What follows belongs to an exercise in optimizing a design on an open flow for a short achievable clock period and few clock cycles; a production flow would make more cautious choices. The RTL was checked by simulation tests, not by an equivalence proof against the original design. Some runs may be left out. An edit can pass the tests and still lose a function that they never use. Power and IR drop assume default switching activity.

run_1/logic_types.png
Drawn at 1.5 px/um.
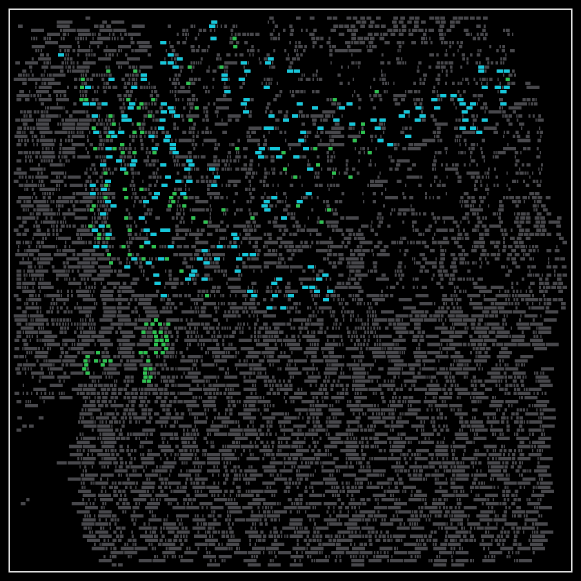
run_1/routing.png
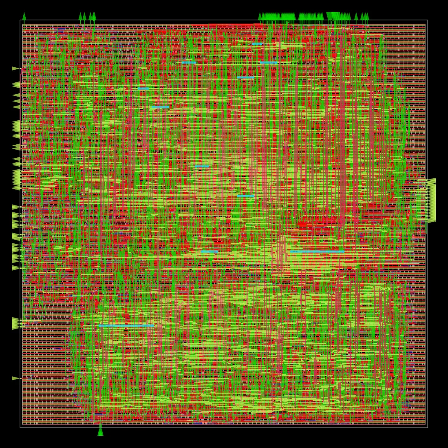
run_1/layer_met4.png
Drawn at 2 px/um.
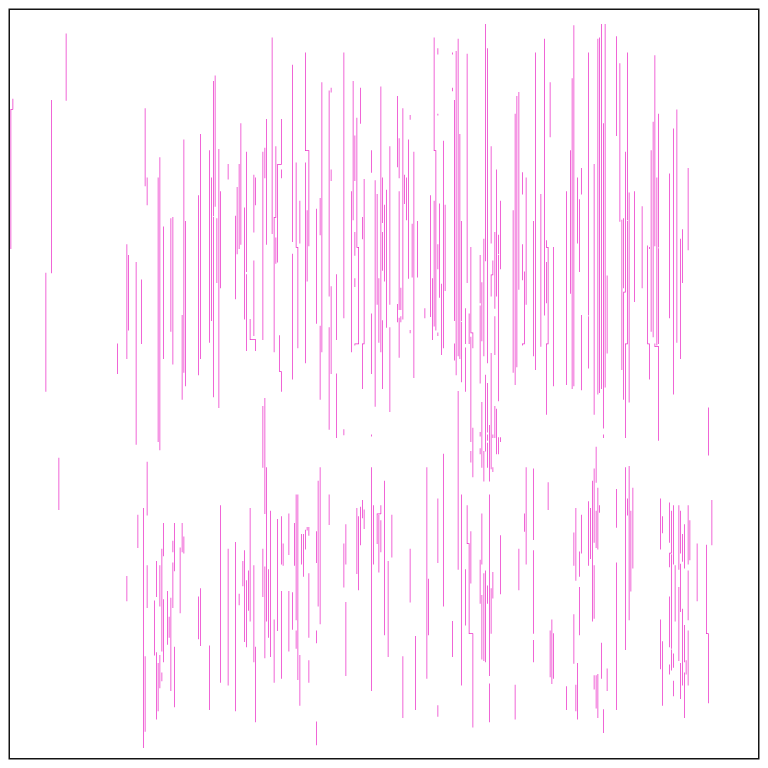
[design/flow/design.v]
`timescale 1ns / 1ps
module alu (
    input wire [31:0] a,
    input wire [31:0] b,
    input wire [3:0] alu_control,
    output reg [31:0] result,
    output wire zero
);
always @(*) begin
    case (alu_control)
        4'b0000:  result = a + b;
        4'b0001:  result = a - b;
        4'b1001:  result = a & b;
        4'b1000:   result = a | b;
        4'b0101:  result = a ^ b;
        4'b0010:  result = a << b[4:0];      
        4'b0110:  result = a >> b[4:0];      
        4'b0111:  result = $signed(a) >>> b[4:0];  
        4'b0011:  result = ($signed(a) < $signed(b)) ? 32'd1 : 32'd0;
        4'b0100: result = (a < b) ? 32'd1 : 32'd0;
        4'b1010:  result = b;                
        default:  result = 32'd0;
    endcase
end
assign zero = (result == 32'd0);
endmodule
`timescale 1ns / 1ps
module immediate_generator (
    input wire [31:0] instr,
    output reg [31:0] imm_out
);
    wire [6:0] opcode = instr[6:0];
    always @(*) begin
        case (opcode)
            7'b0010011, 7'b0000011, 7'b1100111:
                imm_out = {{20{instr[31]}}, instr[31:20]};   
            7'b0100011:
                imm_out = {{20{instr[31]}}, instr[31:25], instr[11:7]};   
            7'b1100011: 
                imm_out = {{20{instr[31]}}, instr[7], instr[30:25], instr[11:8], 1'b0};
            7'b0110111, 7'b0010111:
                imm_out = {instr[31:12], 12'b0};   
            7'b1101111:
                imm_out = {{11{instr[31]}}, instr[31], instr[19:12], instr[20], instr[30:21], 1'b0};
            default:
                imm_out = 32'b0;
        endcase
    end
endmodule
`timescale 1ns / 1ps
module control_unit (
    input wire [31:0] instruction,   
    output reg [20-1:0] control_signals
);
    wire [6:0] opcode = instruction[6:0];
    wire [2:0] funct3 = instruction[14:12];
    wire [6:0] funct7 = instruction[31:25];
    reg reg_write, mem_to_reg, mem_read, mem_write;
    reg branch, jump, alu_src;
    reg [3:0] alu_op;
    reg [2:0] imm_type;
    reg [1:0] pc_src;
    always @(*) begin
        reg_write = 0;
        mem_to_reg = 0;
        mem_read = 0;
        mem_write = 0;
        branch = 0;
        jump = 0;
        alu_src = 0;
        alu_op = 4'b0000;   
        imm_type = 3'b000;
        pc_src = 2'b00;
        case (opcode)
            7'b0110011: begin   
                reg_write = 1;
                alu_src = 0;
                case (funct3)
                    3'b000: alu_op = funct7[5] ? 4'b0001 : 4'b0000;
                    3'b001: alu_op = 4'b0010;
                    3'b010: alu_op = 4'b0011;
                    3'b011: alu_op = 4'b0100;
                    3'b100: alu_op = 4'b0101;
                    3'b101: alu_op = funct7[5] ? 4'b0111 : 4'b0110;
                    3'b110: alu_op = 4'b1000;
                    3'b111: alu_op = 4'b1001;
                endcase
            end
            7'b0010011: begin   
                reg_write = 1;
                alu_src = 1;
                imm_type = 3'b000;  
                case (funct3)
                    3'b000: alu_op = 4'b0000;   
                    3'b001: alu_op = 4'b0010;   
                    3'b010: alu_op = 4'b0011;   
                    3'b011: alu_op = 4'b0100;  
                    3'b100: alu_op = 4'b0101;   
                    3'b101: alu_op = funct7[5] ? 4'b0111 : 4'b0110;  
                    3'b110: alu_op = 4'b1000;    
                    3'b111: alu_op = 4'b1001;   
                endcase
            end
            7'b0000011: begin   
                reg_write = 1;
                mem_to_reg = 1;
                mem_read = 1;
                alu_src = 1;
                alu_op = 4'b0000;
                imm_type = 3'b000;  
            end
            7'b0100011: begin   
                mem_write = 1;
                alu_src = 1;
                alu_op = 4'b0000;
                imm_type = 3'b001;  
            end
            7'b1100011: begin   
                branch = 1;
                alu_op = 4'b0001;  
                imm_type = 3'b010;  
            end
            7'b1101111: begin   
                jump = 1;
                reg_write = 1;
                pc_src = 2'b01;  
                imm_type = 3'b011;  
            end
            7'b1100111: begin   
                jump = 1;
                reg_write = 1;
                alu_src = 1;
                pc_src = 2'b10;  
                imm_type = 3'b000;  
            end
            7'b0110111: begin   
                reg_write = 1;
                alu_src = 1;
                alu_op = 4'b1010;  
                imm_type = 3'b100;  
            end
            7'b0010111: begin   
                reg_write = 1;
                alu_src = 1;
                alu_op = 4'b0000;
                imm_type = 3'b100;  
                pc_src = 2'b11;  
            end
            default: begin
            end
        endcase
        control_signals = 0;
        control_signals[0] = reg_write;
        control_signals[1] = mem_to_reg;
        control_signals[2] = mem_read;
        control_signals[3] = mem_write;
        control_signals[4] = branch;
        control_signals[5] = jump;
        control_signals[6] = alu_src;
        control_signals[10:7] = alu_op;
        control_signals[13:11] = imm_type;
        control_signals[15:14] = pc_src;
        if (mem_read || mem_write)
            control_signals[14:12] = funct3;
    end
endmodule
`timescale 1ns / 1ps
module forwarding_unit (
    input wire [4:0] id_ex_rs1_addr,   
    input wire [4:0] id_ex_rs2_addr,   
    input wire [4:0] ex_mem_rd_addr,   
    input wire ex_mem_reg_write,       
    input wire [4:0] mem_wb_rd_addr,   
    input wire mem_wb_reg_write,       
    output reg [1:0] forward_a,        
    output reg [1:0] forward_b         
);
    localparam NO_FORWARD = 2'b00;
    localparam FORWARD_FROM_EX = 2'b01;
    localparam FORWARD_FROM_MEM = 2'b10;
    always @(*) begin
        forward_a = NO_FORWARD;
        forward_b = NO_FORWARD;
        if (ex_mem_reg_write && 
            (ex_mem_rd_addr != 5'b0) && 
            (ex_mem_rd_addr == id_ex_rs1_addr)) begin
            forward_a = FORWARD_FROM_EX;
        end
        else if (mem_wb_reg_write && 
                (mem_wb_rd_addr != 5'b0) && 
                (mem_wb_rd_addr == id_ex_rs1_addr)) begin
            forward_a = FORWARD_FROM_MEM;
        end
        if (ex_mem_reg_write && 
            (ex_mem_rd_addr != 5'b0) && 
            (ex_mem_rd_addr == id_ex_rs2_addr)) begin
            forward_b = FORWARD_FROM_EX;
        end
        else if (mem_wb_reg_write && 
                (mem_wb_rd_addr != 5'b0) && 
                (mem_wb_rd_addr == id_ex_rs2_addr)) begin
            forward_b = FORWARD_FROM_MEM;
        end
    end
endmodule
`timescale 1ns / 1ps
module hazard_detection (
    input wire [4:0] if_id_rs1_addr,   
    input wire [4:0] if_id_rs2_addr,   
    input wire [4:0] id_ex_rd_addr,    
    input wire id_ex_mem_read,         
    output reg stall                   
);
    always @(*) begin
        stall = id_ex_mem_read && 
               (id_ex_rd_addr != 5'b0) && 
               ((id_ex_rd_addr == if_id_rs1_addr) || (id_ex_rd_addr == if_id_rs2_addr));
    end
endmodule
`timescale 1ns / 1ps
module register_file #(
    parameter WIDTH = 32,
    parameter DEPTH = 16    
)(
    input wire clk,
    input wire reset,
    input wire [4:0] rs1_addr,
    input wire [4:0] rs2_addr,
    output reg [WIDTH-1:0] rs1_data,
    output reg [WIDTH-1:0] rs2_data,
    input wire [4:0] rd_addr,
    input wire [WIDTH-1:0] rd_data,
    input wire reg_write
);
    reg [WIDTH-1:0] regs [1:DEPTH-1];
    always @(posedge clk or posedge reset) begin
        if (reset) begin
            for (int i = 1; i < DEPTH; i++) begin
                regs[i] <= '0;
            end
        end else if (reg_write && rd_addr[3:0] != 4'd0) begin
            regs[rd_addr[3:0]] <= rd_data;
        end
    end
    always @(*) begin
        rs1_data = (rs1_addr[3:0] == 4'd0) ? '0 :
                  ((reg_write && (rs1_addr[3:0] == rd_addr[3:0])) ? rd_data :
                  regs[rs1_addr[3:0]]);
        rs2_data = (rs2_addr[3:0] == 4'd0) ? '0 :
                  ((reg_write && (rs2_addr[3:0] == rd_addr[3:0])) ? rd_data :
                  regs[rs2_addr[3:0]]);
    end
endmodule
`timescale 1ns / 1ps
module if_stage (
    input wire clk,
    input wire reset,
    input wire stall,
    input wire flush,
    input wire pc_src,       
    input wire [31:0] new_pc,      
    output wire [31:0] imem_addr,
    output wire imem_read,
    input wire [31:0] imem_data,
    output reg [31:0] if_id_pc,
    output reg [31:0] if_id_instruction,
    output reg if_id_valid
);
    reg [31:0] pc_reg;
    wire [31:0] pc_next;
    assign pc_next = pc_src ? new_pc : pc_reg + 4;
    wire [31:0] if_id_pc_next;
    wire [31:0] if_id_instruction_next;
    wire        if_id_valid_next;
    assign if_id_pc_next          = pc_reg;
    assign if_id_instruction_next = imem_data;
    assign if_id_valid_next       = 1'b1;
    always @(posedge clk or posedge reset) begin
        if (reset)
            pc_reg <= 32'h0;
        else if (!stall)
            pc_reg <= pc_next;
    end
    always @(posedge clk or posedge reset) begin
        if (reset) begin
            if_id_pc <= 32'h0;
            if_id_instruction <= 32'h13;
            if_id_valid <= 1'b0;
        end else if (flush) begin  
            if_id_pc <= 32'h0;
            if_id_instruction <= 32'h13;
            if_id_valid <= 1'b0;
        end else if (!stall) begin
            if_id_pc <= if_id_pc_next;
            if_id_instruction <= if_id_instruction_next;
            if_id_valid <= if_id_valid_next;
        end
    end
    assign imem_addr = pc_reg;
    assign imem_read = !stall;
endmodule
`timescale 1ns / 1ps
module id_stage (
    input wire clk,
    input wire reset,
    input wire stall,
    input wire flush,
    input wire if_id_valid,
    input wire [31:0] if_id_pc,
    input wire [31:0] if_id_instruction,
    output wire [4:0] rs1_addr,   
    output wire [4:0] rs2_addr,
    input wire [31:0] rs1_data,
    input wire [31:0] rs2_data,
    input wire [4:0] mem_wb_rd_addr,
    input wire [31:0] mem_wb_rd_data,
    input wire mem_wb_reg_write,
    output reg [31:0] id_ex_pc,
    output reg [31:0] id_ex_instruction,
    output reg [31:0] id_ex_rs1_data,
    output reg [31:0] id_ex_rs2_data,
    output reg [31:0] id_ex_immediate,
    output reg [4:0] id_ex_rd_addr,
    output reg [4:0] id_ex_rs1_addr,
    output reg [4:0] id_ex_rs2_addr,
    output reg [20-1:0] id_ex_control_signals,
    output reg id_ex_valid
);
    wire [4:0] rs1_addr_full = if_id_instruction[19:15];
    wire [4:0] rs2_addr_full = if_id_instruction[24:20];
    wire [4:0] rd_addr_full  = if_id_instruction[11:7];
    wire [20-1:0] control_signals;
    wire [31:0] immediate;
    control_unit ctrl_unit (
        .instruction(if_id_instruction),
        .control_signals(control_signals)
    );
    immediate_generator imm_gen (
        .instr(if_id_instruction),
        .imm_out(immediate)
    );
    wire [31:0] rs1_data_bypassed = (mem_wb_reg_write && mem_wb_rd_addr == rs1_addr_full && rs1_addr_full != 0) 
                                  ? mem_wb_rd_data : rs1_data;
    wire [31:0] rs2_data_bypassed = (mem_wb_reg_write && mem_wb_rd_addr == rs2_addr_full && rs2_addr_full != 0) 
                                  ? mem_wb_rd_data : rs2_data;
    assign rs1_addr = rs1_addr_full;
    assign rs2_addr = rs2_addr_full;
    always @(posedge clk or posedge reset) begin
        if (reset) begin
            id_ex_pc <= 0;
            id_ex_instruction <= 32'h00000013;  
            id_ex_rs1_data <= 0;
            id_ex_rs2_data <= 0;
            id_ex_immediate <= 0;
            id_ex_rd_addr <= 0;
            id_ex_rs1_addr <= 0;
            id_ex_rs2_addr <= 0;
            id_ex_control_signals <= 0;
            id_ex_valid <= 0;
        end else if (flush || stall) begin
            id_ex_pc <= 0;
            id_ex_instruction <= 32'h00000013;
            id_ex_rs1_data <= 0;
            id_ex_rs2_data <= 0;
            id_ex_immediate <= 0;
            id_ex_rd_addr <= 0;
            id_ex_rs1_addr <= 0;
            id_ex_rs2_addr <= 0;
            id_ex_control_signals <= 0;
            id_ex_valid <= 0;
        end else begin
            id_ex_pc <= if_id_pc;
            id_ex_instruction <= if_id_instruction;
            id_ex_rs1_data <= rs1_data_bypassed;
            id_ex_rs2_data <= rs2_data_bypassed;
            id_ex_immediate <= immediate;
            id_ex_rd_addr <= rd_addr_full;
            id_ex_rs1_addr <= rs1_addr_full;
            id_ex_rs2_addr <= rs2_addr_full;
            id_ex_control_signals <= control_signals;
            id_ex_valid <= if_id_valid;
        end
    end
endmodule
`timescale 1ns / 1ps
module ex_stage (
    input wire clk,
    input wire reset,
    input wire [31:0] id_ex_pc,
    input wire [31:0] id_ex_instruction,
    input wire [31:0] id_ex_rs1_data,
    input wire [31:0] id_ex_rs2_data,
    input wire [31:0] id_ex_immediate,
    input wire [4:0] id_ex_rd_addr,
    input wire [4:0] id_ex_rs1_addr,
    input wire [4:0] id_ex_rs2_addr,
    input wire [20-1:0] id_ex_control_signals,
    input wire id_ex_valid,
    input wire [1:0] forward_a,
    input wire [1:0] forward_b,
    input wire [31:0] wb_data,             
    output reg [31:0] ex_mem_pc,
    output reg [31:0] ex_mem_alu_result,
    output reg [31:0] ex_mem_rs2_data,
    output reg [4:0] ex_mem_rd_addr,
    output reg [20-1:0] ex_mem_control_signals,
    output reg ex_mem_valid,
    output wire [31:0] ex_mem_alu_result_fwd,  
    output wire branch_taken,                  
    output wire [31:0] branch_target           
);
    wire reg_write = id_ex_control_signals[0];
    wire mem_to_reg = id_ex_control_signals[1];
    wire mem_read = id_ex_control_signals[2];
    wire mem_write = id_ex_control_signals[3];
    wire branch = id_ex_control_signals[4];
    wire jump = id_ex_control_signals[5];
    wire alu_src = id_ex_control_signals[6];
    wire [3:0] alu_op = id_ex_control_signals[10:7];
    wire [31:0] alu_input_a, alu_input_b;
    reg [31:0] forwarded_rs1, forwarded_rs2;
    wire alu_zero;
    wire [31:0] pc_plus4 = id_ex_pc + 32'd4;
    wire [2:0] branch_type = id_ex_instruction[14:12];  
    reg branch_condition_met;
    always @(*) begin
        case (forward_a)
            2'b00: forwarded_rs1 = id_ex_rs1_data;        
            2'b01: forwarded_rs1 = ex_mem_alu_result;     
            2'b10: forwarded_rs1 = wb_data;               
            default: forwarded_rs1 = id_ex_rs1_data;
        endcase
        case (forward_b)
            2'b00: forwarded_rs2 = id_ex_rs2_data;        
            2'b01: forwarded_rs2 = ex_mem_alu_result;     
            2'b10: forwarded_rs2 = wb_data;               
            default: forwarded_rs2 = id_ex_rs2_data;
        endcase
    end
    wire [1:0] pc_src_sel = id_ex_control_signals[15:14];
    wire is_auipc = (pc_src_sel == 2'b11);
    wire is_jalr  = (pc_src_sel == 2'b10);
    assign alu_input_a = is_auipc ? id_ex_pc : forwarded_rs1;
    assign alu_input_b = alu_src ? id_ex_immediate : forwarded_rs2;
    wire [31:0] alu_result;
    alu alu_unit (
        .a(alu_input_a),
        .b(alu_input_b),
        .alu_control(alu_op),
        .result(alu_result),
        .zero(alu_zero)
    );
    always @(*) begin
        branch_condition_met = 1'b0;
        if (branch) begin
            case (branch_type)
                3'b000: branch_condition_met = (forwarded_rs1 == forwarded_rs2);  
                3'b001: branch_condition_met = (forwarded_rs1 != forwarded_rs2);  
                3'b100: branch_condition_met = ($signed(forwarded_rs1) < $signed(forwarded_rs2));  
                3'b101: branch_condition_met = ($signed(forwarded_rs1) >= $signed(forwarded_rs2));  
                3'b110: branch_condition_met = (forwarded_rs1 < forwarded_rs2);  
                3'b111: branch_condition_met = (forwarded_rs1 >= forwarded_rs2);  
                default: branch_condition_met = 1'b0;
            endcase
        end
    end
    assign branch_taken = (branch_condition_met || jump);
    wire [31:0] jalr_sum = forwarded_rs1 + id_ex_immediate;
    assign branch_target = is_jalr ? {jalr_sum[31:1], 1'b0} : (id_ex_pc + id_ex_immediate);
    always @(posedge clk or posedge reset) begin
        if (reset) begin
            ex_mem_pc <= 0;
            ex_mem_alu_result <= 0;
            ex_mem_rs2_data <= 0;
            ex_mem_rd_addr <= 0;
            ex_mem_control_signals <= 0;
            ex_mem_valid <= 0;
        end else begin
            ex_mem_pc <= id_ex_pc;
            ex_mem_alu_result <= jump ? pc_plus4 : alu_result;    
            ex_mem_rs2_data <= forwarded_rs2;
            ex_mem_rd_addr <= id_ex_rd_addr;
            ex_mem_control_signals <= id_ex_control_signals;
            ex_mem_valid <= id_ex_valid;
        end
    end
    assign ex_mem_alu_result_fwd = alu_result;
endmodule
`timescale 1ns / 1ps
module mem_stage (
    input wire clk,
    input wire reset,
    input wire [31:0] ex_mem_pc,
    input wire [31:0] ex_mem_alu_result,
    input wire [31:0] ex_mem_rs2_data,
    input wire [4:0] ex_mem_rd_addr,
    input wire [20-1:0] ex_mem_control_signals,
    input wire ex_mem_valid,
    output reg [31:0] dmem_addr,
    input wire [31:0] dmem_data_in,
    output reg [31:0] dmem_data_out,
    output reg dmem_read,
    output reg dmem_write,
    output reg [3:0] dmem_byte_enable,
    output reg [31:0] mem_wb_pc,
    output reg [31:0] mem_wb_alu_result,
    output reg [31:0] mem_wb_mem_data,
    output reg [4:0] mem_wb_rd_addr,
    output reg [20-1:0] mem_wb_control_signals,
    output reg mem_wb_valid
);
    wire mem_read_en = ex_mem_control_signals[2];
    wire mem_write_en = ex_mem_control_signals[3];
    wire [2:0] mem_width = ex_mem_control_signals[14:12];
    wire mem_unsigned = ex_mem_control_signals[14];
    always @(*) begin
        dmem_addr = ex_mem_alu_result;
        dmem_read = mem_read_en;
        dmem_write = mem_write_en;
        case (mem_width[1:0])
            2'b00: begin
                dmem_data_out = {4{ex_mem_rs2_data[7:0]}};
                case (ex_mem_alu_result[1:0])
                    2'b00: dmem_byte_enable = 4'b0001;
                    2'b01: dmem_byte_enable = 4'b0010;
                    2'b10: dmem_byte_enable = 4'b0100;
                    2'b11: dmem_byte_enable = 4'b1000;
                endcase
            end
            2'b01: begin
                dmem_data_out = {2{ex_mem_rs2_data[15:0]}};
                case (ex_mem_alu_result[1])
                    1'b0: dmem_byte_enable = 4'b0011;
                    1'b1: dmem_byte_enable = 4'b1100;
                endcase
            end
            default: begin
                dmem_data_out = ex_mem_rs2_data;
                dmem_byte_enable = 4'b1111;  
            end
        endcase
    end
    reg [31:0] read_data;
    always @(*) begin
        if (mem_read_en) begin
            case (mem_width[1:0])
                2'b00: begin
                    case (dmem_addr[1:0])
                        2'b00: read_data = mem_unsigned ? {24'b0, dmem_data_in[7:0]} : {{24{dmem_data_in[7]}}, dmem_data_in[7:0]};
                        2'b01: read_data = mem_unsigned ? {24'b0, dmem_data_in[15:8]} : {{24{dmem_data_in[15]}}, dmem_data_in[15:8]};
                        2'b10: read_data = mem_unsigned ? {24'b0, dmem_data_in[23:16]} : {{24{dmem_data_in[23]}}, dmem_data_in[23:16]};
                        2'b11: read_data = mem_unsigned ? {24'b0, dmem_data_in[31:24]} : {{24{dmem_data_in[31]}}, dmem_data_in[31:24]};
                    endcase
                end
                2'b01: begin
                    case (dmem_addr[1])
                        1'b0: read_data = mem_unsigned ? {16'b0, dmem_data_in[15:0]} : {{16{dmem_data_in[15]}}, dmem_data_in[15:0]};
                        1'b1: read_data = mem_unsigned ? {16'b0, dmem_data_in[31:16]} : {{16{dmem_data_in[31]}}, dmem_data_in[31:16]};
                    endcase
                end
                default: begin  
                    read_data = dmem_data_in;
                end
            endcase
        end else begin
            read_data = 32'b0;
        end
    end
    always @(posedge clk or posedge reset) begin
        if (reset) begin
            mem_wb_pc <= 32'h0;
            mem_wb_alu_result <= 32'h0;
            mem_wb_mem_data <= 32'h0;
            mem_wb_rd_addr <= 5'h0;
            mem_wb_control_signals <= {20{1'b0}};
            mem_wb_valid <= 1'b0;
        end else begin
            mem_wb_pc <= ex_mem_pc;
            mem_wb_alu_result <= ex_mem_alu_result;
            mem_wb_mem_data <= read_data;
            mem_wb_rd_addr <= ex_mem_rd_addr;
            mem_wb_control_signals <= ex_mem_control_signals;
            mem_wb_valid <= ex_mem_valid;
        end
    end
endmodule
`timescale 1ns / 1ps
module rv32i_cpu (
    input wire clk,
    input wire reset,
    output wire [31:0] imem_addr,
    input  wire [31:0] imem_rdata,
    output wire [31:0] dmem_addr,
    output wire [31:0] dmem_wdata,
    output wire        dmem_we,
    output wire [3:0]  dmem_be,
    input  wire [31:0] dmem_rdata
);
    wire [31:0] if_id_pc;
    wire [31:0] if_id_instruction;
    wire if_id_valid;
    wire [31:0] id_ex_pc;
    wire [31:0] id_ex_instruction;
    wire [31:0] id_ex_rs1_data;
    wire [31:0] id_ex_rs2_data;
    wire [31:0] id_ex_immediate;
    wire [4:0] id_ex_rd_addr;
    wire [4:0] id_ex_rs1_addr;
    wire [4:0] id_ex_rs2_addr;
    wire [20-1:0] id_ex_control_signals;
    wire id_ex_valid;
    wire [31:0] ex_mem_pc;
    wire [31:0] ex_mem_alu_result;
    wire [31:0] ex_mem_rs2_data;
    wire [4:0] ex_mem_rd_addr;
    wire [20-1:0] ex_mem_control_signals;
    wire ex_mem_valid;
    wire [31:0] mem_wb_pc;
    wire [31:0] mem_wb_alu_result;
    wire [31:0] mem_wb_mem_data;
    wire [4:0] mem_wb_rd_addr;
    wire [20-1:0] mem_wb_control_signals;
    wire mem_wb_valid;
    wire stall;
    wire [31:0] new_pc;
    wire pc_src;
    wire flush = pc_src;    
    wire [1:0] forward_a;
    wire [1:0] forward_b;
    wire [31:0] rs1_data;
    wire [31:0] rs2_data;
    wire [4:0] rs1_addr;
    wire [4:0] rs2_addr;
    wire [31:0] wb_data;
    wire imem_read;
    wire [31:0] dmem_data_in;
    wire [31:0] dmem_data_out;
    wire dmem_read;
    wire dmem_write;
    wire [3:0] dmem_byte_enable;
    wire [31:0] imem_data = imem_rdata;
    wire [31:0] dmem_addr_int;
    assign dmem_addr = dmem_addr_int;
    assign dmem_wdata = dmem_data_out;
    assign dmem_we = dmem_write;
    assign dmem_be = dmem_byte_enable;
    assign dmem_data_in = dmem_rdata;
    if_stage instruction_fetch (
        .clk(clk),
        .reset(reset),
        .stall(stall),
        .flush(flush),
        .pc_src(pc_src),
        .new_pc(new_pc),
        .imem_addr(imem_addr),
        .imem_data(imem_data),
        .imem_read(imem_read),
        .if_id_pc(if_id_pc),
        .if_id_instruction(if_id_instruction),
        .if_id_valid(if_id_valid)
    );
    id_stage instruction_decode (
        .clk(clk),
        .reset(reset),
        .stall(stall),
        .flush(flush),
        .if_id_pc(if_id_pc),
        .if_id_instruction(if_id_instruction),
        .if_id_valid(if_id_valid),
        .mem_wb_rd_addr(mem_wb_rd_addr),
        .mem_wb_rd_data(wb_data),
        .mem_wb_reg_write(mem_wb_control_signals[0]),
        .id_ex_pc(id_ex_pc),
        .id_ex_instruction(id_ex_instruction),
        .id_ex_rs1_data(id_ex_rs1_data),
        .id_ex_rs2_data(id_ex_rs2_data),
        .id_ex_immediate(id_ex_immediate),
        .id_ex_rd_addr(id_ex_rd_addr),
        .id_ex_rs1_addr(id_ex_rs1_addr),
        .id_ex_rs2_addr(id_ex_rs2_addr),
        .id_ex_control_signals(id_ex_control_signals),
        .id_ex_valid(id_ex_valid),
        .rs1_addr(rs1_addr),
        .rs2_addr(rs2_addr),
        .rs1_data(rs1_data),
        .rs2_data(rs2_data)
    );
    ex_stage execute (
        .clk(clk),
        .reset(reset),
        .id_ex_pc(id_ex_pc),
        .id_ex_instruction(id_ex_instruction),
        .id_ex_rs1_data(id_ex_rs1_data),
        .id_ex_rs2_data(id_ex_rs2_data),
        .id_ex_immediate(id_ex_immediate),
        .id_ex_rd_addr(id_ex_rd_addr),
        .id_ex_rs1_addr(id_ex_rs1_addr),
        .id_ex_rs2_addr(id_ex_rs2_addr),
        .id_ex_control_signals(id_ex_control_signals),
        .id_ex_valid(id_ex_valid),
        .ex_mem_pc(ex_mem_pc),
        .ex_mem_alu_result(ex_mem_alu_result),
        .ex_mem_rs2_data(ex_mem_rs2_data),
        .ex_mem_rd_addr(ex_mem_rd_addr),
        .ex_mem_control_signals(ex_mem_control_signals),
        .ex_mem_valid(ex_mem_valid),
        .forward_a(forward_a),
        .forward_b(forward_b),
        .wb_data(wb_data),
        .branch_taken(pc_src),   
        .branch_target(new_pc)
    );
    mem_stage memory_access (
        .clk(clk),
        .reset(reset),
        .ex_mem_pc(ex_mem_pc),
        .ex_mem_alu_result(ex_mem_alu_result),
        .ex_mem_rs2_data(ex_mem_rs2_data),
        .ex_mem_rd_addr(ex_mem_rd_addr),
        .ex_mem_control_signals(ex_mem_control_signals),
        .ex_mem_valid(ex_mem_valid),
        .dmem_addr(dmem_addr_int),
        .dmem_data_in(dmem_data_in),
        .dmem_data_out(dmem_data_out),
        .dmem_read(dmem_read),
        .dmem_write(dmem_write),
        .dmem_byte_enable(dmem_byte_enable),
        .mem_wb_pc(mem_wb_pc),
        .mem_wb_alu_result(mem_wb_alu_result),
        .mem_wb_mem_data(mem_wb_mem_data),
        .mem_wb_rd_addr(mem_wb_rd_addr),
        .mem_wb_control_signals(mem_wb_control_signals),
        .mem_wb_valid(mem_wb_valid)
    );
    assign wb_data = mem_wb_control_signals[1] ? mem_wb_mem_data : mem_wb_alu_result;
    hazard_detection hazard_detection (
        .id_ex_rd_addr(id_ex_rd_addr),
        .id_ex_mem_read(id_ex_control_signals[2]),
        .if_id_rs1_addr(rs1_addr),
        .if_id_rs2_addr(rs2_addr),
        .stall(stall)
    );
    forwarding_unit forwarding_unit (
        .id_ex_rs1_addr(id_ex_rs1_addr),
        .id_ex_rs2_addr(id_ex_rs2_addr),
        .ex_mem_rd_addr(ex_mem_rd_addr),
        .ex_mem_reg_write(ex_mem_control_signals[0]),
        .mem_wb_rd_addr(mem_wb_rd_addr),
        .mem_wb_reg_write(mem_wb_control_signals[0]),
        .forward_a(forward_a),
        .forward_b(forward_b)
    );
    register_file #(
        .WIDTH(32),
        .DEPTH(16)   
    ) reg_file (
        .clk(clk),
        .reset(reset),
        .rs1_addr(rs1_addr),
        .rs2_addr(rs2_addr),
        .rd_addr(mem_wb_rd_addr),
        .rd_data(wb_data),
        .reg_write(mem_wb_control_signals[0]),
        .rs1_data(rs1_data),
        .rs2_data(rs2_data)
    );
endmodule
[design/flow/run.sh]
#!/bin/bash
# synth_recipe.tcl (not shown) runs the flow's synth.tcl, then flattens the netlist and writes it again
# the make line also repeats each setting of config.mk as NAME=value (left out here)
make -C /OpenROAD-flow-scripts/flow DESIGN_CONFIG=/design/flow/config.mk WORK_HOME=/design/flow/orfs CLKGATE_MAP_FILE= SYNTH_SCRIPT=/design/flow/synth_recipe.tcl finish
[design/flow/config.mk]
export PLATFORM = sky130hd
export DESIGN_NAME = rv32i_cpu
export DESIGN_NICKNAME = rv32i_cpu
export VERILOG_FILES = /design/flow/design.v
export SDC_FILE = /design/flow/constraint.sdc
export NUM_CORES = 4
export LEC_CHECK = 0
export CAP_MARGIN = 20
export CORE_MARGIN = 2
export CORE_UTILIZATION = 40
export SLEW_MARGIN = 20
[design/flow/constraint.sdc]
create_clock -name core_clock -period 8.0 [get_ports {clk}]
set_input_delay 1.6000 -clock core_clock [delete_from_list [all_inputs] [get_ports {clk}]]
set_output_delay 1.6000 -clock core_clock [all_outputs]
set_load 0.01 [all_outputs]
==> results.sh, run 1 <==
export IMPL_fin_skew_ns=0.0389
export IMPL_die_w_um=374
export IMPL_fin_setup_tns_ns=0
export IMPL_netlist_area_mm2=0.0547
export IMPL_ys_warn_count=11
export IMPL_maxSlewHeadroom_pct=13.2
export IMPL_cp_start_kind="flop"
export IMPL_clock_path_buffers=3
export IMPL_slowest_stage="or4_4"
export IMPL_worstPathCellList="or4_4, o211a_4, a21oi_1, o31ai_1, buf_4, mux2i_1, inv_1, ha_1, inv_1, fa_1, nor2_1, o311a_1, o41ai_1, a21oi_1, a41oi_1, a21oi_1, a31o_2, o21ai_0, nor2b_1, mux2_2, o32a_1"
export IMPL_drive_above_1_share_pct=10.6
export IMPL_maxSlewViolCount=0
export IMPL_initial_core_util_pct=40.4
export IMPL_cp_endpoint="execute.ex_mem_alu_result[28]$_DFF_PP0_"
export IMPL_port_buffers=166
export IMPL_antenna_left=0
export IMPL_ys_seq_area_share_pct=40.3
export IMPL_cpMostUsedCell="a21oi_1"
export IMPL_hold_end="execute.ex_mem_control_signals[12]$_DFF_PP0_"
export IMPL_synthDistinctLibCells=94
export IMPL_r2r_end="execute.ex_mem_alu_result[28]$_DFF_PP0_"
export IMPL_worst_r2r_cell_count=21
export IMPL_fin_crit_sh_pct=86.9
export IMPL_cts_buffers=99
export IMPL_detailed_place_hpwl_um=194000
export IMPL_grt_pass1_vias=51900
export IMPL_reg2reg_slack_ns=1.05
export IMPL_vias_per_cell=6.74
export IMPL_post_route_min_period_ns=6.95
export IMPL_p_leak_nw=27.5
export IMPL_worst_slew_pin_slew_ns=1.27
export IMPL_fillers=13200
export IMPL_reg2reg_from="memory_access.mem_wb_rd_addr[1]$_DFF_PP0_"
export IMPL_path_max_fanout=32
export IMPL_critPathCaptureType="flop"
export IMPL_timing_final_hold_violations=0
export IMPL_grt_pass1_wl_um=399000
export IMPL_synthTopCellsByArea="dfrtp_1 (40%), a21oi_1 (7.0%), nor2_1 (4.7%)"
export IMPL_antenna_found_initial=31
export IMPL_largest_reg_flops=480
export IMPL_cp_top_family="compound AO/OA/AOI/OAI gates"
export IMPL_fin_ws_ns=1.05
export IMPL_synth_seq_cells=882
export IMPL_synthCells=6294
export IMPL_htree_levels=3
export IMPL_layout_common_cells="dfrtp_1 (877), a21oi_1 (771), nor2_1 (652)"
export IMPL_async_flop_share_pct=100
export IMPL_pwr_density_cell_mw_per_mm2=271
export IMPL_cts_root_buf="clkbuf_16"
export IMPL_area_growth_pct=13.9
export IMPL_synth_ff_type="dfrtp_1"
export IMPL_critPathArrivalTime_ns=7.57
export IMPL_io_pins=167
export IMPL_die_h_um=374
export IMPL_worstHoldPathType="flop to flop"
export IMPL_path_depth=21
export IMPL_nets=6542
export IMPL_synth_enable_flop_cells=0
export IMPL_cp_buffers_inverters=3
export IMPL_gp_congestion=1.10
export IMPL_drc=0
export IMPL_hold_depth=0
export IMPL_cts_resized=0
export IMPL_synth_top_cell_area_share_pct=40.2
export IMPL_grt_max_degree=143
export IMPL_avgSynthCellArea_um2=8.70
export IMPL_vdd_ir_drop_worst_mv=0.194
export IMPL_hold_buffers=0
export IMPL_startpoint="memory_access.mem_wb_rd_addr[1]$_DFF_PP0_"
export IMPL_hold_start="instruction_decode.id_ex_control_signals[12]$_DFF_PP0_"
export IMPL_cts_sinks=882
export IMPL_crit_required_ns=8.62
export IMPL_dieArea_mm2=0.140
export IMPL_fmax_mhz=144
export IMPL_drt_initial_drc_count=8944
export IMPL_gr_usage_all_layers_pct=39.6
export IMPL_pre_cts_slack_ns=1.20
export IMPL_maxCapViolations=0
export IMPL_first_pass_iters=8
export IMPL_cts_setup_buffers=0
export IMPL_clk_pin_slew_ns=0.07
export IMPL_rows=135
export IMPL_insertion_delay_ns=0.75
export IMPL_finalPower_mw=16.9
export IMPL_yosysTopAreaCell="dfrtp_1"
export IMPL_rsz0062_at_grt="false"
export IMPL_critPathMaxStageDelay_ns=0.62
export IMPL_core_mm2=0.136
export IMPL_finalSetupViolations=0
export IMPL_grt_overflow_total=0
export IMPL_cts_tree="yes"
export IMPL_crit_type="flop to flop"
export IMPL_outcome="timing/DRC/antenna clean"
export IMPL_regMostFlops="reg_file.regs"
Testbench counts for the RTL of run 1, summed over its fixed seeds: cycles 64,675.
## Picture notes: logic_types.png
Key: fa/ha/maj cells = cyan [cells 196, most used ha_1]; xor and xnor cells = green [cells 124, most used xnor2_1]
commonest non-fill, non-tap cell in the layout: dfrtp_1
Layout Cells excl Fill: 8156

## Picture notes: routing.png
wire per inst: 34.9 um
met1 wire length: 116000 um

## Picture notes: layer_met4.png
The longest straight run is 182 um. The wires run mostly vertical. The layer carries 19000 um of wire. 245 nets have wire on it.
routed vias: 54900
Routed WL: 285000 um

-- run 1: routing by layer --
metal / up-vias / track usage (%) / routed length, um
met2: 3776 / 54.4 / 114000
met3: 919 / 13.0 / 35400
met4: 22 / 22.0 / 19000
met1: 27100 / 54.5 / 116000
met5: - / 0.240 / 203
li1: 23100 / - / -
-- run 1: report_power, final --
part | internal, mW | switching, mW | leakage [nW]
Sequential | 5.18 | 1.13 | 11.7
Combinational | 1.92 | 3.64 | 14.1
Clock | 2.94 | 2.09 | 1.72
-- run 1: layout make-up --
type                            count  area, um2  share of cell area [%]
Sequential cell                   882      22100                    35.4
Multi-Input combinational cell   4735      30400                    48.8
Clock inverter                     46        706                    1.13
Inverter                          175        671                    1.08
Timing Repair Buffer              387       3400                    5.45
Clock buffer                      135       2830                    4.53
Tap cell                         1781       2230                    3.57
Antenna cell                       15       37.5                  0.0602
-- run 1: synthesized netlist by cell type (all sizes together), types with 22 or more instances --
cell type  count
a221o         26
o211ai        47
a22oi        262
a21oi        776
xor2          52
a222oi        65
a22o          47
nor3          72
a21o          67
xnor2         72
clkbuf       415
or3           25
nand2b        48
nor2         687
o221ai        22
buf           87
dfrtp        879
ha           192
o21ai        402
nor2b         28
nor4          23
and3         114
nand3        178
nand2        571
o21a          27
o31ai         23
inv          175
a221oi        98
a31oi         33
nand4         61
o22ai        105
mux2         122
a211oi        66
mux2i        195
-- run 1: kinds of logic after synthesis --
group / share of synthesized area (%)
and+or+nand+nor: 15.3
DFF: 40.3
xor gates and xnor gates: 1.98
buffers and inverters: 4.97
muxes: 6.53
adders and majority gates: 4.53
AOI/OAI and AO/OA: 26.4
-- run 1: metrics by stage --
| step | utilization [%] | hold slack [ns] | std cells | instance area, um2 |
|---|---|---|---|---|
| after floorplan | - | 0.331 | 6294 | 54800 |
| after CTS | 45.9 | 0.354 | 8141 | 62300 |
| final | 46.0 | 0.352 | 8156 | 62300 |
| after global placement | 43.3 | 0.338 | 7959 | 58700 |
| after detailed placement | 43.3 | 0.337 | 7960 | 58800 |
| after global routing | 45.9 | 0.363 | 8143 | 62300 |
--- run 2 (changed files replaced; the others as in run 1) ---
==> design/flow/design.v <==
`timescale 1ns / 1ps
module rv32i_cpu (
    input  wire        clk,
    input  wire        reset,
    output wire [31:0] imem_addr,
    input  wire [31:0] imem_rdata,
    output wire [31:0] dmem_addr,
    output wire [31:0] dmem_wdata,
    output wire        dmem_we,
    output wire [3:0]  dmem_be,
    input  wire [31:0] dmem_rdata
);
    reg  [29:0] pc;             
    reg         f_valid;
    reg  [29:0] f_pc;
    reg  [31:0] f_ins;
    reg         e_wr, e_ld, e_st, e_br, e_jalr;    
    reg  [3:0]  e_rd;
    reg  [31:0] e_a, e_b, e_sd, e_pass;
    reg         e_a_m, e_a_w;                      
    reg         e_b_m, e_b_w;                      
    reg         e_d_m, e_d_w;                      
    reg         r_sum, r_xor, r_or, r_and, r_sll, r_sr, r_slt, r_sltu, r_pass;
    reg         e_sub, e_sra;
    reg  [2:0]  e_f3;
    reg         e_pred;                            
    reg  [29:0] e_alt;                             
    reg         m_wr, m_we;
    reg         m_ld;
    reg  [3:0]  m_rd;
    reg  [31:0] m_res;
    reg  [2:0]  m_f3;
    reg  [3:0]  m_be;
    reg  [31:0] m_wdata;
    reg         w_wr;
    reg  [3:0]  w_rd;
    reg  [31:0] w_val;
    reg  [31:0] rf [1:15];
    reg  [15:1] rfv;
    wire        stall;
    wire        ex_redirect;
    wire [29:0] ex_target;
    wire [31:0] fi = imem_rdata;
    wire fi_jal = (fi[6:0] == 7'b1101111);
    wire fi_bbk = (fi[6:0] == 7'b1100011) & fi[31];
    wire [29:0] fi_jimm = {{12{fi[31]}}, fi[19:12], fi[20], fi[30:22]};
    wire [29:0] fi_bimm = {{20{fi[31]}}, fi[7], fi[30:25], fi[11:9]};
    wire [29:0] pc_jal  = pc + fi_jimm;
    wire [29:0] pc_br   = pc + fi_bimm;
    wire [29:0] pc_inc  = pc + 30'd1;
    wire [29:0] pc_pred = fi_jal ? pc_jal : (fi_bbk ? pc_br : pc_inc);
    assign imem_addr = {pc, 2'b00};
    always @(posedge clk or posedge reset) begin
        if (reset)
            pc <= 30'd0;
        else if (ex_redirect)
            pc <= ex_target;
        else if (!stall)
            pc <= pc_pred;
    end
    always @(posedge clk or posedge reset) begin
        if (reset)
            f_valid <= 1'b0;
        else if (ex_redirect)
            f_valid <= 1'b0;
        else if (!stall)
            f_valid <= 1'b1;
    end
    always @(posedge clk) begin
        if (!stall) begin
            f_pc  <= pc;
            f_ins <= fi;
        end
    end
    wire [6:0] op  = f_ins[6:0];
    wire [2:0] f3  = f_ins[14:12];
    wire [3:0] rd  = f_ins[10:7];
    wire [3:0] rs1 = f_ins[18:15];
    wire [3:0] rs2 = f_ins[23:20];
    wire d_r     = (op == 7'b0110011);
    wire d_i     = (op == 7'b0010011);
    wire d_ld    = (op == 7'b0000011);
    wire d_st    = (op == 7'b0100011);
    wire d_br    = (op == 7'b1100011);
    wire d_jal   = (op == 7'b1101111);
    wire d_jalr  = (op == 7'b1100111);
    wire d_lui   = (op == 7'b0110111);
    wire d_auipc = (op == 7'b0010111);
    wire d_wr  = (d_r | d_i | d_ld | d_jal | d_jalr | d_lui | d_auipc) & (rd != 4'd0);
    wire use1  = d_r | d_i | d_ld | d_st | d_br | d_jalr;
    wire use2  = d_r | d_st | d_br;
    wire b_rs2 = d_r | d_br;                  
    wire [31:0] imm_i = {{20{f_ins[31]}}, f_ins[31:20]};
    wire [31:0] imm_s = {{20{f_ins[31]}}, f_ins[31:25], f_ins[11:7]};
    wire [31:0] imm_u = {f_ins[31:12], 12'b0};
    wire [29:0] imm_b = {{20{f_ins[31]}}, f_ins[7], f_ins[30:25], f_ins[11:9]};
    wire [31:0] pc32   = {f_pc, 2'b00};
    wire [31:0] d_pass = d_lui ? imm_u : (d_auipc ? (pc32 + imm_u) : (pc32 + 32'd4));
    wire [29:0] d_alt  = f_ins[31] ? (f_pc + 30'd1) : (f_pc + imm_b);
    wire [31:0] rf1 = (rs1 != 4'd0 && rfv[rs1]) ? rf[rs1] : 32'd0;
    wire [31:0] rf2 = (rs2 != 4'd0 && rfv[rs2]) ? rf[rs2] : 32'd0;
    wire [31:0] d_v1 = (w_wr && w_rd == rs1) ? w_val : rf1;
    wire [31:0] d_v2 = (w_wr && w_rd == rs2) ? w_val : rf2;
    wire a_m = e_wr & (e_rd == rs1);
    wire a_w = ~a_m & m_wr & (m_rd == rs1);
    wire s_m = e_wr & (e_rd == rs2);
    wire s_w = ~s_m & m_wr & (m_rd == rs2);
    assign stall = f_valid & e_ld & ((use1 & (e_rd == rs1)) | (use2 & (e_rd == rs2)));
    wire kill = ex_redirect | stall | ~f_valid;
    always @(posedge clk or posedge reset) begin
        if (reset) begin
            e_wr   <= 1'b0;
            e_ld   <= 1'b0;
            e_st   <= 1'b0;
            e_br   <= 1'b0;
            e_jalr <= 1'b0;
        end else begin
            e_wr   <= d_wr & ~kill;
            e_ld   <= d_ld & d_wr & ~kill;
            e_st   <= d_st & ~kill;
            e_br   <= d_br & ~kill;
            e_jalr <= d_jalr & ~kill;
        end
    end
    always @(posedge clk) begin
        e_rd   <= rd;
        e_a    <= d_v1;
        e_b    <= b_rs2 ? d_v2 : (d_st ? imm_s : imm_i);
        e_sd   <= d_v2;
        e_pass <= d_pass;
        e_a_m  <= a_m;
        e_a_w  <= a_w;
        e_b_m  <= s_m & b_rs2;
        e_b_w  <= s_w & b_rs2;
        e_d_m  <= s_m;
        e_d_w  <= s_w;
        r_sum  <= ((d_r | d_i) & f3 == 3'b000) | d_ld | d_st;
        r_sll  <= (d_r | d_i) & f3 == 3'b001;
        r_slt  <= (d_r | d_i) & f3 == 3'b010;
        r_sltu <= (d_r | d_i) & f3 == 3'b011;
        r_xor  <= (d_r | d_i) & f3 == 3'b100;
        r_sr   <= (d_r | d_i) & f3 == 3'b101;
        r_or   <= (d_r | d_i) & f3 == 3'b110;
        r_and  <= (d_r | d_i) & f3 == 3'b111;
        r_pass <= d_jal | d_jalr | d_lui | d_auipc;
        e_sub  <= d_r & f_ins[30];
        e_sra  <= f_ins[30];
        e_f3   <= f3;
        e_pred <= f_ins[31];
        e_alt  <= d_alt;
    end
    wire [31:0] A  = e_a_m ? m_res : (e_a_w ? w_val : e_a);
    wire [31:0] B  = e_b_m ? m_res : (e_b_w ? w_val : e_b);
    wire [31:0] SD = e_d_m ? m_res : (e_d_w ? w_val : e_sd);
    wire [31:0] sum  = e_sub ? (A - B) : (A + B);
    wire        eq   = (A == B);
    wire        lt   = ($signed(A) < $signed(B));
    wire        ltu  = (A < B);
    wire [4:0]  sh   = B[4:0];
    wire [31:0] sll  = A << sh;
    wire [32:0] sra_in = {e_sra & A[31], A};
    wire [32:0] sr33 = $signed(sra_in) >>> sh;
    wire [31:0] sr   = sr33[31:0];
    wire [31:0] res = ({32{r_sum}}  & sum)
                    | ({32{r_xor}}  & (A ^ B))
                    | ({32{r_or}}   & (A | B))
                    | ({32{r_and}}  & (A & B))
                    | ({32{r_sll}}  & sll)
                    | ({32{r_sr}}   & sr)
                    | ({32{r_slt}}  & {31'd0, lt})
                    | ({32{r_sltu}} & {31'd0, ltu})
                    | ({32{r_pass}} & e_pass);
    reg cond;
    always @(*) begin
        case (e_f3[2:1])
            2'b00:   cond = eq  ^ e_f3[0];
            2'b10:   cond = lt  ^ e_f3[0];
            2'b11:   cond = ltu ^ e_f3[0];
            default: cond = 1'b0;
        endcase
    end
    assign ex_redirect = e_jalr | (e_br & (cond ^ e_pred));
    assign ex_target   = e_jalr ? sum[31:2] : e_alt;
    reg [3:0]  st_be;
    reg [31:0] st_data;
    always @(*) begin
        case (e_f3[1:0])
            2'b00: begin
                st_data = {4{SD[7:0]}};
                st_be   = 4'b0001 << sum[1:0];
            end
            2'b01: begin
                st_data = {2{SD[15:0]}};
                st_be   = sum[1] ? 4'b1100 : 4'b0011;
            end
            default: begin
                st_data = SD;
                st_be   = 4'b1111;
            end
        endcase
    end
    always @(posedge clk or posedge reset) begin
        if (reset) begin
            m_wr <= 1'b0;
            m_we <= 1'b0;
        end else begin
            m_wr <= e_wr;
            m_we <= e_st;
        end
    end
    always @(posedge clk) begin
        m_ld    <= e_ld;
        m_rd    <= e_rd;
        m_res   <= res;
        m_f3    <= e_f3;
        m_be    <= st_be;
        m_wdata <= st_data;
    end
    assign dmem_addr  = m_res;
    assign dmem_wdata = m_wdata;
    assign dmem_we    = m_we;
    assign dmem_be    = m_be;
    reg [31:0] ld_val;
    always @(*) begin
        case (m_f3[1:0])
            2'b00: begin
                case (m_res[1:0])
                    2'b00: ld_val = {{24{~m_f3[2] & dmem_rdata[7]}},  dmem_rdata[7:0]};
                    2'b01: ld_val = {{24{~m_f3[2] & dmem_rdata[15]}}, dmem_rdata[15:8]};
                    2'b10: ld_val = {{24{~m_f3[2] & dmem_rdata[23]}}, dmem_rdata[23:16]};
                    default: ld_val = {{24{~m_f3[2] & dmem_rdata[31]}}, dmem_rdata[31:24]};
                endcase
            end
            2'b01: begin
                if (m_res[1])
                    ld_val = {{16{~m_f3[2] & dmem_rdata[31]}}, dmem_rdata[31:16]};
                else
                    ld_val = {{16{~m_f3[2] & dmem_rdata[15]}}, dmem_rdata[15:0]};
            end
            default: ld_val = dmem_rdata;
        endcase
    end
    always @(posedge clk or posedge reset) begin
        if (reset)
            w_wr <= 1'b0;
        else
            w_wr <= m_wr;
    end
    always @(posedge clk) begin
        w_rd  <= m_rd;
        w_val <= m_ld ? ld_val : m_res;
    end
    always @(posedge clk or posedge reset) begin
        if (reset)
            rfv <= 15'd0;
        else if (w_wr)
            rfv[w_rd] <= 1'b1;
    end
    always @(posedge clk) begin
        if (w_wr)
            rf[w_rd] <= w_val;
    end
endmodule
==> design/flow/config.mk <==
export PLATFORM = sky130hd
export DESIGN_NAME = rv32i_cpu
export DESIGN_NICKNAME = rv32i_cpu
export VERILOG_FILES = /design/flow/design.v
export SDC_FILE = /design/flow/constraint.sdc
export NUM_CORES = 4
export LEC_CHECK = 0
export ABC_CLOCK_PERIOD_IN_PS = 2500
export CAP_MARGIN = 20
export CORE_MARGIN = 2
export CORE_UTILIZATION = 40
export SETUP_SLACK_MARGIN = 5
export SLEW_MARGIN = 20
run_2/io_fan.png
Drawn at 1.5 px/um.
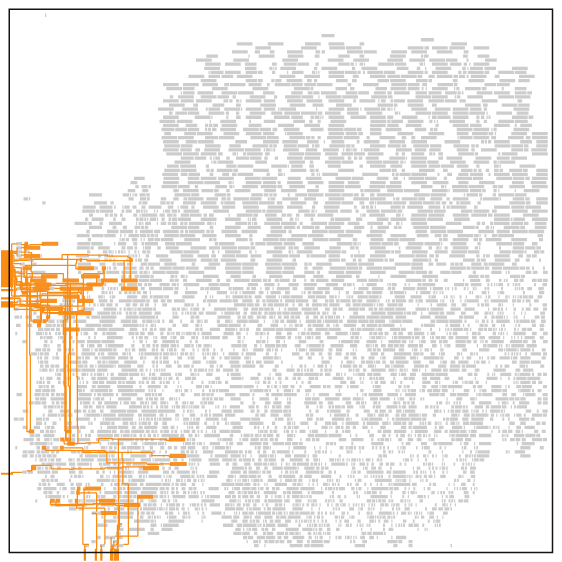
Key: `imem_rdata` = orange [bits 32, direction input, end cells 65, wire 3000 um]
I/O Pins: 167
Port Buf Inserts: 164

==> run 2 against run 1 <==
- still clean on timing, DRC and antenna
- global-route usage is 11 points lower
- critical path depth fell by 3
- flip-flop and latch count increased by 15
- hold slack improved by 0.035 ns
- register-to-register slack improved by 2.5 ns
- clock power down 8.2%
- cell count down 17%
- first-iteration DRC count is 37% lower
- power down 11%
- sequential power fell by 7.1%
==> results.sh, run 2 <==
export IMPL_critPathArrivalTime_ns=4.99
export IMPL_synth_seq_cells=897
export IMPL_cts_tree="yes"
export IMPL_path_max_fanout=5
export IMPL_clock_path_buffers=3
export IMPL_nonClkBufAreaFrac_pct=8.77
export IMPL_grt_pass1_wl_um=276000
export IMPL_fin_skew_ns=0.0586
export IMPL_met2_length_um=84300
export IMPL_final_util_pct=50.3
export IMPL_post_route_min_period_ns=4.44
export IMPL_gp_congestion=1.02
export IMPL_cts_root_buf="clkbuf_16"
export IMPL_dieArea_mm2=0.130
export IMPL_cp_start_kind="flop"
export IMPL_p_leak_nw=24.4
export IMPL_fin_ws_ns=3.56
export IMPL_synthDistinctLibCells=86
export IMPL_cts_buffers=98
export IMPL_async_flop_share_pct=6.02
export IMPL_reg2reg_from="e_a_w$_DFF_P_"
export IMPL_synth_top_cell_area_share_pct=31.9
export IMPL_regMostFlops="rf"
export IMPL_critPathCaptureType="flop"
export IMPL_vdd_ir_drop_worst_mv=0.177
export IMPL_cts_sinks=897
export IMPL_layout_common_cells="edfxtp_1 (542), nand2_1 (410), nor2_1 (347)"
export IMPL_fmax_mhz=225
export IMPL_fillers=11100
export IMPL_multi_input_area_mm2=0.0284
export IMPL_worst_r2r_cell_count=18
export IMPL_largestClassByArea="multi-input combinational cells"
export IMPL_insertion_delay_ns=0.72
export IMPL_clk_share_pct=5.19
export IMPL_hold_slack_ns=0.387
export IMPL_final_clkbuf_count=118
export IMPL_crit_type="flop to flop"
export IMPL_finalNonFillerCells=6808
export IMPL_vias_per_cell=6.20
export IMPL_first_pass_iters=6
export IMPL_drc=0
export IMPL_fin_setup_tns_ns=0
export IMPL_ys_warn_count=1
export IMPL_grt_pass1_vias=40000
export IMPL_hold_buffers=0
export IMPL_layout_commonest_cell="edfxtp_1"
export IMPL_inv_count=159
export IMPL_hold_end="w_rd[1]$_DFF_P_"
export IMPL_fin_crit_sh_pct=55.4
export IMPL_placed_area_mm2=0.0546
export IMPL_outcome="timing/DRC/antenna clean"
export IMPL_synthCells=4722
export IMPL_maxSlewViolCount=0
export IMPL_synth_enable_flop_cells=542
export IMPL_synthTopCellsByArea="edfxtp_1 (32%), dfxtp_1 (12%), mux4_2 (8.9%)"
export IMPL_final_area_mm2=0.0639
export IMPL_comb_multi_input_count=3341
export IMPL_area_growth_pct=25.3
export IMPL_multi_input_area_share_pct=44.4
export IMPL_maxSlewHeadroom_pct=21.4
export IMPL_grt_overflow_total=0
export IMPL_synthTopCellsByCount="edfxtp_1 (542), nand2_1 (423), nor2_1 (371)"
export IMPL_place_inst=6303
export IMPL_buffers=560
export IMPL_finalSetupViolations=0
export IMPL_crit_required_ns=8.55
export IMPL_maxCapViolations=0
export IMPL_detailed_place_hpwl_um=128000
export IMPL_pre_cts_slack_ns=1.62
export IMPL_antenna_found_initial=9
export IMPL_rsz0062_at_grt="true"
export IMPL_sh_seq_area_pct=37.5
export IMPL_clk_pin_slew_ns=0.07
export IMPL_yosysTopAreaCell="edfxtp_1"
export IMPL_die_h_um=361
export IMPL_wire_per_inst_um=28.5
export IMPL_wl_met3_um=19600
export IMPL_worst_slew_pin_slew_ns=1.18
export IMPL_avgSynthCellArea_um2=10.8
export IMPL_seq_cells=897
export IMPL_synth_most_common_cell="edfxtp_1"
export IMPL_largest_reg_flops=480
export IMPL_ys_seq_area_share_pct=46.3
export IMPL_r2r_end="pc[16]$_DFFE_PP0P_"
export IMPL_antenna_left=0
export IMPL_htree_levels=3
export IMPL_nets=5318
export IMPL_reg2reg_slack_ns=3.56
export IMPL_seq_area_mm2=0.0239
export IMPL_drt_initial_drc_count=5638
export IMPL_top_layer_used="met5"
export IMPL_rows=131
export IMPL_core_mm2=0.127
export IMPL_drive_above_1_share_pct=27.0
export IMPL_worstHoldPathType="flop to flop"
export IMPL_synth_ff_type="edfxtp_1"
export IMPL_pwr_density_cell_mw_per_mm2=234
export IMPL_grt_max_degree=77
export IMPL_finalPower_mw=15.0
export IMPL_die_w_um=361
export IMPL_initial_core_util_pct=40.2
export IMPL_hold_start="m_rd[1]$_DFF_P_"
export IMPL_n_antenna_cell=5
export IMPL_timing_final_hold_violations=0
export IMPL_tap_cells=1662
export IMPL_netlist_area_mm2=0.0510
export IMPL_hold_depth=0
Testbench counts for the RTL of run 2, summed over its fixed seeds: cycles 58,571.
run_2/routing.png
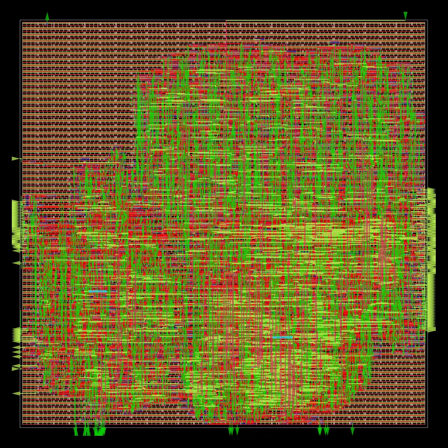
met1 wire length: 81900 um
routed vias: 42200
Routed WL: 194000 um
gr usage total: 28.6%

run 2: cell count changes after synthesis, sizes merged, moves of 137 or more:
cell / delta
dfrtp: -825
edfxtp: +542
a21oi: -448
nor2: -315
dfxtp: +301
a22oi: -243
mux4: +191
clkbuf: -186
nand2: -148
a211oi: +137
run 2: worst max-delay path by stage:
stage                   startpoint            endpoint  slack (ns)  cells after the start
global placement    imem_rdata[31]  pc[28]$_DFFE_PP0P_        1.63                     18
detailed placement  imem_rdata[31]  pc[28]$_DFFE_PP0P_        1.62                     18
global route         e_a_w$_DFF_P_   m_res[21]$_DFF_P_        3.49                     20
floorplan            imem_rdata[3]  pc[28]$_DFFE_PP0P_        3.15                     18
finish               e_a_w$_DFF_P_  pc[16]$_DFFE_PP0P_        3.56                     18
CTS                  imem_rdata[1]  pc[28]$_DFFE_PP0P_        3.62                     19
run 2: report_power, final:
part	leakage [nW]	internal [mW]	switching (mW)	total (mW)
clock network	1.62	2.61	2.01	4.62
logic	14.4	1.98	2.51	4.49
registers	8.32	5.34	0.518	5.86
total	24.4	9.93	5.04	15.0
run 2: repair_timing:
| item | in CTS | in global routing |
|---|---|---|
| pin swaps | 150 | 153 |
| gates cloned | 13 | 3 |
| hold endpoints to repair | 0 | 0 |
| endpoints found under the setup margin | 333 | 238 |
| buffers inserted | 209 | 91 |
| resized for setup | 825 | 204 |
run 2: critical path: stages (launching register included):
cell	delay, ns
dfxtp_4	0.39
buf_4	0.12
buf_6	0.10
mux2i_2	0.22
o21a_2	0.31
ha_4	0.19
fa_2	0.24
o21bai_4	0.07
o211ai_1	0.30
a31oi_2	0.22
a311oi_2	0.36
nor4b_4	0.42
o31ai_4	0.11
o41ai_4	0.07
buf_6	0.19
mux2i_4	0.26
buf_6	0.17
mux2_4	0.30
mux2_4	0.26
run 2: logic make-up (layout without fill, tap and decap cells):
family | count (synthesis) | after routing | synth area share, %
flip-flops | 897 | 897 | 46.3
AO/OA/AOI/OAI | 1337 | 1337 | 17.1
AND/OR/NAND/NOR | 1112 | 1112 | 9.63
other | 1 | 7 | 0.00735
adder cells (fa/ha/maj) | 195 | 195 | 4.85
multiplexers | 542 | 543 | 15.7
XOR/XNOR | 152 | 152 | 2.61
buffers and inverters | 486 | 903 | 3.75
run 2: layer usage:
metal	vias up	track usage [%]
met5	-	0
met4	4	11.1
met3	390	5.97
met2	2315	42.6
met1	21100	40.7
li1	18400	-
==> run 3: a larger rewrite; changed files in full <==
==> design/flow/design.v <==
`timescale 1ns / 1ps
module rv32i_cpu (
    input  wire        clk,
    input  wire        reset,
    output wire [31:0] imem_addr,
    input  wire [31:0] imem_rdata,
    output wire [31:0] dmem_addr,
    output wire [31:0] dmem_wdata,
    output wire        dmem_we,
    output wire [3:0]  dmem_be,
    input  wire [31:0] dmem_rdata
);
    reg  [29:0] pc;             
    reg         f_valid;
    reg  [29:0] f_pc;
    reg  [31:0] f_ins;
    reg         e_wr, e_ld, e_st, e_br, e_jalr;    
    reg         e_jal;                             
    reg  [3:0]  e_rd;
    reg  [31:0] e_a, e_b, e_sd, e_pass;
    reg         e_a_m;                             
    reg         e_b_m;                             
    reg         e_d_m;                             
    reg         r_sum, r_xor, r_or, r_and, r_sll, r_sr, r_slt, r_sltu, r_pass;
    reg         e_sub, e_sra;
    reg  [2:0]  e_f3;
    reg         e_pred;                            
    reg  [29:0] e_alt;                             
    reg         m_wr, m_we;
    reg         m_ld;
    reg  [3:0]  m_rd;
    reg  [31:0] m_res;
    reg  [31:0] m_addr;
    reg  [2:0]  m_f3;
    reg  [3:0]  m_be;
    reg  [31:0] m_wdata;
    reg         w_wr;
    reg  [3:0]  w_rd;
    reg  [31:0] w_val;
    reg  [31:0] rf [1:15];
    reg  [15:1] rfv;
    wire        stall;
    wire        ex_redirect;
    wire [29:0] ex_target;
    wire [31:0] fi = imem_rdata;
    wire fi_jal = (fi[6:0] == 7'b1101111);
    wire fi_br  = (fi[6:0] == 7'b1100011);
    wire j_short = (fi[30] == fi[31]) & (fi[20] == fi[31]) & (fi[19:12] == {8{fi[31]}});
    wire b_short = fi[31] & fi[30] & fi[7];
    wire [7:0]  jlo  = fi[29:22];
    wire [7:0]  blo  = {fi[29:25], fi[11:9]};
    wire [8:0]  jsum = {1'b0, pc[7:0]} + {1'b0, jlo};
    wire [8:0]  bsum = {1'b0, pc[7:0]} + {1'b0, blo};
    wire [21:0] pchi     = pc[29:8];
    wire [21:0] pchi_inc = pc[29:8] + 22'd1;
    wire [21:0] pchi_dec = pc[29:8] - 22'd1;
    wire [21:0] j_hi = fi[31] ? (jsum[8] ? pchi : pchi_dec) : (jsum[8] ? pchi_inc : pchi);
    wire [21:0] b_hi = bsum[8] ? pchi : pchi_dec;
    wire [29:0] t_j  = {j_hi, jsum[7:0]};
    wire [29:0] t_b  = {b_hi, bsum[7:0]};
    wire take_j = fi_jal & j_short;
    wire take_b = fi_br & b_short;
    wire [29:0] pc_inc  = pc + 30'd1;
    wire [29:0] pc_pred = take_j ? t_j : (take_b ? t_b : pc_inc);
    assign imem_addr = {pc, 2'b00};
    always @(posedge clk or posedge reset) begin
        if (reset)
            pc <= 30'd0;
        else if (ex_redirect)
            pc <= ex_target;
        else if (!stall)
            pc <= pc_pred;
    end
    always @(posedge clk or posedge reset) begin
        if (reset)
            f_valid <= 1'b0;
        else if (ex_redirect)
            f_valid <= 1'b0;
        else if (!stall)
            f_valid <= 1'b1;
    end
    always @(posedge clk) begin
        if (!stall) begin
            f_pc  <= pc;
            f_ins <= fi;
        end
    end
    wire [6:0] op  = f_ins[6:0];
    wire [2:0] f3  = f_ins[14:12];
    wire [3:0] rd  = f_ins[10:7];
    wire [3:0] rs1 = f_ins[18:15];
    wire [3:0] rs2 = f_ins[23:20];
    wire d_r     = (op == 7'b0110011);
    wire d_i     = (op == 7'b0010011);
    wire d_ld    = (op == 7'b0000011);
    wire d_st    = (op == 7'b0100011);
    wire d_br    = (op == 7'b1100011);
    wire d_jal   = (op == 7'b1101111);
    wire d_jalr  = (op == 7'b1100111);
    wire d_lui   = (op == 7'b0110111);
    wire d_auipc = (op == 7'b0010111);
    wire d_wr  = (d_r | d_i | d_ld | d_jal | d_jalr | d_lui | d_auipc) & (rd != 4'd0);
    wire use1  = d_r | d_i | d_ld | d_st | d_br | d_jalr;
    wire use2  = d_r | d_st | d_br;
    wire b_rs2 = d_r | d_br;                  
    wire [31:0] imm_i = {{20{f_ins[31]}}, f_ins[31:20]};
    wire [31:0] imm_s = {{20{f_ins[31]}}, f_ins[31:25], f_ins[11:7]};
    wire [31:0] imm_u = {f_ins[31:12], 12'b0};
    wire [29:0] imm_bw = {{20{f_ins[31]}}, f_ins[7], f_ins[30:25], f_ins[11:9]};
    wire [29:0] imm_jw = {{12{f_ins[31]}}, f_ins[19:12], f_ins[20], f_ins[30:22]};
    wire d_bpred  = f_ins[31] & f_ins[30] & f_ins[7];
    wire d_jshort = (f_ins[30] == f_ins[31]) & (f_ins[20] == f_ins[31]) &
                    (f_ins[19:12] == {8{f_ins[31]}});
    wire [31:0] pc32   = {f_pc, 2'b00};
    wire [31:0] d_pass = d_lui ? imm_u : (d_auipc ? (pc32 + imm_u) : (pc32 + 32'd4));
    wire [29:0] d_alt  = d_jal ? (f_pc + imm_jw) :
                         (d_bpred ? (f_pc + 30'd1) : (f_pc + imm_bw));
    reg  [31:0] ld_val;
    wire [31:0] mem_val = m_ld ? ld_val : m_res;
    wire [31:0] rf1 = (rs1 != 4'd0 && rfv[rs1]) ? rf[rs1] : 32'd0;
    wire [31:0] rf2 = (rs2 != 4'd0 && rfv[rs2]) ? rf[rs2] : 32'd0;
    wire a_mem = m_wr & (m_rd == rs1);
    wire a_wb  = w_wr & (w_rd == rs1);
    wire b_mem = m_wr & (m_rd == rs2);
    wire b_wb  = w_wr & (w_rd == rs2);
    wire [31:0] d_v1 = a_mem ? mem_val : (a_wb ? w_val : rf1);
    wire [31:0] d_v2 = b_mem ? mem_val : (b_wb ? w_val : rf2);
    wire a_ex = e_wr & (e_rd == rs1);
    wire b_ex = e_wr & (e_rd == rs2);
    assign stall = f_valid & e_ld & ((use1 & (e_rd == rs1)) | (use2 & (e_rd == rs2)));
    wire kill = ex_redirect | stall | ~f_valid;
    always @(posedge clk or posedge reset) begin
        if (reset) begin
            e_wr   <= 1'b0;
            e_ld   <= 1'b0;
            e_st   <= 1'b0;
            e_br   <= 1'b0;
            e_jalr <= 1'b0;
            e_jal  <= 1'b0;
        end else begin
            e_wr   <= d_wr & ~kill;
            e_ld   <= d_ld & d_wr & ~kill;
            e_st   <= d_st & ~kill;
            e_br   <= d_br & ~kill;
            e_jalr <= d_jalr & ~kill;
            e_jal  <= d_jal & ~d_jshort & ~kill;
        end
    end
    always @(posedge clk) begin
        e_rd   <= rd;
        e_a    <= d_v1;
        e_b    <= b_rs2 ? d_v2 : (d_st ? imm_s : imm_i);
        e_sd   <= d_v2;
        e_pass <= d_pass;
        e_a_m  <= a_ex;
        e_b_m  <= b_ex & b_rs2;
        e_d_m  <= b_ex;
        r_sum  <= ((d_r | d_i) & f3 == 3'b000) | d_ld | d_st;
        r_sll  <= (d_r | d_i) & f3 == 3'b001;
        r_slt  <= (d_r | d_i) & f3 == 3'b010;
        r_sltu <= (d_r | d_i) & f3 == 3'b011;
        r_xor  <= (d_r | d_i) & f3 == 3'b100;
        r_sr   <= (d_r | d_i) & f3 == 3'b101;
        r_or   <= (d_r | d_i) & f3 == 3'b110;
        r_and  <= (d_r | d_i) & f3 == 3'b111;
        r_pass <= d_jal | d_jalr | d_lui | d_auipc;
        e_sub  <= d_r & f_ins[30];
        e_sra  <= f_ins[30];
        e_f3   <= f3;
        e_pred <= d_bpred;
        e_alt  <= d_alt;
    end
    wire [31:0] A  = e_a_m ? m_res : e_a;
    wire [31:0] B  = e_b_m ? m_res : e_b;
    wire [31:0] SD = e_d_m ? m_res : e_sd;
    wire [31:0] sum  = A + (B ^ {32{e_sub}}) + {31'd0, e_sub};
    wire        eq   = (A == B);
    wire        lt   = ($signed(A) < $signed(B));
    wire        ltu  = (A < B);
    wire [4:0]  sh   = B[4:0];
    wire [31:0] sll  = A << sh;
    wire [32:0] sra_in = {e_sra & A[31], A};
    wire [32:0] sr33 = $signed(sra_in) >>> sh;
    wire [31:0] sr   = sr33[31:0];
    wire [31:0] res = ({32{r_sum}}  & sum)
                    | ({32{r_xor}}  & (A ^ B))
                    | ({32{r_or}}   & (A | B))
                    | ({32{r_and}}  & (A & B))
                    | ({32{r_sll}}  & sll)
                    | ({32{r_sr}}   & sr)
                    | ({32{r_slt}}  & {31'd0, lt})
                    | ({32{r_sltu}} & {31'd0, ltu})
                    | ({32{r_pass}} & e_pass);
    reg cond;
    always @(*) begin
        case (e_f3[2:1])
            2'b00:   cond = eq  ^ e_f3[0];
            2'b10:   cond = lt  ^ e_f3[0];
            2'b11:   cond = ltu ^ e_f3[0];
            default: cond = 1'b0;
        endcase
    end
    assign ex_redirect = e_jalr | e_jal | (e_br & (cond ^ e_pred));
    assign ex_target   = e_jalr ? sum[31:2] : e_alt;
    reg [3:0]  st_be;
    reg [31:0] st_data;
    always @(*) begin
        case (e_f3[1:0])
            2'b00: begin
                st_data = {4{SD[7:0]}};
                st_be   = 4'b0001 << sum[1:0];
            end
            2'b01: begin
                st_data = {2{SD[15:0]}};
                st_be   = sum[1] ? 4'b1100 : 4'b0011;
            end
            default: begin
                st_data = SD;
                st_be   = 4'b1111;
            end
        endcase
    end
    always @(posedge clk or posedge reset) begin
        if (reset) begin
            m_wr <= 1'b0;
            m_we <= 1'b0;
        end else begin
            m_wr <= e_wr;
            m_we <= e_st;
        end
    end
    always @(posedge clk) begin
        m_ld    <= e_ld;
        m_rd    <= e_rd;
        m_res   <= res;
        m_addr  <= sum;
        m_f3    <= e_f3;
        m_be    <= st_be;
        m_wdata <= st_data;
    end
    assign dmem_addr  = m_addr;
    assign dmem_wdata = m_wdata;
    assign dmem_we    = m_we;
    assign dmem_be    = m_be;
    always @(*) begin
        case (m_f3[1:0])
            2'b00: begin
                case (m_addr[1:0])
                    2'b00: ld_val = {{24{~m_f3[2] & dmem_rdata[7]}},  dmem_rdata[7:0]};
                    2'b01: ld_val = {{24{~m_f3[2] & dmem_rdata[15]}}, dmem_rdata[15:8]};
                    2'b10: ld_val = {{24{~m_f3[2] & dmem_rdata[23]}}, dmem_rdata[23:16]};
                    default: ld_val = {{24{~m_f3[2] & dmem_rdata[31]}}, dmem_rdata[31:24]};
                endcase
            end
            2'b01: begin
                if (m_addr[1])
                    ld_val = {{16{~m_f3[2] & dmem_rdata[31]}}, dmem_rdata[31:16]};
                else
                    ld_val = {{16{~m_f3[2] & dmem_rdata[15]}}, dmem_rdata[15:0]};
            end
            default: ld_val = dmem_rdata;
        endcase
    end
    always @(posedge clk or posedge reset) begin
        if (reset)
            w_wr <= 1'b0;
        else
            w_wr <= m_wr;
    end
    always @(posedge clk) begin
        w_rd  <= m_rd;
        w_val <= mem_val;
    end
    always @(posedge clk or posedge reset) begin
        if (reset)
            rfv <= 15'd0;
        else if (w_wr)
            rfv[w_rd] <= 1'b1;
    end
    always @(posedge clk) begin
        if (w_wr)
            rf[w_rd] <= w_val;
    end
endmodule
run_3/io_fan.png
Drawn at 1.5 px/um.
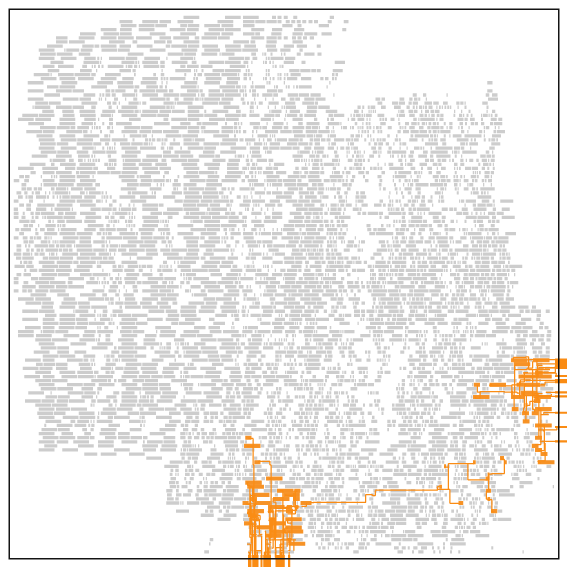
Key: `imem_rdata` = orange [bits 32, direction input, end cells 79, wire 1880 um]

==> run 3 against run 2 <==
- global-route usage grew 2.3 points
- cell count rose by 4.1%
- power is 5.5% higher
- critical path type unchanged
==> results.sh, run 3 <==
export IMPL_first_pass_iters=6
export IMPL_wl_met1_um=82700
export IMPL_async_flop_share_pct=5.93
export IMPL_fin_crit_sh_pct=50.8
export IMPL_met2_usage_pct=47.9
export IMPL_cts_tree="yes"
export IMPL_wl_met3_um=23000
export IMPL_avgSynthCellArea_um2=10.9
export IMPL_switching_share_pct=34.0
export IMPL_combPwrFrac_pct=31.3
export IMPL_grt_pass1_vias=41900
export IMPL_initial_core_util_pct=40.3
export IMPL_final_area_mm2=0.0678
export IMPL_core_mm2=0.129
export IMPL_fin_skew_ns=0.0642
export IMPL_htree_levels=3
export IMPL_finalPower_mw=15.8
export IMPL_clock_path_buffers=3
export IMPL_hold_slack_ns=0.378
export IMPL_pg_comb_mw=4.94
export IMPL_post_route_min_period_ns=4.06
export IMPL_synthTopCellsByCount="edfxtp_1 (542), nand2_1 (496), nor2_1 (354)"
export IMPL_timing_final_hold_violations=0
export IMPL_synth_top_family_by_area="multiplexers"
export IMPL_synthCells=4807
export IMPL_synthDistinctLibCells=90
export IMPL_top_power_group="sequential cells"
export IMPL_grt_met1_usage_pct=41.0
export IMPL_synth_enable_flop_cells=542
export IMPL_insertion_delay_ns=0.79
export IMPL_cp_start_kind="flop"
export IMPL_met2_length_um=94900
export IMPL_die_h_um=365
export IMPL_top_layer_used="met5"
export IMPL_net_switching_power_mw=5.38
export IMPL_cts_sinks=927
export IMPL_vias_per_cell=6.22
export IMPL_synth_top_cell_area_share_pct=31.2
export IMPL_powerClk_mw=4.94
export IMPL_clk_pin_slew_ns=0.09
export IMPL_maxSlewHeadroom_pct=30.2
export IMPL_synth_seq_cells=927
export IMPL_fillers=11200
export IMPL_gp_congestion=1.06
export IMPL_ys_warn_count=1
export IMPL_largest_reg_flops=480
export IMPL_ys_seq_area_share_pct=46.4
export IMPL_worst_slew_pin_slew_ns=1.05
export IMPL_drive_above_1_share_pct=29.8
export IMPL_vdd_ir_drop_worst_mv=0.170
export IMPL_grt_pass1_wl_um=298000
export IMPL_cts_buffers=101
export IMPL_area_growth_pct=29.9
export IMPL_synth_xor_area_share_pct=3.07
export IMPL_die_w_um=365
export IMPL_dieArea_mm2=0.134
export IMPL_worstHoldPathType="flop to flop"
export IMPL_grt_max_degree=65
export IMPL_regMostFlops="rf"
export IMPL_maxCapViolations=0
export IMPL_final_util_pct=52.4
export IMPL_synthSimpleGateAreaFrac_pct=10.6
export IMPL_drt_initial_drc_count=5488
export IMPL_placed_area_mm2=0.0567
export IMPL_synthAdderAreaFrac_pct=5.28
export IMPL_yosysTopAreaCell="edfxtp_1"
export IMPL_path_max_fanout=5
export IMPL_grt_overflow_total=0
export IMPL_nets=5533
export IMPL_gr_usage_all_layers_pct=30.9
export IMPL_reg2reg_slack_ns=3.94
export IMPL_synthMuxAreaShare_pct=16.2
export IMPL_use_met3_pct=6.97
export IMPL_synth_ff_type="edfxtp_1"
export IMPL_detailed_place_hpwl_um=137000
export IMPL_finalSetupViolations=0
export IMPL_p_seq_share_pct=37.4
export IMPL_p_leak_nw=25.6
export IMPL_io_pins=167
export IMPL_rows=132
export IMPL_worstPathCellList="mux2i_4, buf_12, xnor2_1, ha_4, a21oi_4, o2111ai_2, a211oi_4, o31ai_4, a31oi_4, o21ai_4, o21a_4, o41a_1, xnor2_4, mux2i_1"
export IMPL_layout_common_cells="edfxtp_1 (542), nand2_1 (474), buf_4 (325)"
export IMPL_critPathMaxStageDelay_ns=0.73
export IMPL_synthTopCellsByArea="edfxtp_1 (31%), dfxtp_1 (13%), mux4_2 (10%)"
export IMPL_internal_power_mw=10.4
export IMPL_crit_required_ns=8.58
export IMPL_maxSlewViolCount=0
export IMPL_p_seq_mw=5.92
export IMPL_outcome="timing/DRC/antenna clean"
export IMPL_fmax_mhz=246
export IMPL_port_buffers=164
export IMPL_wire_per_inst_um=29.9
export IMPL_pwr_density_cell_mw_per_mm2=233
export IMPL_layout_commonest_cell="edfxtp_1"
export IMPL_synth_most_common_cell="edfxtp_1"
export IMPL_clockPowerShare_pct=31.3
export IMPL_rsz0062_at_grt="true"
export IMPL_fin_setup_tns_ns=0
export IMPL_cts_root_buf="clkbuf_16"
export IMPL_critPathArrivalTime_ns=4.64
export IMPL_crit_type="flop to flop"
export IMPL_grt_busiest_layer="met2"
export IMPL_critPathCaptureType="flop"
export IMPL_netlist_area_mm2=0.0522
export IMPL_synth_compound_area_share_pct=14.8
export IMPL_slowest_stage="dfxtp_1"
export IMPL_drc=0
export IMPL_antenna_found_initial=13
export IMPL_antenna_left=0
Testbench counts for the RTL of run 3, summed over its fixed seeds: cycles 58,571.
run_3/layer_met4.png
Drawn at 2 px/um.
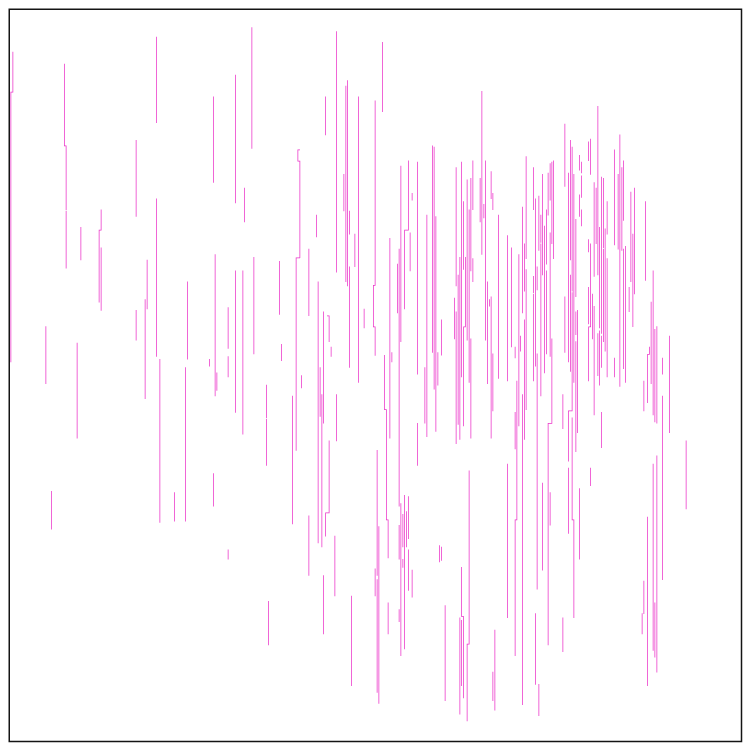
The layer holds 5.4% of the routed length. The wires run mostly vertical. 192 nets have wire on it. The layer carries 11500 um of wire. The longest straight run is 155 um.
routed vias: 44100
Routed WL: 212000 um

[run 3: cell count changes in the layout (fill, tap and decap cells not counted), moves of 50 or more]
cell / change
dfxtp_1: +87
mux2i_1: -94
a211oi_1: -118
dfxtp_4: -50
nand2_1: +64
buf_4: +57
[run 3: per-stage QoR]
stage,worst slack (ns),std cells
floorplan,4.25,4808
global placement,2.34,6499
detailed placement,2.27,6499
CTS,4.09,6968
global route,3.93,7082
finish,3.94,7085
[run 3: logic make-up (layout without fill, tap and decap cells)]
logic type	Yosys count	in the layout
adders and majority gates	217	217
xor gates and xnor gates	183	183
DFF	927	927
other	1	7
AOI/OAI and AO/OA	1219	1219
buffers and inverters	490	1020
muxes	540	540
and+or+nand+nor	1230	1230
[run 3: worst max-delay path, delay by kind of cell (launching register included)]
family          cells  cell delay (ns)
flops               1             0.73
buf+inv             1             0.18
mux                 2             0.27
xor+xnor            2             0.55
compound gates      8             1.82
fa+ha+maj           1             0.29
[run 3: timing repair]
| item | in CTS | in global routing |
|---|---|---|
| hold buffers | 0 | 0 |
| endpoints found under the setup margin | 339 | 268 |
| gates resized for setup | 806 | 298 |
| gates cloned | 21 | 2 |
| pin swaps | 150 | 138 |
| setup buffers | 257 | 110 |
[run 3: cell type report]
| type | count | area (um2) | share of cell area, % |
|---|---|---|---|
| Antenna cell | 5 | 12.5 | 0.0184 |
| Clock buffer | 135 | 2860 | 4.21 |
| Clock inverter | 56 | 711 | 1.05 |
| Inverter | 184 | 712 | 1.05 |
| Multi-Input combinational cell | 3391 | 30400 | 44.8 |
| Sequential cell | 927 | 24400 | 35.9 |
| Tap cell | 1742 | 2180 | 3.21 |
| Timing Repair Buffer | 645 | 6630 | 9.77 |
[run 3: path summary, 6_finish.rpt]
kind | startpoint | end | cells after the start
max in group asynchronous | reset | pc[26]$_DFFE_PP0P_ | 3
worst min-delay path | e_ld$_DFF_PP0_ | m_ld$_DFF_P_ | 0
worst min register to register | e_ld$_DFF_PP0_ | m_ld$_DFF_P_ | 0
min in group asynchronous | reset | rfv[3]$_DFFE_PP0P_ | 3
worst max register to register | m_res[10]$_DFF_P_ | pc[23]$_DFFE_PP0P_ | 14
worst max-delay path | m_res[10]$_DFF_P_ | pc[23]$_DFFE_PP0P_ | 14
==> run 4: a larger rewrite; changed files in full <==
==> design/flow/design.v <==
`timescale 1ns / 1ps
module rv32i_cpu (
    input  wire        clk,
    input  wire        reset,
    output wire [31:0] imem_addr,
    input  wire [31:0] imem_rdata,
    output wire [31:0] dmem_addr,
    output wire [31:0] dmem_wdata,
    output wire        dmem_we,
    output wire [3:0]  dmem_be,
    input  wire [31:0] dmem_rdata
);
    reg  [29:0] pc;             
    reg         f_valid;
    reg  [29:0] f_pc;
    reg  [31:0] f_ins;
    reg         f_r, f_i, f_ld, f_st, f_br, f_jal, f_jalr, f_lui, f_auipc;
    reg         f_use1, f_use2, f_brs2, f_wr, f_bpred;
    reg         e_wr, e_ld, e_st;                  
    reg         e_beq;                             
    reg         e_blt;                             
    reg         e_jalr;                            
    reg  [3:0]  e_rd;
    reg  [31:0] e_a, e_b, e_bx, e_sd, e_pass;      
    reg         r_sum, r_xor, r_or, r_and, r_sll, r_sr, r_slt, r_sltu, r_pass;
    reg         e_sub, e_sra;
    reg  [2:0]  e_f3;
    reg         e_pred;                            
    reg  [29:0] e_alt;                             
    reg         m_wr, m_we, m_mis;                 
    reg         m_ld, m_jalr;
    reg  [3:0]  m_rd;
    reg  [31:0] m_res;
    reg  [31:0] m_addr;
    reg  [29:0] m_alt;
    reg  [2:0]  m_f3;
    reg  [3:0]  m_be;
    reg  [31:0] m_wdata;
    reg         w_wr;
    reg  [3:0]  w_rd;
    reg  [31:0] w_val;
    reg  [31:0] rf [0:15];
    reg  [15:0] rfv;
    wire        stall;
    wire        id_redirect;
    wire [29:0] id_target;
    wire        ex_redirect;
    wire [29:0] ex_target;
    wire        mem_redirect = m_mis;
    wire [29:0] mem_target   = m_jalr ? m_addr[31:2] : m_alt;
    wire [31:0] fi = imem_rdata;
    wire fi_br  = (fi[6:0] == 7'b1100011);
    wire [7:0]  blo  = {fi[29:25], fi[11:9]};
    wire [8:0]  bsum = {1'b0, pc[7:0]} + {1'b0, blo};
    wire take_b = fi_br & fi[31] & fi[30] & fi[7] & bsum[8];
    wire [29:0] pc_inc   = pc + 30'd1;
    wire [29:0] t_b      = {pc[29:8], bsum[7:0]};
    wire        use_pred = ~mem_redirect & ~ex_redirect & ~id_redirect & ~stall;
    wire [29:0] pc_other = mem_redirect ? mem_target :
                           ex_redirect  ? ex_target  :
                           id_redirect  ? id_target  : pc;
    wire [29:0] pc_next  = ({30{use_pred &  take_b}} & t_b) |
                           ({30{use_pred & ~take_b}} & pc_inc) |
                           ({30{~use_pred}} & pc_other);
    assign imem_addr = {pc, 2'b00};
    always @(posedge clk or posedge reset) begin
        if (reset)
            pc <= 30'd0;
        else
            pc <= pc_next;
    end
    always @(posedge clk or posedge reset) begin
        if (reset)
            f_valid <= 1'b0;
        else if (mem_redirect | ex_redirect | id_redirect)
            f_valid <= 1'b0;
        else if (!stall)
            f_valid <= 1'b1;
    end
    wire fd_r     = (fi[6:0] == 7'b0110011);
    wire fd_i     = (fi[6:0] == 7'b0010011);
    wire fd_ld    = (fi[6:0] == 7'b0000011);
    wire fd_st    = (fi[6:0] == 7'b0100011);
    wire fd_jal   = (fi[6:0] == 7'b1101111);
    wire fd_jalr  = (fi[6:0] == 7'b1100111);
    wire fd_lui   = (fi[6:0] == 7'b0110111);
    wire fd_auipc = (fi[6:0] == 7'b0010111);
    always @(posedge clk) begin
        if (!stall) begin
            f_pc     <= pc;
            f_ins    <= fi;
            f_r      <= fd_r;
            f_i      <= fd_i;
            f_ld     <= fd_ld;
            f_st     <= fd_st;
            f_br     <= fi_br;
            f_jal    <= fd_jal;
            f_jalr   <= fd_jalr;
            f_lui    <= fd_lui;
            f_auipc  <= fd_auipc;
            f_use1   <= fd_r | fd_i | fd_ld | fd_st | fi_br | fd_jalr;
            f_use2   <= fd_r | fd_st | fi_br;
            f_brs2   <= fd_r | fi_br;
            f_wr     <= (fd_r | fd_i | fd_ld | fd_jal | fd_jalr | fd_lui | fd_auipc) &
                        (fi[10:7] != 4'd0);
            f_bpred  <= take_b;
        end
    end
    wire [2:0] f3  = f_ins[14:12];
    wire [3:0] rd  = f_ins[10:7];
    wire [3:0] rs1 = f_ins[18:15];
    wire [3:0] rs2 = f_ins[23:20];
    wire [31:0] imm_i  = {{20{f_ins[31]}}, f_ins[31:20]};
    wire [31:0] imm_s  = {{20{f_ins[31]}}, f_ins[31:25], f_ins[11:7]};
    wire [29:0] imm_bw = {{20{f_ins[31]}}, f_ins[7], f_ins[30:25], f_ins[11:9]};
    wire [29:0] imm_jw = {{12{f_ins[31]}}, f_ins[19:12], f_ins[20], f_ins[30:22]};
    wire [29:0] pc_p1  = f_pc + 30'd1;
    wire [19:0] pc_up  = f_pc[29:10] + f_ins[31:12];
    wire [31:0] d_pass = f_lui   ? {f_ins[31:12], 12'b0} :
                         f_auipc ? {pc_up, f_pc[9:0], 2'b00} : {pc_p1, 2'b00};
    wire [29:0] alt_b  = f_pc + imm_bw;
    wire [29:0] d_alt  = f_bpred ? pc_p1 : alt_b;
    assign id_redirect = f_valid & f_jal & ~mem_redirect & ~ex_redirect;
    assign id_target   = f_pc + imm_jw;
    reg  [31:0] ld_val;
    wire [31:0] mem_val = m_ld ? ld_val : m_res;
    wire [31:0] rf1 = (rs1 != 4'd0 && rfv[rs1]) ? rf[rs1] : 32'd0;
    wire [31:0] rf2 = (rs2 != 4'd0 && rfv[rs2]) ? rf[rs2] : 32'd0;
    wire a_mem = m_wr & (m_rd == rs1);
    wire a_wb  = w_wr & (w_rd == rs1);
    wire b_mem = m_wr & (m_rd == rs2);
    wire b_wb  = w_wr & (w_rd == rs2);
    wire [31:0] d_v1 = a_mem ? mem_val : (a_wb ? w_val : rf1);
    wire [31:0] d_v2 = b_mem ? mem_val : (b_wb ? w_val : rf2);
    wire [31:0] d_b   = f_brs2 ? d_v2 : (f_st ? imm_s : imm_i);
    wire        d_sub = (f_r & f_ins[30] & f3 == 3'b000) |
                        ((f_r | f_i) & f3[2:1] == 2'b01) | f_br;
    wire a_ex = e_wr & (e_rd == rs1);
    wire b_ex = e_wr & (e_rd == rs2) & f_brs2;
    wire d_ex = e_wr & (e_rd == rs2);
    assign stall = f_valid & e_ld & ((f_use1 & (e_rd == rs1)) | (f_use2 & (e_rd == rs2)));
    wire kill = mem_redirect | ex_redirect | stall | ~f_valid;
    always @(posedge clk or posedge reset) begin
        if (reset) begin
            e_wr   <= 1'b0;
            e_ld   <= 1'b0;
            e_st   <= 1'b0;
            e_beq  <= 1'b0;
            e_blt  <= 1'b0;
            e_jalr <= 1'b0;
        end else begin
            e_wr   <= f_wr & ~kill;
            e_ld   <= f_ld & f_wr & ~kill;
            e_st   <= f_st & ~kill;
            e_beq  <= f_br & ~f3[2] & ~kill;
            e_blt  <= f_br & f3[2] & ~kill;
            e_jalr <= f_jalr & ~kill;
        end
    end
    wire [31:0] sum;
    wire [31:0] res_o;                             
    wire a_s  = a_ex & r_sum;
    wire a_o  = a_ex & ~r_sum;
    wire b_s  = b_ex & r_sum;
    wire b_o  = b_ex & ~r_sum;
    wire d_s  = d_ex & r_sum;
    wire d_o  = d_ex & ~r_sum;
    always @(posedge clk) begin
        e_rd   <= rd;
        e_a    <= ({32{a_s}} & sum) | ({32{a_o}} & res_o) | ({32{~a_ex}} & d_v1);
        e_b    <= ({32{b_s}} & sum) | ({32{b_o}} & res_o) | ({32{~b_ex}} & d_b);
        e_bx   <= ({32{b_s & ~d_sub}} & sum) | ({32{b_s & d_sub}} & ~sum) |
                  ({32{b_o}} & (res_o ^ {32{d_sub}})) |
                  ({32{~b_ex}} & (d_b ^ {32{d_sub}}));
        e_sd   <= ({32{d_s}} & sum) | ({32{d_o}} & res_o) | ({32{~d_ex}} & d_v2);
        e_pass <= d_pass;
        r_sum  <= ((f_r | f_i) & f3 == 3'b000) | f_ld | f_st;
        r_sll  <= (f_r | f_i) & f3 == 3'b001;
        r_slt  <= (f_r | f_i) & f3 == 3'b010;
        r_sltu <= (f_r | f_i) & f3 == 3'b011;
        r_xor  <= (f_r | f_i) & f3 == 3'b100;
        r_sr   <= (f_r | f_i) & f3 == 3'b101;
        r_or   <= (f_r | f_i) & f3 == 3'b110;
        r_and  <= (f_r | f_i) & f3 == 3'b111;
        r_pass <= f_jal | f_jalr | f_lui | f_auipc;
        e_sub  <= d_sub;
        e_sra  <= f_ins[30];
        e_f3   <= f3;
        e_pred <= f_bpred;
        e_alt  <= d_alt;
    end
    wire [31:0] A  = e_a;
    wire [31:0] B  = e_b;
    wire [31:0] SD = e_sd;
    wire [32:0] ad  = {1'b0, A} + {1'b0, e_bx} + {32'd0, e_sub};
    assign sum = ad[31:0];
    wire ltu = ~ad[32];
    wire lt  = (A[31] ^ B[31]) ? A[31] : ad[31];
    wire eq  = (A == B);
    wire [4:0]  sh   = B[4:0];
    wire [31:0] sll  = A << sh;
    wire [32:0] sra_in = {e_sra & A[31], A};
    wire [32:0] sr33 = $signed(sra_in) >>> sh;
    wire [31:0] sr   = sr33[31:0];
    assign res_o = ({32{r_xor}}  & (A ^ B))
                 | ({32{r_or}}   & (A | B))
                 | ({32{r_and}}  & (A & B))
                 | ({32{r_sll}}  & sll)
                 | ({32{r_sr}}   & sr)
                 | ({32{r_slt}}  & {31'd0, lt})
                 | ({32{r_sltu}} & {31'd0, ltu})
                 | ({32{r_pass}} & e_pass);
    wire beq_taken = eq ^ e_f3[0];
    assign ex_redirect = e_beq & (beq_taken ^ e_pred);
    assign ex_target   = e_alt;
    wire blt_taken = (e_f3[1] ? ltu : lt) ^ e_f3[0];
    wire ex_mis    = e_jalr | (e_blt & (blt_taken ^ e_pred));
    reg [3:0]  st_be;
    reg [31:0] st_data;
    always @(*) begin
        case (e_f3[1:0])
            2'b00: begin
                st_data = {4{SD[7:0]}};
                st_be   = 4'b0001 << sum[1:0];
            end
            2'b01: begin
                st_data = {2{SD[15:0]}};
                st_be   = sum[1] ? 4'b1100 : 4'b0011;
            end
            default: begin
                st_data = SD;
                st_be   = 4'b1111;
            end
        endcase
    end
    always @(posedge clk or posedge reset) begin
        if (reset) begin
            m_wr  <= 1'b0;
            m_we  <= 1'b0;
            m_mis <= 1'b0;
        end else begin
            m_wr  <= e_wr & ~mem_redirect;
            m_we  <= e_st & ~mem_redirect;
            m_mis <= ex_mis & ~mem_redirect;
        end
    end
    always @(posedge clk) begin
        m_ld    <= e_ld;
        m_jalr  <= e_jalr;
        m_rd    <= e_rd;
        m_res   <= r_sum ? sum : res_o;
        m_addr  <= sum;
        m_alt   <= e_alt;
        m_f3    <= e_f3;
        m_be    <= st_be;
        m_wdata <= st_data;
    end
    assign dmem_addr  = m_addr;
    assign dmem_wdata = m_wdata;
    assign dmem_we    = m_we;
    assign dmem_be    = m_be;
    always @(*) begin
        case (m_f3[1:0])
            2'b00: begin
                case (m_addr[1:0])
                    2'b00: ld_val = {{24{~m_f3[2] & dmem_rdata[7]}},  dmem_rdata[7:0]};
                    2'b01: ld_val = {{24{~m_f3[2] & dmem_rdata[15]}}, dmem_rdata[15:8]};
                    2'b10: ld_val = {{24{~m_f3[2] & dmem_rdata[23]}}, dmem_rdata[23:16]};
                    default: ld_val = {{24{~m_f3[2] & dmem_rdata[31]}}, dmem_rdata[31:24]};
                endcase
            end
            2'b01: begin
                if (m_addr[1])
                    ld_val = {{16{~m_f3[2] & dmem_rdata[31]}}, dmem_rdata[31:16]};
                else
                    ld_val = {{16{~m_f3[2] & dmem_rdata[15]}}, dmem_rdata[15:0]};
            end
            default: ld_val = dmem_rdata;
        endcase
    end
    always @(posedge clk or posedge reset) begin
        if (reset)
            w_wr <= 1'b0;
        else
            w_wr <= m_wr;
    end
    always @(posedge clk) begin
        w_rd  <= m_rd;
        w_val <= mem_val;
    end
    always @(posedge clk or posedge reset) begin
        if (reset)
            rfv <= 16'd0;
        else if (w_wr)
            rfv[w_rd] <= 1'b1;
    end
    always @(posedge clk) begin
        if (w_wr)
            rf[w_rd] <= w_val;
    end
endmodule
run_4/io_fan.png
Drawn at 1.5 px/um.
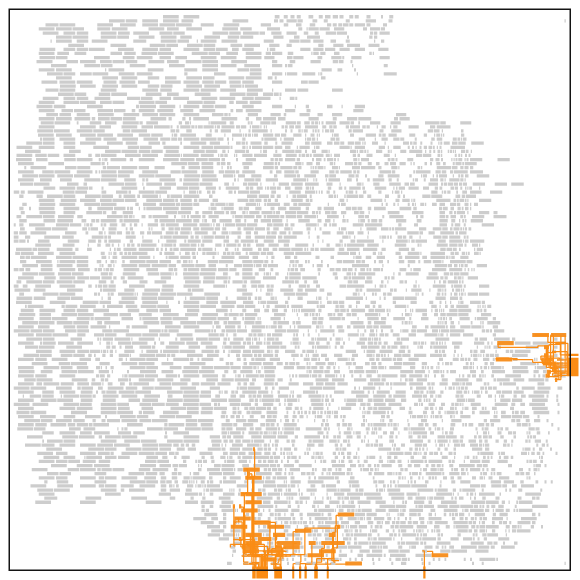
Key: `imem_rdata` = orange [bits 32, direction input, end cells 62, wire 1620 um]

==> run 4 against run 3 <==
- count of clock-buffer cells in the layout increased by 2
- largest power group unchanged
- via count decreased by 3.0%
- largest cell class unchanged
- clock skew increased by 0.0070 ns
- still clean
==> results.sh, run 4 <==
export IMPL_wire_per_inst_um=32.3
export IMPL_combPwrFrac_pct=25.5
export IMPL_rsz0062_at_grt="true"
export IMPL_use_met3_pct=6.95
export IMPL_post_route_min_period_ns=3.44
export IMPL_p_seq_share_pct=40.9
export IMPL_fin_crit_sh_pct=43.0
export IMPL_synth_top_cell_area_share_pct=32.0
export IMPL_cts_buffers=109
export IMPL_port_buffers=164
export IMPL_dieArea_mm2=0.139
export IMPL_async_flop_share_pct=5.45
export IMPL_die_h_um=373
export IMPL_antenna_found_initial=5
export IMPL_htree_levels=3
export IMPL_num_vias=42800
export IMPL_first_pass_iters=7
export IMPL_fillers=11600
export IMPL_synthDistinctLibCells=96
export IMPL_synthCells=4435
export IMPL_worstHoldPathType="flop to flop"
export IMPL_grt_overflow_total=0
export IMPL_gr_usage_all_layers_pct=30.1
export IMPL_grt_pass1_vias=41200
export IMPL_maxCapViolations=0
export IMPL_top_power_group="sequential cells"
export IMPL_clk_pin_slew_ns=0.06
export IMPL_gp_congestion=0.984
export IMPL_nets=5087
export IMPL_largest_reg_flops=512
export IMPL_p_leak_nw=25.5
export IMPL_clock_path_buffers=3
export IMPL_io_pins=167
export IMPL_vdd_ir_drop_worst_mv=0.289
export IMPL_synth_enable_flop_cells=581
export IMPL_grt_max_degree=66
export IMPL_area_growth_pct=26.3
export IMPL_final_util_pct=50.9
export IMPL_fin_setup_tns_ns=0
export IMPL_switching_share_pct=31.9
export IMPL_synth_ff_type="edfxtp_1"
export IMPL_hold_slack_ns=0.346
export IMPL_path_max_fanout=8
export IMPL_pwr_density_cell_mw_per_mm2=235
export IMPL_powerClk_mw=5.43
export IMPL_crit_required_ns=8.59
export IMPL_outcome="timing/DRC/antenna clean"
export IMPL_detailed_place_hpwl_um=138000
export IMPL_drt_initial_drc_count=5007
export IMPL_netlist_area_mm2=0.0545
export IMPL_initial_core_util_pct=40.3
export IMPL_regMostFlops="rf"
export IMPL_ys_warn_count=1
export IMPL_worst_slew_pin_slew_ns=1.13
export IMPL_rows=135
export IMPL_drive_above_1_share_pct=33.5
export IMPL_net_switching_power_mw=5.16
export IMPL_finalSetupViolations=0
export IMPL_seq_area_mm2=0.0269
export IMPL_grt_pass1_wl_um=305000
export IMPL_cts_sinks=1027
export IMPL_insertion_delay_ns=0.79
export IMPL_pg_comb_mw=4.11
export IMPL_avgSynthCellArea_um2=12.3
export IMPL_timing_final_hold_violations=0
export IMPL_grt_busiest_layer="met2"
export IMPL_die_w_um=373
export IMPL_critPathArrivalTime_ns=4.03
export IMPL_cts_root_buf="clkbuf_16"
export IMPL_p_seq_mw=6.60
export IMPL_grt_met1_usage_pct=39.5
export IMPL_ys_seq_area_share_pct=48.9
export IMPL_cp_start_kind="primary input"
export IMPL_fin_skew_ns=0.0712
export IMPL_critPathCaptureType="flop"
export IMPL_synth_seq_cells=1027
export IMPL_maxSlewHeadroom_pct=24.6
export IMPL_maxSlewViolCount=0
export IMPL_layout_common_cells="edfxtp_1 (581), mux4_2 (382), dfxtp_1 (316)"
export IMPL_synthTopCellsByArea="edfxtp_1 (32%), mux4_2 (16%), dfxtp_1 (14%)"
export IMPL_core_mm2=0.135
export IMPL_fmax_mhz=291
export IMPL_clockPowerShare_pct=33.7
export IMPL_vias_per_cell=6.35
export IMPL_drc=0
export IMPL_met2_usage_pct=47.5
export IMPL_multi_input_area_mm2=0.0289
export IMPL_antenna_left=0
export IMPL_cts_tree="yes"
export IMPL_yosysTopAreaCell="edfxtp_1"
export IMPL_internal_power_mw=11.0
Testbench counts for the RTL of run 4, summed over its fixed seeds: cycles 59,877.
run_4/routing.png
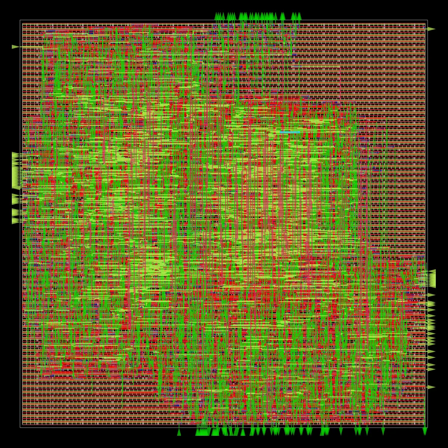
metal3 WL: 22700 um
met2 wire len: 99900 um
Routed WL: 218000 um

[run 4: cell types whose count changed after synthesis, moves of 44 or more]
cell,delta
a211oi_1,-53
a21oi_1,-64
dfxtp_1,+60
ha_1,-48
mux2i_1,-142
mux4_2,+141
nand2_1,-204
nor2_1,-108
o211ai_1,+44
o21ai_0,-150
[run 4: layout make-up]
class	count	share of cell area, %
multi-input combinational	2916	42.0
sequential	1027	39.1
timing repair buffer	604	8.90
clock buffer	137	4.34
tap	1781	3.24
clock inverter	70	1.23
inverter	194	1.14
antenna	3	0.0109
[run 4: stage by stage]
stage	power, mW	cells	setup slack (ns)	area [um2]
6_report	16.1	6732	4.56	68800
5_1_grt	16.6	6729	4.52	68800
4_1_cts	15.8	6608	4.55	66400
3_5_place_dp	9.96	6168	2.89	58300
3_3_place_gp	9.96	6168	2.95	58300
2_1_floorplan	8.59	4436	4.06	54800
[run 4: timing repair]
action,4_1_cts,5_1_grt
cloned,18,7
setup endpoints to repair,412,200
pin swaps,103,145
setup buffers,215,114
resized for setup,888,301
hold buffers,0,0
[run 4: routing by layer]
layer / vias up / share of wire [%]
met4: 2 / 5.6
li1: 17900 / -
met3: 558 / 10
met1: 21700 / 38
met5: - / 0.0073
met2: 2551 / 46
[run 4: final timing paths]
check | endpoint | cells past startpoint | from | slack (ns)
worst max-delay path | e_bx[27]$_DFF_P_ | 11 | dmem_rdata[31] | 4.56
worst min-delay path | m_alt[11]$_DFF_P_ | 0 | e_alt[11]$_DFF_P_ | 0.35
worst max register to register | e_bx[10]$_DFF_P_ | 14 | e_bx[0]$_DFF_P_ | 4.56
worst min register to register | m_alt[11]$_DFF_P_ | 0 | e_alt[11]$_DFF_P_ | 0.35
max in group asynchronous | m_mis$_DFF_PP0_ | 3 | reset | 5.86
min in group asynchronous | rfv[4]$_DFFE_PP0P_ | 3 | reset | 1.38
[run 4: kinds of logic after synthesis]
| family | share of synthesized area [%] |
|---|---|
| other cells | 0.00688 |
| fa+ha+maj | 3.96 |
| xor+xnor | 3.34 |
| simple gates | 8.13 |
| mux | 19.6 |
| flops | 48.9 |
| compound gates | 12.4 |
| buf+inv | 3.61 |
[run 4: critical path, stage by stage]
cell and delay, ns:
buf_8 0.10, mux4_2 0.47, nor4b_4 0.15, buf_6 0.17
nor3b_4 0.18, buf_6 0.17, nor2_4 0.04, o211ai_1 0.56
o41ai_4 0.21, o21a_1 0.24, xnor2_1 0.13
==> run 5: changes to the inputs <==
--- a/design/flow/design.v
+++ b/design/flow/design.v
@@ -26,13 +26,16 @@
     reg         e_sub, e_sra;
     reg  [2:0]  e_f3;
     reg         e_pred;                            
+    reg         e_d_m;                             
+    reg  [31:0] e_sa;                              
+    reg  [4:0]  e_sh;                              
     reg  [29:0] e_alt;                             
     reg         m_wr, m_we, m_mis;                 
     reg         m_ld, m_jalr;
     reg  [3:0]  m_rd;
     reg  [31:0] m_res;
-    reg  [31:0] m_addr;
     reg  [29:0] m_alt;
+    reg  [29:0] m_tgt;                             
     reg  [2:0]  m_f3;
     reg  [3:0]  m_be;
     reg  [31:0] m_wdata;
@@ -47,7 +50,7 @@
     wire        ex_redirect;
     wire [29:0] ex_target;
     wire        mem_redirect = m_mis;
-    wire [29:0] mem_target   = m_jalr ? m_addr[31:2] : m_alt;
+    wire [29:0] mem_target   = m_jalr ? m_tgt : m_alt;
     wire [31:0] fi = imem_rdata;
     wire fi_br  = (fi[6:0] == 7'b1100011);
     wire [7:0]  blo  = {fi[29:25], fi[11:9]};
@@ -135,6 +138,7 @@
     wire [31:0] d_b   = f_brs2 ? d_v2 : (f_st ? imm_s : imm_i);
     wire        d_sub = (f_r & f_ins[30] & f3 == 3'b000) |
                         ((f_r | f_i) & f3[2:1] == 2'b01) | f_br;
+    wire d_shift = (f_r | f_i) & (f3[1:0] == 2'b01);
     wire a_ex = e_wr & (e_rd == rs1);
     wire b_ex = e_wr & (e_rd == rs2) & f_brs2;
     wire d_ex = e_wr & (e_rd == rs2);
@@ -163,8 +167,6 @@
     wire a_o  = a_ex & ~r_sum;
     wire b_s  = b_ex & r_sum;
     wire b_o  = b_ex & ~r_sum;
-    wire d_s  = d_ex & r_sum;
-    wire d_o  = d_ex & ~r_sum;
     always @(posedge clk) begin
         e_rd   <= rd;
         e_a    <= ({32{a_s}} & sum) | ({32{a_o}} & res_o) | ({32{~a_ex}} & d_v1);
@@ -172,7 +174,12 @@
         e_bx   <= ({32{b_s & ~d_sub}} & sum) | ({32{b_s & d_sub}} & ~sum) |
                   ({32{b_o}} & (res_o ^ {32{d_sub}})) |
                   ({32{~b_ex}} & (d_b ^ {32{d_sub}}));
-        e_sd   <= ({32{d_s}} & sum) | ({32{d_o}} & res_o) | ({32{~d_ex}} & d_v2);
+        e_sd   <= d_v2;
+        if (d_shift) begin
+            e_sa <= ({32{a_s}} & sum) | ({32{a_o}} & res_o) | ({32{~a_ex}} & d_v1);
+            e_sh <= ({5{b_s}} & sum[4:0]) | ({5{b_o}} & res_o[4:0]) | ({5{~b_ex}} & d_b[4:0]);
+        end
+        e_d_m  <= d_ex;
         e_pass <= d_pass;
         r_sum  <= ((f_r | f_i) & f3 == 3'b000) | f_ld | f_st;
         r_sll  <= (f_r | f_i) & f3 == 3'b001;
@@ -191,15 +198,15 @@
     end
     wire [31:0] A  = e_a;
     wire [31:0] B  = e_b;
-    wire [31:0] SD = e_sd;
+    wire [31:0] SD = e_d_m ? m_res : e_sd;      
     wire [32:0] ad  = {1'b0, A} + {1'b0, e_bx} + {32'd0, e_sub};
     assign sum = ad[31:0];
     wire ltu = ~ad[32];
     wire lt  = (A[31] ^ B[31]) ? A[31] : ad[31];
     wire eq  = (A == B);
-    wire [4:0]  sh   = B[4:0];
-    wire [31:0] sll  = A << sh;
-    wire [32:0] sra_in = {e_sra & A[31], A};
+    wire [4:0]  sh   = e_sh;
+    wire [31:0] sll  = e_sa << sh;
+    wire [32:0] sra_in = {e_sra & e_sa[31], e_sa};
     wire [32:0] sr33 = $signed(sra_in) >>> sh;
     wire [31:0] sr   = sr33[31:0];
     assign res_o = ({32{r_xor}}  & (A ^ B))
@@ -249,20 +256,20 @@
         m_jalr  <= e_jalr;
         m_rd    <= e_rd;
         m_res   <= r_sum ? sum : res_o;
-        m_addr  <= sum;
         m_alt   <= e_alt;
+        m_tgt   <= sum[31:2];
         m_f3    <= e_f3;
         m_be    <= st_be;
         m_wdata <= st_data;
     end
-    assign dmem_addr  = m_addr;
+    assign dmem_addr  = m_res;
     assign dmem_wdata = m_wdata;
     assign dmem_we    = m_we;
     assign dmem_be    = m_be;
     always @(*) begin
         case (m_f3[1:0])
             2'b00: begin
-                case (m_addr[1:0])
+                case (m_res[1:0])
                     2'b00: ld_val = {{24{~m_f3[2] & dmem_rdata[7]}},  dmem_rdata[7:0]};
                     2'b01: ld_val = {{24{~m_f3[2] & dmem_rdata[15]}}, dmem_rdata[15:8]};
                     2'b10: ld_val = {{24{~m_f3[2] & dmem_rdata[23]}}, dmem_rdata[23:16]};
@@ -270,7 +277,7 @@
                 endcase
             end
             2'b01: begin
-                if (m_addr[1])
+                if (m_res[1])
                     ld_val = {{16{~m_f3[2] & dmem_rdata[31]}}, dmem_rdata[31:16]};
                 else
                     ld_val = {{16{~m_f3[2] & dmem_rdata[15]}}, dmem_rdata[15:0]};
run_5/io_fan.png
Drawn at 1.5 px/um.
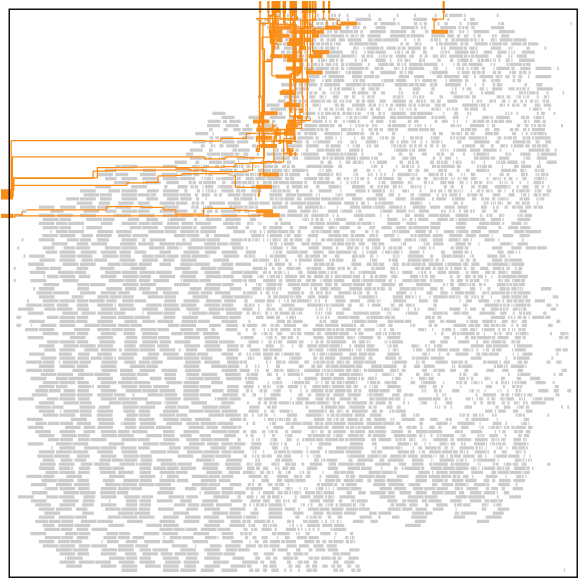
Key: `imem_rdata` = orange [bits 32, direction input, end cells 67, wire 3250 um]

==> run 5 against run 4 <==
- maximum frequency is 3.9% lower
- utilization is 0.29 points lower
- synthesized cell count is 1.2% higher
- critical path type unchanged
- critical endpoint is now pc[29]$_DFF_PP0_
- largest cell class unchanged
- largest power group unchanged
==> results.sh, run 5 <==
export IMPL_maxSlewHeadroom_pct=26.1
export IMPL_drt_initial_drc_count=5640
export IMPL_fin_setup_tns_ns=0
export IMPL_synth_ff_type="edfxtp_1"
export IMPL_worst_slew_pin_slew_ns=1.10
export IMPL_antenna_found_initial=14
export IMPL_drive_above_1_share_pct=34.8
export IMPL_maxSlewViolCount=0
export IMPL_first_pass_iters=6
export IMPL_clk_pin_slew_ns=0.06
export IMPL_worstPathCellList="buf_8, ha_4, fa_2, a21o_1, a21oi_2, nor2b_2, o31ai_2, a21o_2, and4b_2, nand3_2, xor2_1, a221o_1, a21oi_1"
export IMPL_grt_pass1_vias=41400
export IMPL_place_inst=6309
export IMPL_drt_total_wl_um=216000
export IMPL_cts_sinks=1063
export IMPL_crit_type="primary input to flop"
export IMPL_nets=5152
export IMPL_fillers=12000
export IMPL_layout_common_cells="edfxtp_1 (618), mux4_2 (390), dfxtp_1 (311)"
export IMPL_synth_seq_cells=1063
export IMPL_async_flop_share_pct=5.27
export IMPL_core_mm2=0.139
export IMPL_maxCapViolations=0
export IMPL_path_max_fanout=4
export IMPL_ys_warn_count=1
export IMPL_synthTopCellsByArea="edfxtp_1 (33%), mux4_2 (16%), dfxtp_1 (14%)"
export IMPL_internal_power_mw=11.3
export IMPL_vias_per_cell=6.21
export IMPL_slowest_stage="and4b_2"
export IMPL_clock_path_buffers=3
export IMPL_io_pins=167
export IMPL_synthMuxAreaShare_pct=19.4
export IMPL_synthTopCellsByCount="edfxtp_1 (618), dfxtp_1 (389), mux4_2 (388)"
export IMPL_num_vias=42800
export IMPL_drc=0
export IMPL_fmax_mhz=279
export IMPL_fin_skew_ns=0.0948
export IMPL_avgSynthCellArea_um2=12.4
export IMPL_vdd_ir_drop_worst_mv=0.159
export IMPL_post_route_min_period_ns=3.58
export IMPL_synthCells=4487
export IMPL_rsz0062_at_grt="true"
export IMPL_gr_usage_all_layers_pct=29.5
export IMPL_gp_congestion=1.02
export IMPL_initial_core_util_pct=40.2
export IMPL_wire_per_inst_um=31.3
export IMPL_synth_top_cell_area_share_pct=33.2
export IMPL_die_h_um=378
export IMPL_outcome="timing/DRC/antenna clean"
export IMPL_finalSetupViolations=0
export IMPL_combPwrFrac_pct=27.1
export IMPL_synthSimpleGateAreaFrac_pct=7.92
export IMPL_synthAdderAreaFrac_pct=3.85
export IMPL_cts_buffers=114
export IMPL_p_seq_share_pct=41.1
export IMPL_clockPowerShare_pct=31.9
export IMPL_cts_root_buf="clkbuf_16"
export IMPL_port_buffers=164
export IMPL_pre_cts_slack_ns=2.92
export IMPL_synth_xor_area_share_pct=3.29
export IMPL_crit_required_ns=8.69
export IMPL_final_area_mm2=0.0703
export IMPL_critPathArrivalTime_ns=4.27
export IMPL_grt_overflow_total=0
export IMPL_cp_buffers_inverters=1
export IMPL_synth_most_common_cell="edfxtp_1"
export IMPL_net_switching_power_mw=5.30
export IMPL_htree_levels=3
export IMPL_switching_share_pct=31.9
export IMPL_detailed_place_hpwl_um=141000
export IMPL_dieArea_mm2=0.143
export IMPL_finalPower_mw=16.6
export IMPL_cts_tree="yes"
export IMPL_fin_ws_ns=4.42
export IMPL_largest_reg_flops=512
export IMPL_critPathMaxStageDelay_ns=0.36
export IMPL_cp_top_family="compound AO/OA/AOI/OAI gates"
export IMPL_area_growth_pct=25.9
export IMPL_cp_start_kind="primary input"
export IMPL_regMostFlops="rf"
Testbench counts for the RTL of run 5, summed over its fixed seeds: cycles 59,877.
run_5/logic_types.png
Drawn at 1.5 px/um.
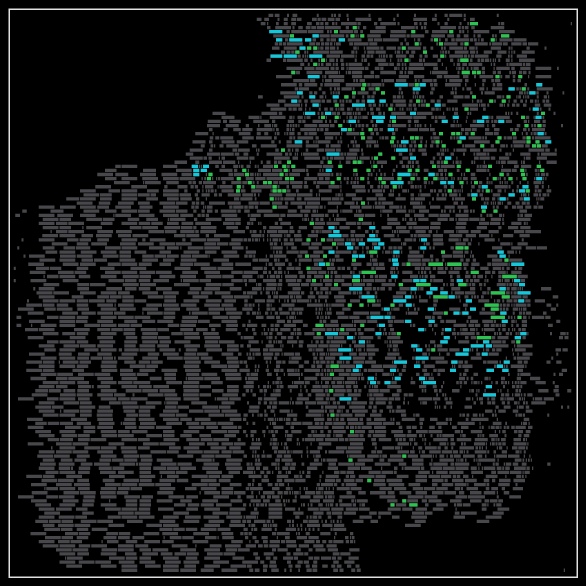
Key: fa/ha/maj cells = cyan [cells 168, most used ha_1]; xor and xnor cells = green [cells 210, most used xnor2_1]
Layout Cells excl Fill: 6896
fraction of area in multi-input gates: 41.7%
commonest non-fill, non-tap cell in the layout: edfxtp_1

run 5: path summary, 6_finish.rpt:
| path | startpoint | to | slack, ns | depth (start not counted) |
|---|---|---|---|---|
| setup / recovery | imem_rdata[9] | pc[29]$_DFF_PP0_ | 4.42 | 13 |
| hold / removal | e_alt[3]$_DFF_P_ | m_alt[3]$_DFF_P_ | 0.30 | 0 |
| setup reg to reg | e_sub$_DFF_P_ | e_sa[25]$_DFFE_PP_ | 4.66 | 16 |
| hold reg to reg | e_alt[3]$_DFF_P_ | m_alt[3]$_DFF_P_ | 0.30 | 0 |
| max in group asynchronous | reset | m_mis$_DFF_PP0_ | 5.93 | 3 |
| min in group asynchronous | reset | pc[0]$_DFF_PP0_ | 1.41 | 3 |
run 5: worst reg2reg max path: cells and delay by family, from the launching register on:
family          cells  cell delay [ns]
buf+inv             5             0.72
fa+ha+maj           1             0.42
mux                 1             0.19
compound gates      7             1.31
flops               1             0.32
simple gates        1             0.06
xor+xnor            1             0.11
run 5: power groups by stage:
stage | registers, mW | logic, mW | clock network, mW
floorplan | 6.77 | 2.28 | 0
global placement | 7.09 | 3.30 | 0
detailed placement | 7.09 | 3.32 | 0
CTS | 6.82 | 4.06 | 5.34
global route | 6.85 | 4.79 | 5.56
finish | 6.82 | 4.50 | 5.29
run 5: metal layers:
metal / share of wire (%) / track usage, %
met1: 38 / 39.3
met2: 46 / 46.3
met3: 9.9 / 5.62
met4: 5.8 / 14.6
met5: 0.0056 / 0
run 5: timing repair:
action	4_1_cts	5_1_grt
setup endpoints to repair	431	178
cloned	26	4
pin swaps	159	177
resized for setup	962	276
setup buffers	245	93
hold buffers	0	0
run 5: through the flow:
step / hold WS [ns] / util (%)
2_1_floorplan: 0.310 / -
3_3_place_gp: 0.312 / 42.8
3_5_place_dp: 0.320 / 42.8
4_1_cts: 0.314 / 49.1
5_1_grt: 0.326 / 50.6
6_report: 0.305 / 50.6
run 5: final cells by class:
class	count	area, um2	share of cell area (%)
clock buffer	158	3180	4.53
antenna	5	12.5	0.0178
timing repair buffer	612	6160	8.76
inverter	181	716	1.02
multi-input combinational	2944	29300	41.7
timing repair inverter	2	12.5	0.0178
sequential	1063	28000	39.8
clock inverter	55	567	0.806
tap	1876	2350	3.34
==> run 6: changes to the inputs <==
--- a/design/flow/design.v
+++ b/design/flow/design.v
@@ -10,7 +10,8 @@
     output wire [3:0]  dmem_be,
     input  wire [31:0] dmem_rdata
 );
-    reg  [29:0] pc;             
+    reg  [29:0] pa, pt;
+    wire [29:0] pc = pa | pt;
     reg         f_valid;
     reg  [29:0] f_pc;
     reg  [31:0] f_ins;
@@ -26,6 +27,8 @@
     reg         e_sub, e_sra;
     reg  [2:0]  e_f3;
     reg         e_pred;                            
+    reg         e_addi;                            
+    reg  [31:0] e_nimm;                            
     reg         e_d_m;                             
     reg  [31:0] e_sa;                              
     reg  [4:0]  e_sh;                              
@@ -58,19 +61,21 @@
     wire take_b = fi_br & fi[31] & fi[30] & fi[7] & bsum[8];
     wire [29:0] pc_inc   = pc + 30'd1;
     wire [29:0] t_b      = {pc[29:8], bsum[7:0]};
-    wire        use_pred = ~mem_redirect & ~ex_redirect & ~id_redirect & ~stall;
-    wire [29:0] pc_other = mem_redirect ? mem_target :
-                           ex_redirect  ? ex_target  :
-                           id_redirect  ? id_target  : pc;
-    wire [29:0] pc_next  = ({30{use_pred &  take_b}} & t_b) |
-                           ({30{use_pred & ~take_b}} & pc_inc) |
-                           ({30{~use_pred}} & pc_other);
+    wire        redirect = mem_redirect | ex_redirect | id_redirect;
+    wire [29:0] r_target = mem_redirect ? mem_target :
+                           ex_redirect  ? ex_target  : id_target;
     assign imem_addr = {pc, 2'b00};
     always @(posedge clk or posedge reset) begin
-        if (reset)
-            pc <= 30'd0;
-        else
-            pc <= pc_next;
+        if (reset) begin
+            pa <= 30'd0;
+            pt <= 30'd0;
+        end else if (redirect) begin
+            pa <= r_target;
+            pt <= 30'd0;
+        end else if (!stall) begin
+            pa <= take_b ? 30'd0 : pc_inc;
+            pt <= take_b ? t_b : 30'd0;
+        end
     end
     always @(posedge clk or posedge reset) begin
         if (reset)
@@ -122,9 +127,18 @@
     wire [31:0] d_pass = f_lui   ? {f_ins[31:12], 12'b0} :
                          f_auipc ? {pc_up, f_pc[9:0], 2'b00} : {pc_p1, 2'b00};
     wire [29:0] alt_b  = f_pc + imm_bw;
-    wire [29:0] d_alt  = f_bpred ? pc_p1 : alt_b;
-    assign id_redirect = f_valid & f_jal & ~mem_redirect & ~ex_redirect;
-    assign id_target   = f_pc + imm_jw;
+    wire j_fuse = f_jalr & e_wr & (e_rd == rs1) & r_pass;
+    wire [31:0] j_sum = e_pass + imm_i;
+    wire z_fuse = f_br & ~f3[2] & (rs2 == 4'd0) & e_wr & (e_rd == rs1) & e_addi;
+    wire z_zero = (e_a == e_nimm);
+    wire z_taken = z_zero ^ f3[0];
+    wire z_mis  = z_fuse & (z_taken ^ f_bpred);
+    assign id_redirect = f_valid & (f_jal | j_fuse | z_mis) & ~mem_redirect & ~ex_redirect;
+    assign id_target   = f_jal  ? (f_pc + imm_jw) :
+                         j_fuse ? j_sum[31:2] :
+                         z_taken ? alt_b : pc_p1;
+    wire d_pred = z_fuse ? z_taken : f_bpred;
+    wire [29:0] d_alt  = d_pred ? pc_p1 : alt_b;
     reg  [31:0] ld_val;
     wire [31:0] mem_val = m_ld ? ld_val : m_res;
     wire [31:0] rf1 = (rs1 != 4'd0 && rfv[rs1]) ? rf[rs1] : 32'd0;
@@ -158,7 +172,7 @@
             e_st   <= f_st & ~kill;
             e_beq  <= f_br & ~f3[2] & ~kill;
             e_blt  <= f_br & f3[2] & ~kill;
-            e_jalr <= f_jalr & ~kill;
+            e_jalr <= f_jalr & ~j_fuse & ~kill;
         end
     end
     wire [31:0] sum;
@@ -193,8 +207,10 @@
         e_sub  <= d_sub;
         e_sra  <= f_ins[30];
         e_f3   <= f3;
-        e_pred <= f_bpred;
+        e_pred <= d_pred;
         e_alt  <= d_alt;
+        e_addi <= f_i & (f3 == 3'b000);
+        e_nimm <= 32'd0 - imm_i;
     end
     wire [31:0] A  = e_a;
     wire [31:0] B  = e_b;
run_6/routing.png
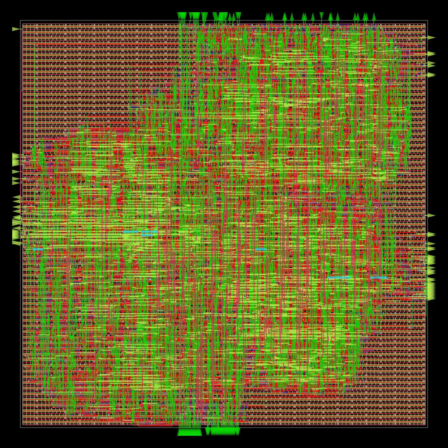
metal3 WL: 25500 um
met2 wire len: 112000 um
routed vias: 50000
wire per inst: 31.1 um
gr usage total: 31.1%

==> run 6 against run 5 <==
- still clean on timing, DRC and antenna
- sequential power up 5.3%
- wire length up 15%
- count of clock-buffer cells in the layout down 1
- register-to-register slack worse by 0.20 ns
- utilization up 2.8 points
- clock skew up 0.025 ns
- die area up 7.9%
- global-route usage up 1.6 points
==> results.sh, run 6 <==
export IMPL_hold_buffers=0
export IMPL_die_w_um=392
export IMPL_drive_above_1_share_pct=38.3
export IMPL_post_route_min_period_ns=3.54
export IMPL_drc=0
export IMPL_vdd_ir_drop_worst_mv=0.207
export IMPL_reg2reg_from="f_ins[9]$_DFFE_PN_"
export IMPL_synth_seq_cells=1108
export IMPL_finalNonFillerCells=7961
export IMPL_grt_max_degree=65
export IMPL_critPathArrivalTime_ns=4.22
export IMPL_switching_share_pct=33.7
export IMPL_io_pins=167
export IMPL_worst_r2r_cell_count=13
export IMPL_layout_commonest_cell="edfxtp_1"
export IMPL_fin_setup_tns_ns=0
export IMPL_synth_enable_flop_cells=618
export IMPL_maxSlewHeadroom_pct=29.7
export IMPL_area_growth_pct=32.6
export IMPL_final_area_mm2=0.0799
export IMPL_largest_reg_flops=512
export IMPL_combPwrFrac_pct=33.6
export IMPL_synthDistinctLibCells=99
export IMPL_crit_required_ns=8.68
export IMPL_nets=6105
export IMPL_fin_crit_sh_pct=44.3
export IMPL_fmax_mhz=282
export IMPL_hold_end="m_f3[2]$_DFF_P_"
export IMPL_fin_skew_ns=0.120
export IMPL_insertion_delay_ns=0.82
export IMPL_drt_total_wl_um=248000
export IMPL_reg2reg_slack_ns=4.46
export IMPL_synth_most_common_cell="edfxtp_1"
export IMPL_ys_warn_count=1
export IMPL_path_max_fanout=4
export IMPL_clk_pin_slew_ns=0.06
export IMPL_dieArea_mm2=0.154
export IMPL_antenna_left=0
export IMPL_gp_congestion=0.994
export IMPL_net_switching_power_mw=6.59
export IMPL_finalSetupViolations=0
export IMPL_placed_area_mm2=0.0643
export IMPL_crit_type="flop to flop"
export IMPL_synthTopCellsByCount="edfxtp_1 (618), nor2_1 (405), dfxtp_1 (403)"
export IMPL_grt_pass1_vias=47900
export IMPL_synthCells=5176
export IMPL_maxCapViolations=0
export IMPL_first_pass_iters=8
export IMPL_hold_start="e_f3[2]$_DFF_P_"
export IMPL_cp_start_kind="flop"
export IMPL_avgSynthCellArea_um2=11.6
export IMPL_rows=142
export IMPL_clockPowerShare_pct=29.7
export IMPL_netlist_area_mm2=0.0603
export IMPL_fillers=12400
export IMPL_die_h_um=392
export IMPL_final_util_pct=53.4
export IMPL_cp_endpoint="pa[26]$_DFFE_PP0P_"
export IMPL_cts_sinks=1108
export IMPL_startpoint="f_ins[9]$_DFFE_PN_"
export IMPL_outcome="timing/DRC/antenna clean"
export IMPL_maxSlewViolCount=0
export IMPL_grt_overflow_total=0
export IMPL_initial_core_util_pct=40.3
export IMPL_cts_buffers=118
export IMPL_place_inst=7116
export IMPL_synth_ff_type="edfxtp_1"
export IMPL_detailed_place_hpwl_um=157000
export IMPL_htree_levels=3
export IMPL_critPathCaptureType="flop"
export IMPL_worst_slew_pin_slew_ns=1.05
export IMPL_antenna_found_initial=17
export IMPL_port_buffers=164
export IMPL_layout_common_cells="edfxtp_1 (618), buf_4 (483), mux4_2 (378)"
export IMPL_regMostFlops="rf"
export IMPL_cts_root_buf="clkbuf_16"
export IMPL_internal_power_mw=13.0
export IMPL_p_seq_share_pct=36.7
export IMPL_rsz0062_at_grt="true"
export IMPL_pre_cts_slack_ns=2.80
export IMPL_r2r_end="pa[26]$_DFFE_PP0P_"
export IMPL_fin_ws_ns=4.46
export IMPL_pwr_density_cell_mw_per_mm2=245
export IMPL_p_leak_nw=30.2
export IMPL_timing_final_hold_violations=0
export IMPL_grt_pass1_wl_um=345000
export IMPL_vias_per_cell=6.28
export IMPL_synthTopCellsByArea="edfxtp_1 (31%), mux4_2 (14%), dfxtp_1 (13%)"
export IMPL_yosysTopAreaCell="edfxtp_1"
export IMPL_drt_initial_drc_count=6422
export IMPL_ys_seq_area_share_pct=47.8
export IMPL_worstHoldPathType="flop to flop"
export IMPL_async_flop_share_pct=7.85
export IMPL_core_mm2=0.150
export IMPL_synth_top_cell_area_share_pct=30.8
export IMPL_cts_tree="yes"
export IMPL_clock_path_buffers=3
export IMPL_hold_depth=0
Testbench counts for the RTL of run 6, summed over its fixed seeds: cycles 57,312.
run_6/io_fan.png
Drawn at 1.5 px/um.
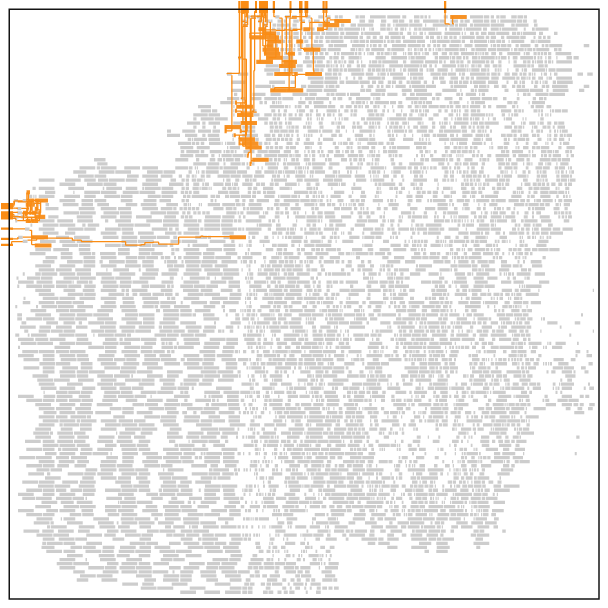
Key: `imem_rdata` = orange [bits 32, direction input, end cells 65, wire 1810 um]

[run 6: cell count changes after synthesis, moves of 31 or more]
cell,change
a211oi_1,+33
a21o_1,+36
a21oi_1,+55
clkbuf_1,+42
dfrtp_1,+31
nand2_1,+101
nor2_1,+102
nor3b_1,+42
o21ai_0,+55
[run 6: timing repair]
item                                     CTS  global route
pin swaps                                232           261
endpoints found under the setup margin   500           280
buffers inserted                         412           174
gates resized for setup                 1307           476
cloned                                    30             4
[run 6: power groups by stage]
stage          Combinational, mW  Clock (mW)  Sequential [mW]
6_report                    6.57        5.80             7.18
5_1_grt                     6.97        6.08             7.20
4_1_cts                     5.78        5.83             7.16
3_5_place_dp                4.51           0             7.36
3_3_place_gp                4.50           0             7.37
2_1_floorplan               3.23           0             6.99
[run 6: cell type report]
type / instances / area [um2] / share of cell area [%]
inverters: 195 / 783 / 0.980
multi-input cells: 3541 / 34600 / 43.3
diodes: 3 / 7.51 / 0.00939
repair inverters: 2 / 18.8 / 0.0235
flip-flops and latches: 1108 / 29100 / 36.4
clock inverters: 65 / 821 / 1.03
repair buffers: 874 / 8820 / 11.0
well taps: 2016 / 2520 / 3.16
clock buffers: 157 / 3300 / 4.12
[run 6: cells by family (layout without fill, tap and decap cells)]
kind of cell               after synthesis  count (layout)  synth area share, %
xor gates and xnor gates               240             240                 3.49
buffers and inverters                  533            1293                 3.56
DFF                                   1108            1108                 47.8
other                                    1               5              0.00622
AOI/OAI and AO/OA                     1250            1250                 13.5
muxes                                  573             573                 17.5
and+or+nand+nor                       1272            1277                 9.98
adders and majority gates              199             199                 4.22
[run 6: critical path, stage by stage, from the launching register on]
cell       delay (ns)
edfxtp_1         0.49
ha_4             0.22
fa_2             0.36
a211o_1          0.35
a2111oi_4        0.29
buf_4            0.19
nor3_2           0.05
or2_4            0.26
a221o_1          0.42
a21o_1           0.23
xnor2_2          0.16
o21ai_1          0.14
a22oi_1          0.11
o311ai_1         0.25
[run 6: metrics by stage]
stage                     power, mW  hold slack [ns]
after global routing           20.3            0.356
after CTS                      18.8            0.340
after floorplan                10.2            0.310
after global placement         11.9            0.312
final                          19.5            0.339
after detailed placement       11.9            0.326
[run 6: layer usage]
layer	wire length [um]	share of wire [%]	track usage, %	vias up
li1	-	-	-	21100
met1	95200	38	41.3	25200
met2	112000	45	48.4	2979
met3	25500	10	6.31	675
met4	15100	6.1	15.8	14
met5	85	0.034	0	-
==> run 7: changes to the inputs <==
--- a/design/flow/design.v
+++ b/design/flow/design.v
@@ -16,7 +16,7 @@
     reg  [29:0] f_pc;
     reg  [31:0] f_ins;
     reg         f_r, f_i, f_ld, f_st, f_br, f_jal, f_jalr, f_lui, f_auipc;
-    reg         f_use1, f_use2, f_brs2, f_wr, f_bpred;
+    reg         f_use1, f_use2, f_brs2, f_wr, f_bpred, f_jpred;
     reg         e_wr, e_ld, e_st;                  
     reg         e_beq;                             
     reg         e_blt;                             
@@ -56,11 +56,17 @@
     wire [29:0] mem_target   = m_jalr ? m_tgt : m_alt;
     wire [31:0] fi = imem_rdata;
     wire fi_br  = (fi[6:0] == 7'b1100011);
+    wire fi_jal = (fi[6:0] == 7'b1101111);
     wire [7:0]  blo  = {fi[29:25], fi[11:9]};
     wire [8:0]  bsum = {1'b0, pc[7:0]} + {1'b0, blo};
     wire take_b = fi_br & fi[31] & fi[30] & fi[7] & bsum[8];
+    wire [7:0]  jlo  = fi[29:22];
+    wire [8:0]  jsum = {1'b0, pc[7:0]} + {1'b0, jlo};
+    wire j_short = (fi[30] == fi[31]) & (fi[20] == fi[31]) & (fi[19:12] == {8{fi[31]}});
+    wire take_j = fi_jal & j_short & (jsum[8] == fi[31]);
+    wire take   = take_b | take_j;
     wire [29:0] pc_inc   = pc + 30'd1;
-    wire [29:0] t_b      = {pc[29:8], bsum[7:0]};
+    wire [29:0] t_bj     = {pc[29:8], take_j ? jsum[7:0] : bsum[7:0]};
     wire        redirect = mem_redirect | ex_redirect | id_redirect;
     wire [29:0] r_target = mem_redirect ? mem_target :
                            ex_redirect  ? ex_target  : id_target;
@@ -73,8 +79,8 @@
             pa <= r_target;
             pt <= 30'd0;
         end else if (!stall) begin
-            pa <= take_b ? 30'd0 : pc_inc;
-            pt <= take_b ? t_b : 30'd0;
+            pa <= take ? 30'd0 : pc_inc;
+            pt <= take ? t_bj : 30'd0;
         end
     end
     always @(posedge clk or posedge reset) begin
@@ -112,6 +118,7 @@
             f_wr     <= (fd_r | fd_i | fd_ld | fd_jal | fd_jalr | fd_lui | fd_auipc) &
                         (fi[10:7] != 4'd0);
             f_bpred  <= take_b;
+            f_jpred  <= take_j;
         end
     end
     wire [2:0] f3  = f_ins[14:12];
@@ -133,8 +140,9 @@
     wire z_zero = (e_a == e_nimm);
     wire z_taken = z_zero ^ f3[0];
     wire z_mis  = z_fuse & (z_taken ^ f_bpred);
-    assign id_redirect = f_valid & (f_jal | j_fuse | z_mis) & ~mem_redirect & ~ex_redirect;
-    assign id_target   = f_jal  ? (f_pc + imm_jw) :
+    wire j_mis  = f_jal & ~f_jpred;
+    assign id_redirect = f_valid & (j_mis | j_fuse | z_mis) & ~mem_redirect & ~ex_redirect;
+    assign id_target   = j_mis  ? (f_pc + imm_jw) :
                          j_fuse ? j_sum[31:2] :
                          z_taken ? alt_b : pc_p1;
     wire d_pred = z_fuse ? z_taken : f_bpred;
run_7/logic_types.png
Drawn at 1.5 px/um.
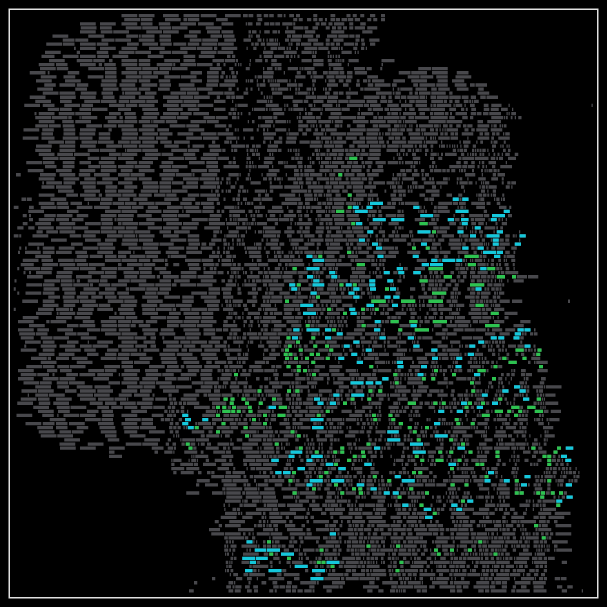
Key: fa/ha/maj cells = cyan [cells 203, most used ha_1]; xor and xnor cells = green [cells 245, most used xnor2_1]
Layout Cells excl Fill: 7856
fraction of area in multi-input gates: 43.0%

==> run 7 against run 6 <==
- via count shrank 1.1%
- sequential share of layout area rose by 0.65 points
- register-to-register slack better by 0.02 ns
- combinational power about the same
- still clean on timing, DRC and antenna
- largest power group unchanged
- hold slack got worse by 0.0031 ns
- first-iteration DRC count shrank 5.2%
- power decreased by 0.62%
- flip-flop and latch count is 1 higher
- cell area decreased by 1.8%
- clock power shrank 3%
- sequential power is 1% higher
- synthesized area fell by 0.45%
==> results.sh, run 7 <==
export IMPL_antenna_found_initial=6
export IMPL_outcome="timing/DRC/antenna clean"
export IMPL_cp_endpoint="pa[21]$_DFFE_PP0P_"
export IMPL_worst_r2r_cell_count=15
export IMPL_dieArea_mm2=0.153
export IMPL_antenna_left=0
export IMPL_hold_depth=0
export IMPL_post_route_min_period_ns=3.52
export IMPL_netlist_area_mm2=0.0600
export IMPL_crit_type="flop to flop"
export IMPL_grt_busiest_layer="met2"
export IMPL_tap_cells=2016
export IMPL_fin_setup_tns_ns=0
export IMPL_async_flop_share_pct=7.84
export IMPL_startpoint="e_b[24]$_DFF_P_"
export IMPL_n_antenna_cell=3
export IMPL_cts_tree="yes"
export IMPL_p_leak_nw=29.6
export IMPL_worst_slew_pin_slew_ns=1.19
export IMPL_synth_most_common_cell="edfxtp_1"
export IMPL_fmax_mhz=284
export IMPL_first_pass_iters=8
export IMPL_critPathArrivalTime_ns=4.21
export IMPL_powerClk_mw=5.63
export IMPL_drive_above_1_share_pct=36.3
Testbench counts for the RTL of run 7, summed over its fixed seeds: cycles 56,829.
run_7/io_fan.png
Drawn at 1.5 px/um.
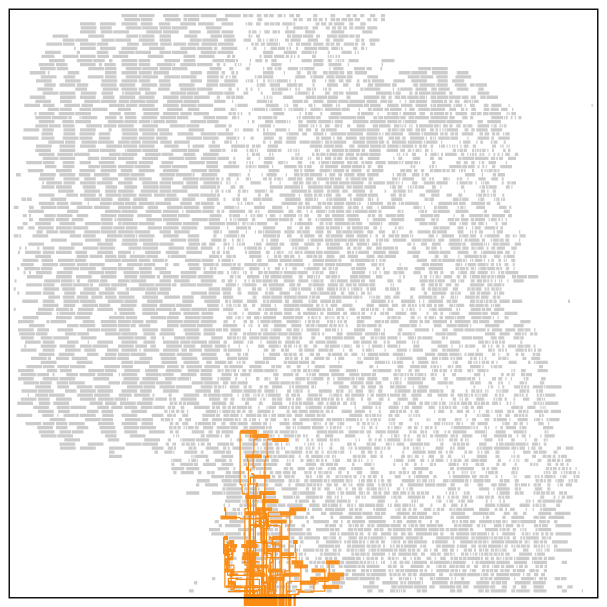
Key: `imem_rdata` = orange [bits 32, direction input, end cells 78, wire 2200 um]

run 7: cell types whose count changed after synthesis, moves of 23 or more:
cell     before  now
nor3b_1      75   38
inv_1       191  226
a21o_1       96   73
nor2_1      405  362
a21oi_1     366  328
o21ai_0     253  300
run 7: logic make-up after synthesis:
kind of cell / Yosys count
xor+xnor: 245
flops: 1109
compound gates: 1257
buf+inv: 560
other cells: 1
simple gates: 1187
mux: 580
fa+ha+maj: 203
run 7: critical path: stages (launching register included):
cell      delay, ns
dfxtp_4        0.38
inv_1          0.05
ha_1           0.30
nor4_2         0.31
nand4_1        0.29
nor2_4         0.25
xnor2_2        0.09
and2_4         0.17
buf_12         0.16
a211o_4        0.34
buf_6          0.14
buf_4          0.13
or3_4          0.45
o221ai_2       0.21
a21oi_1        0.07
o21ai_1        0.08
run 7: metrics by stage:
step | hold WS [ns] | utilization [%] | instances | power (mW)
2_1_floorplan | 0.310 | - | 5143 | 10.3
3_3_place_gp | 0.318 | 42.9 | 7091 | 12.1
3_5_place_dp | 0.329 | 42.9 | 7091 | 12.1
4_1_cts | 0.335 | 50.0 | 7657 | 18.8
5_1_grt | 0.344 | 52.5 | 7854 | 20.1
6_report | 0.336 | 52.5 | 7856 | 19.4
run 7: repair_timing:
action / CTS / global route
resized for setup: 1150 / 429
buffers inserted: 308 / 183
pin swaps: 198 / 214
cloned: 38 / 13
hold buffers: 0 / 0
setup endpoints to repair: 502 / 310

Check on run 7: ideal ports give 4.476 ns setup slack; a clkbuf_16 on the clock port and buf_2 on the inputs give 4.476 ns; moving port delays by the midpoint clock arrival (0.836 ns) as well gives 3.668 ns.
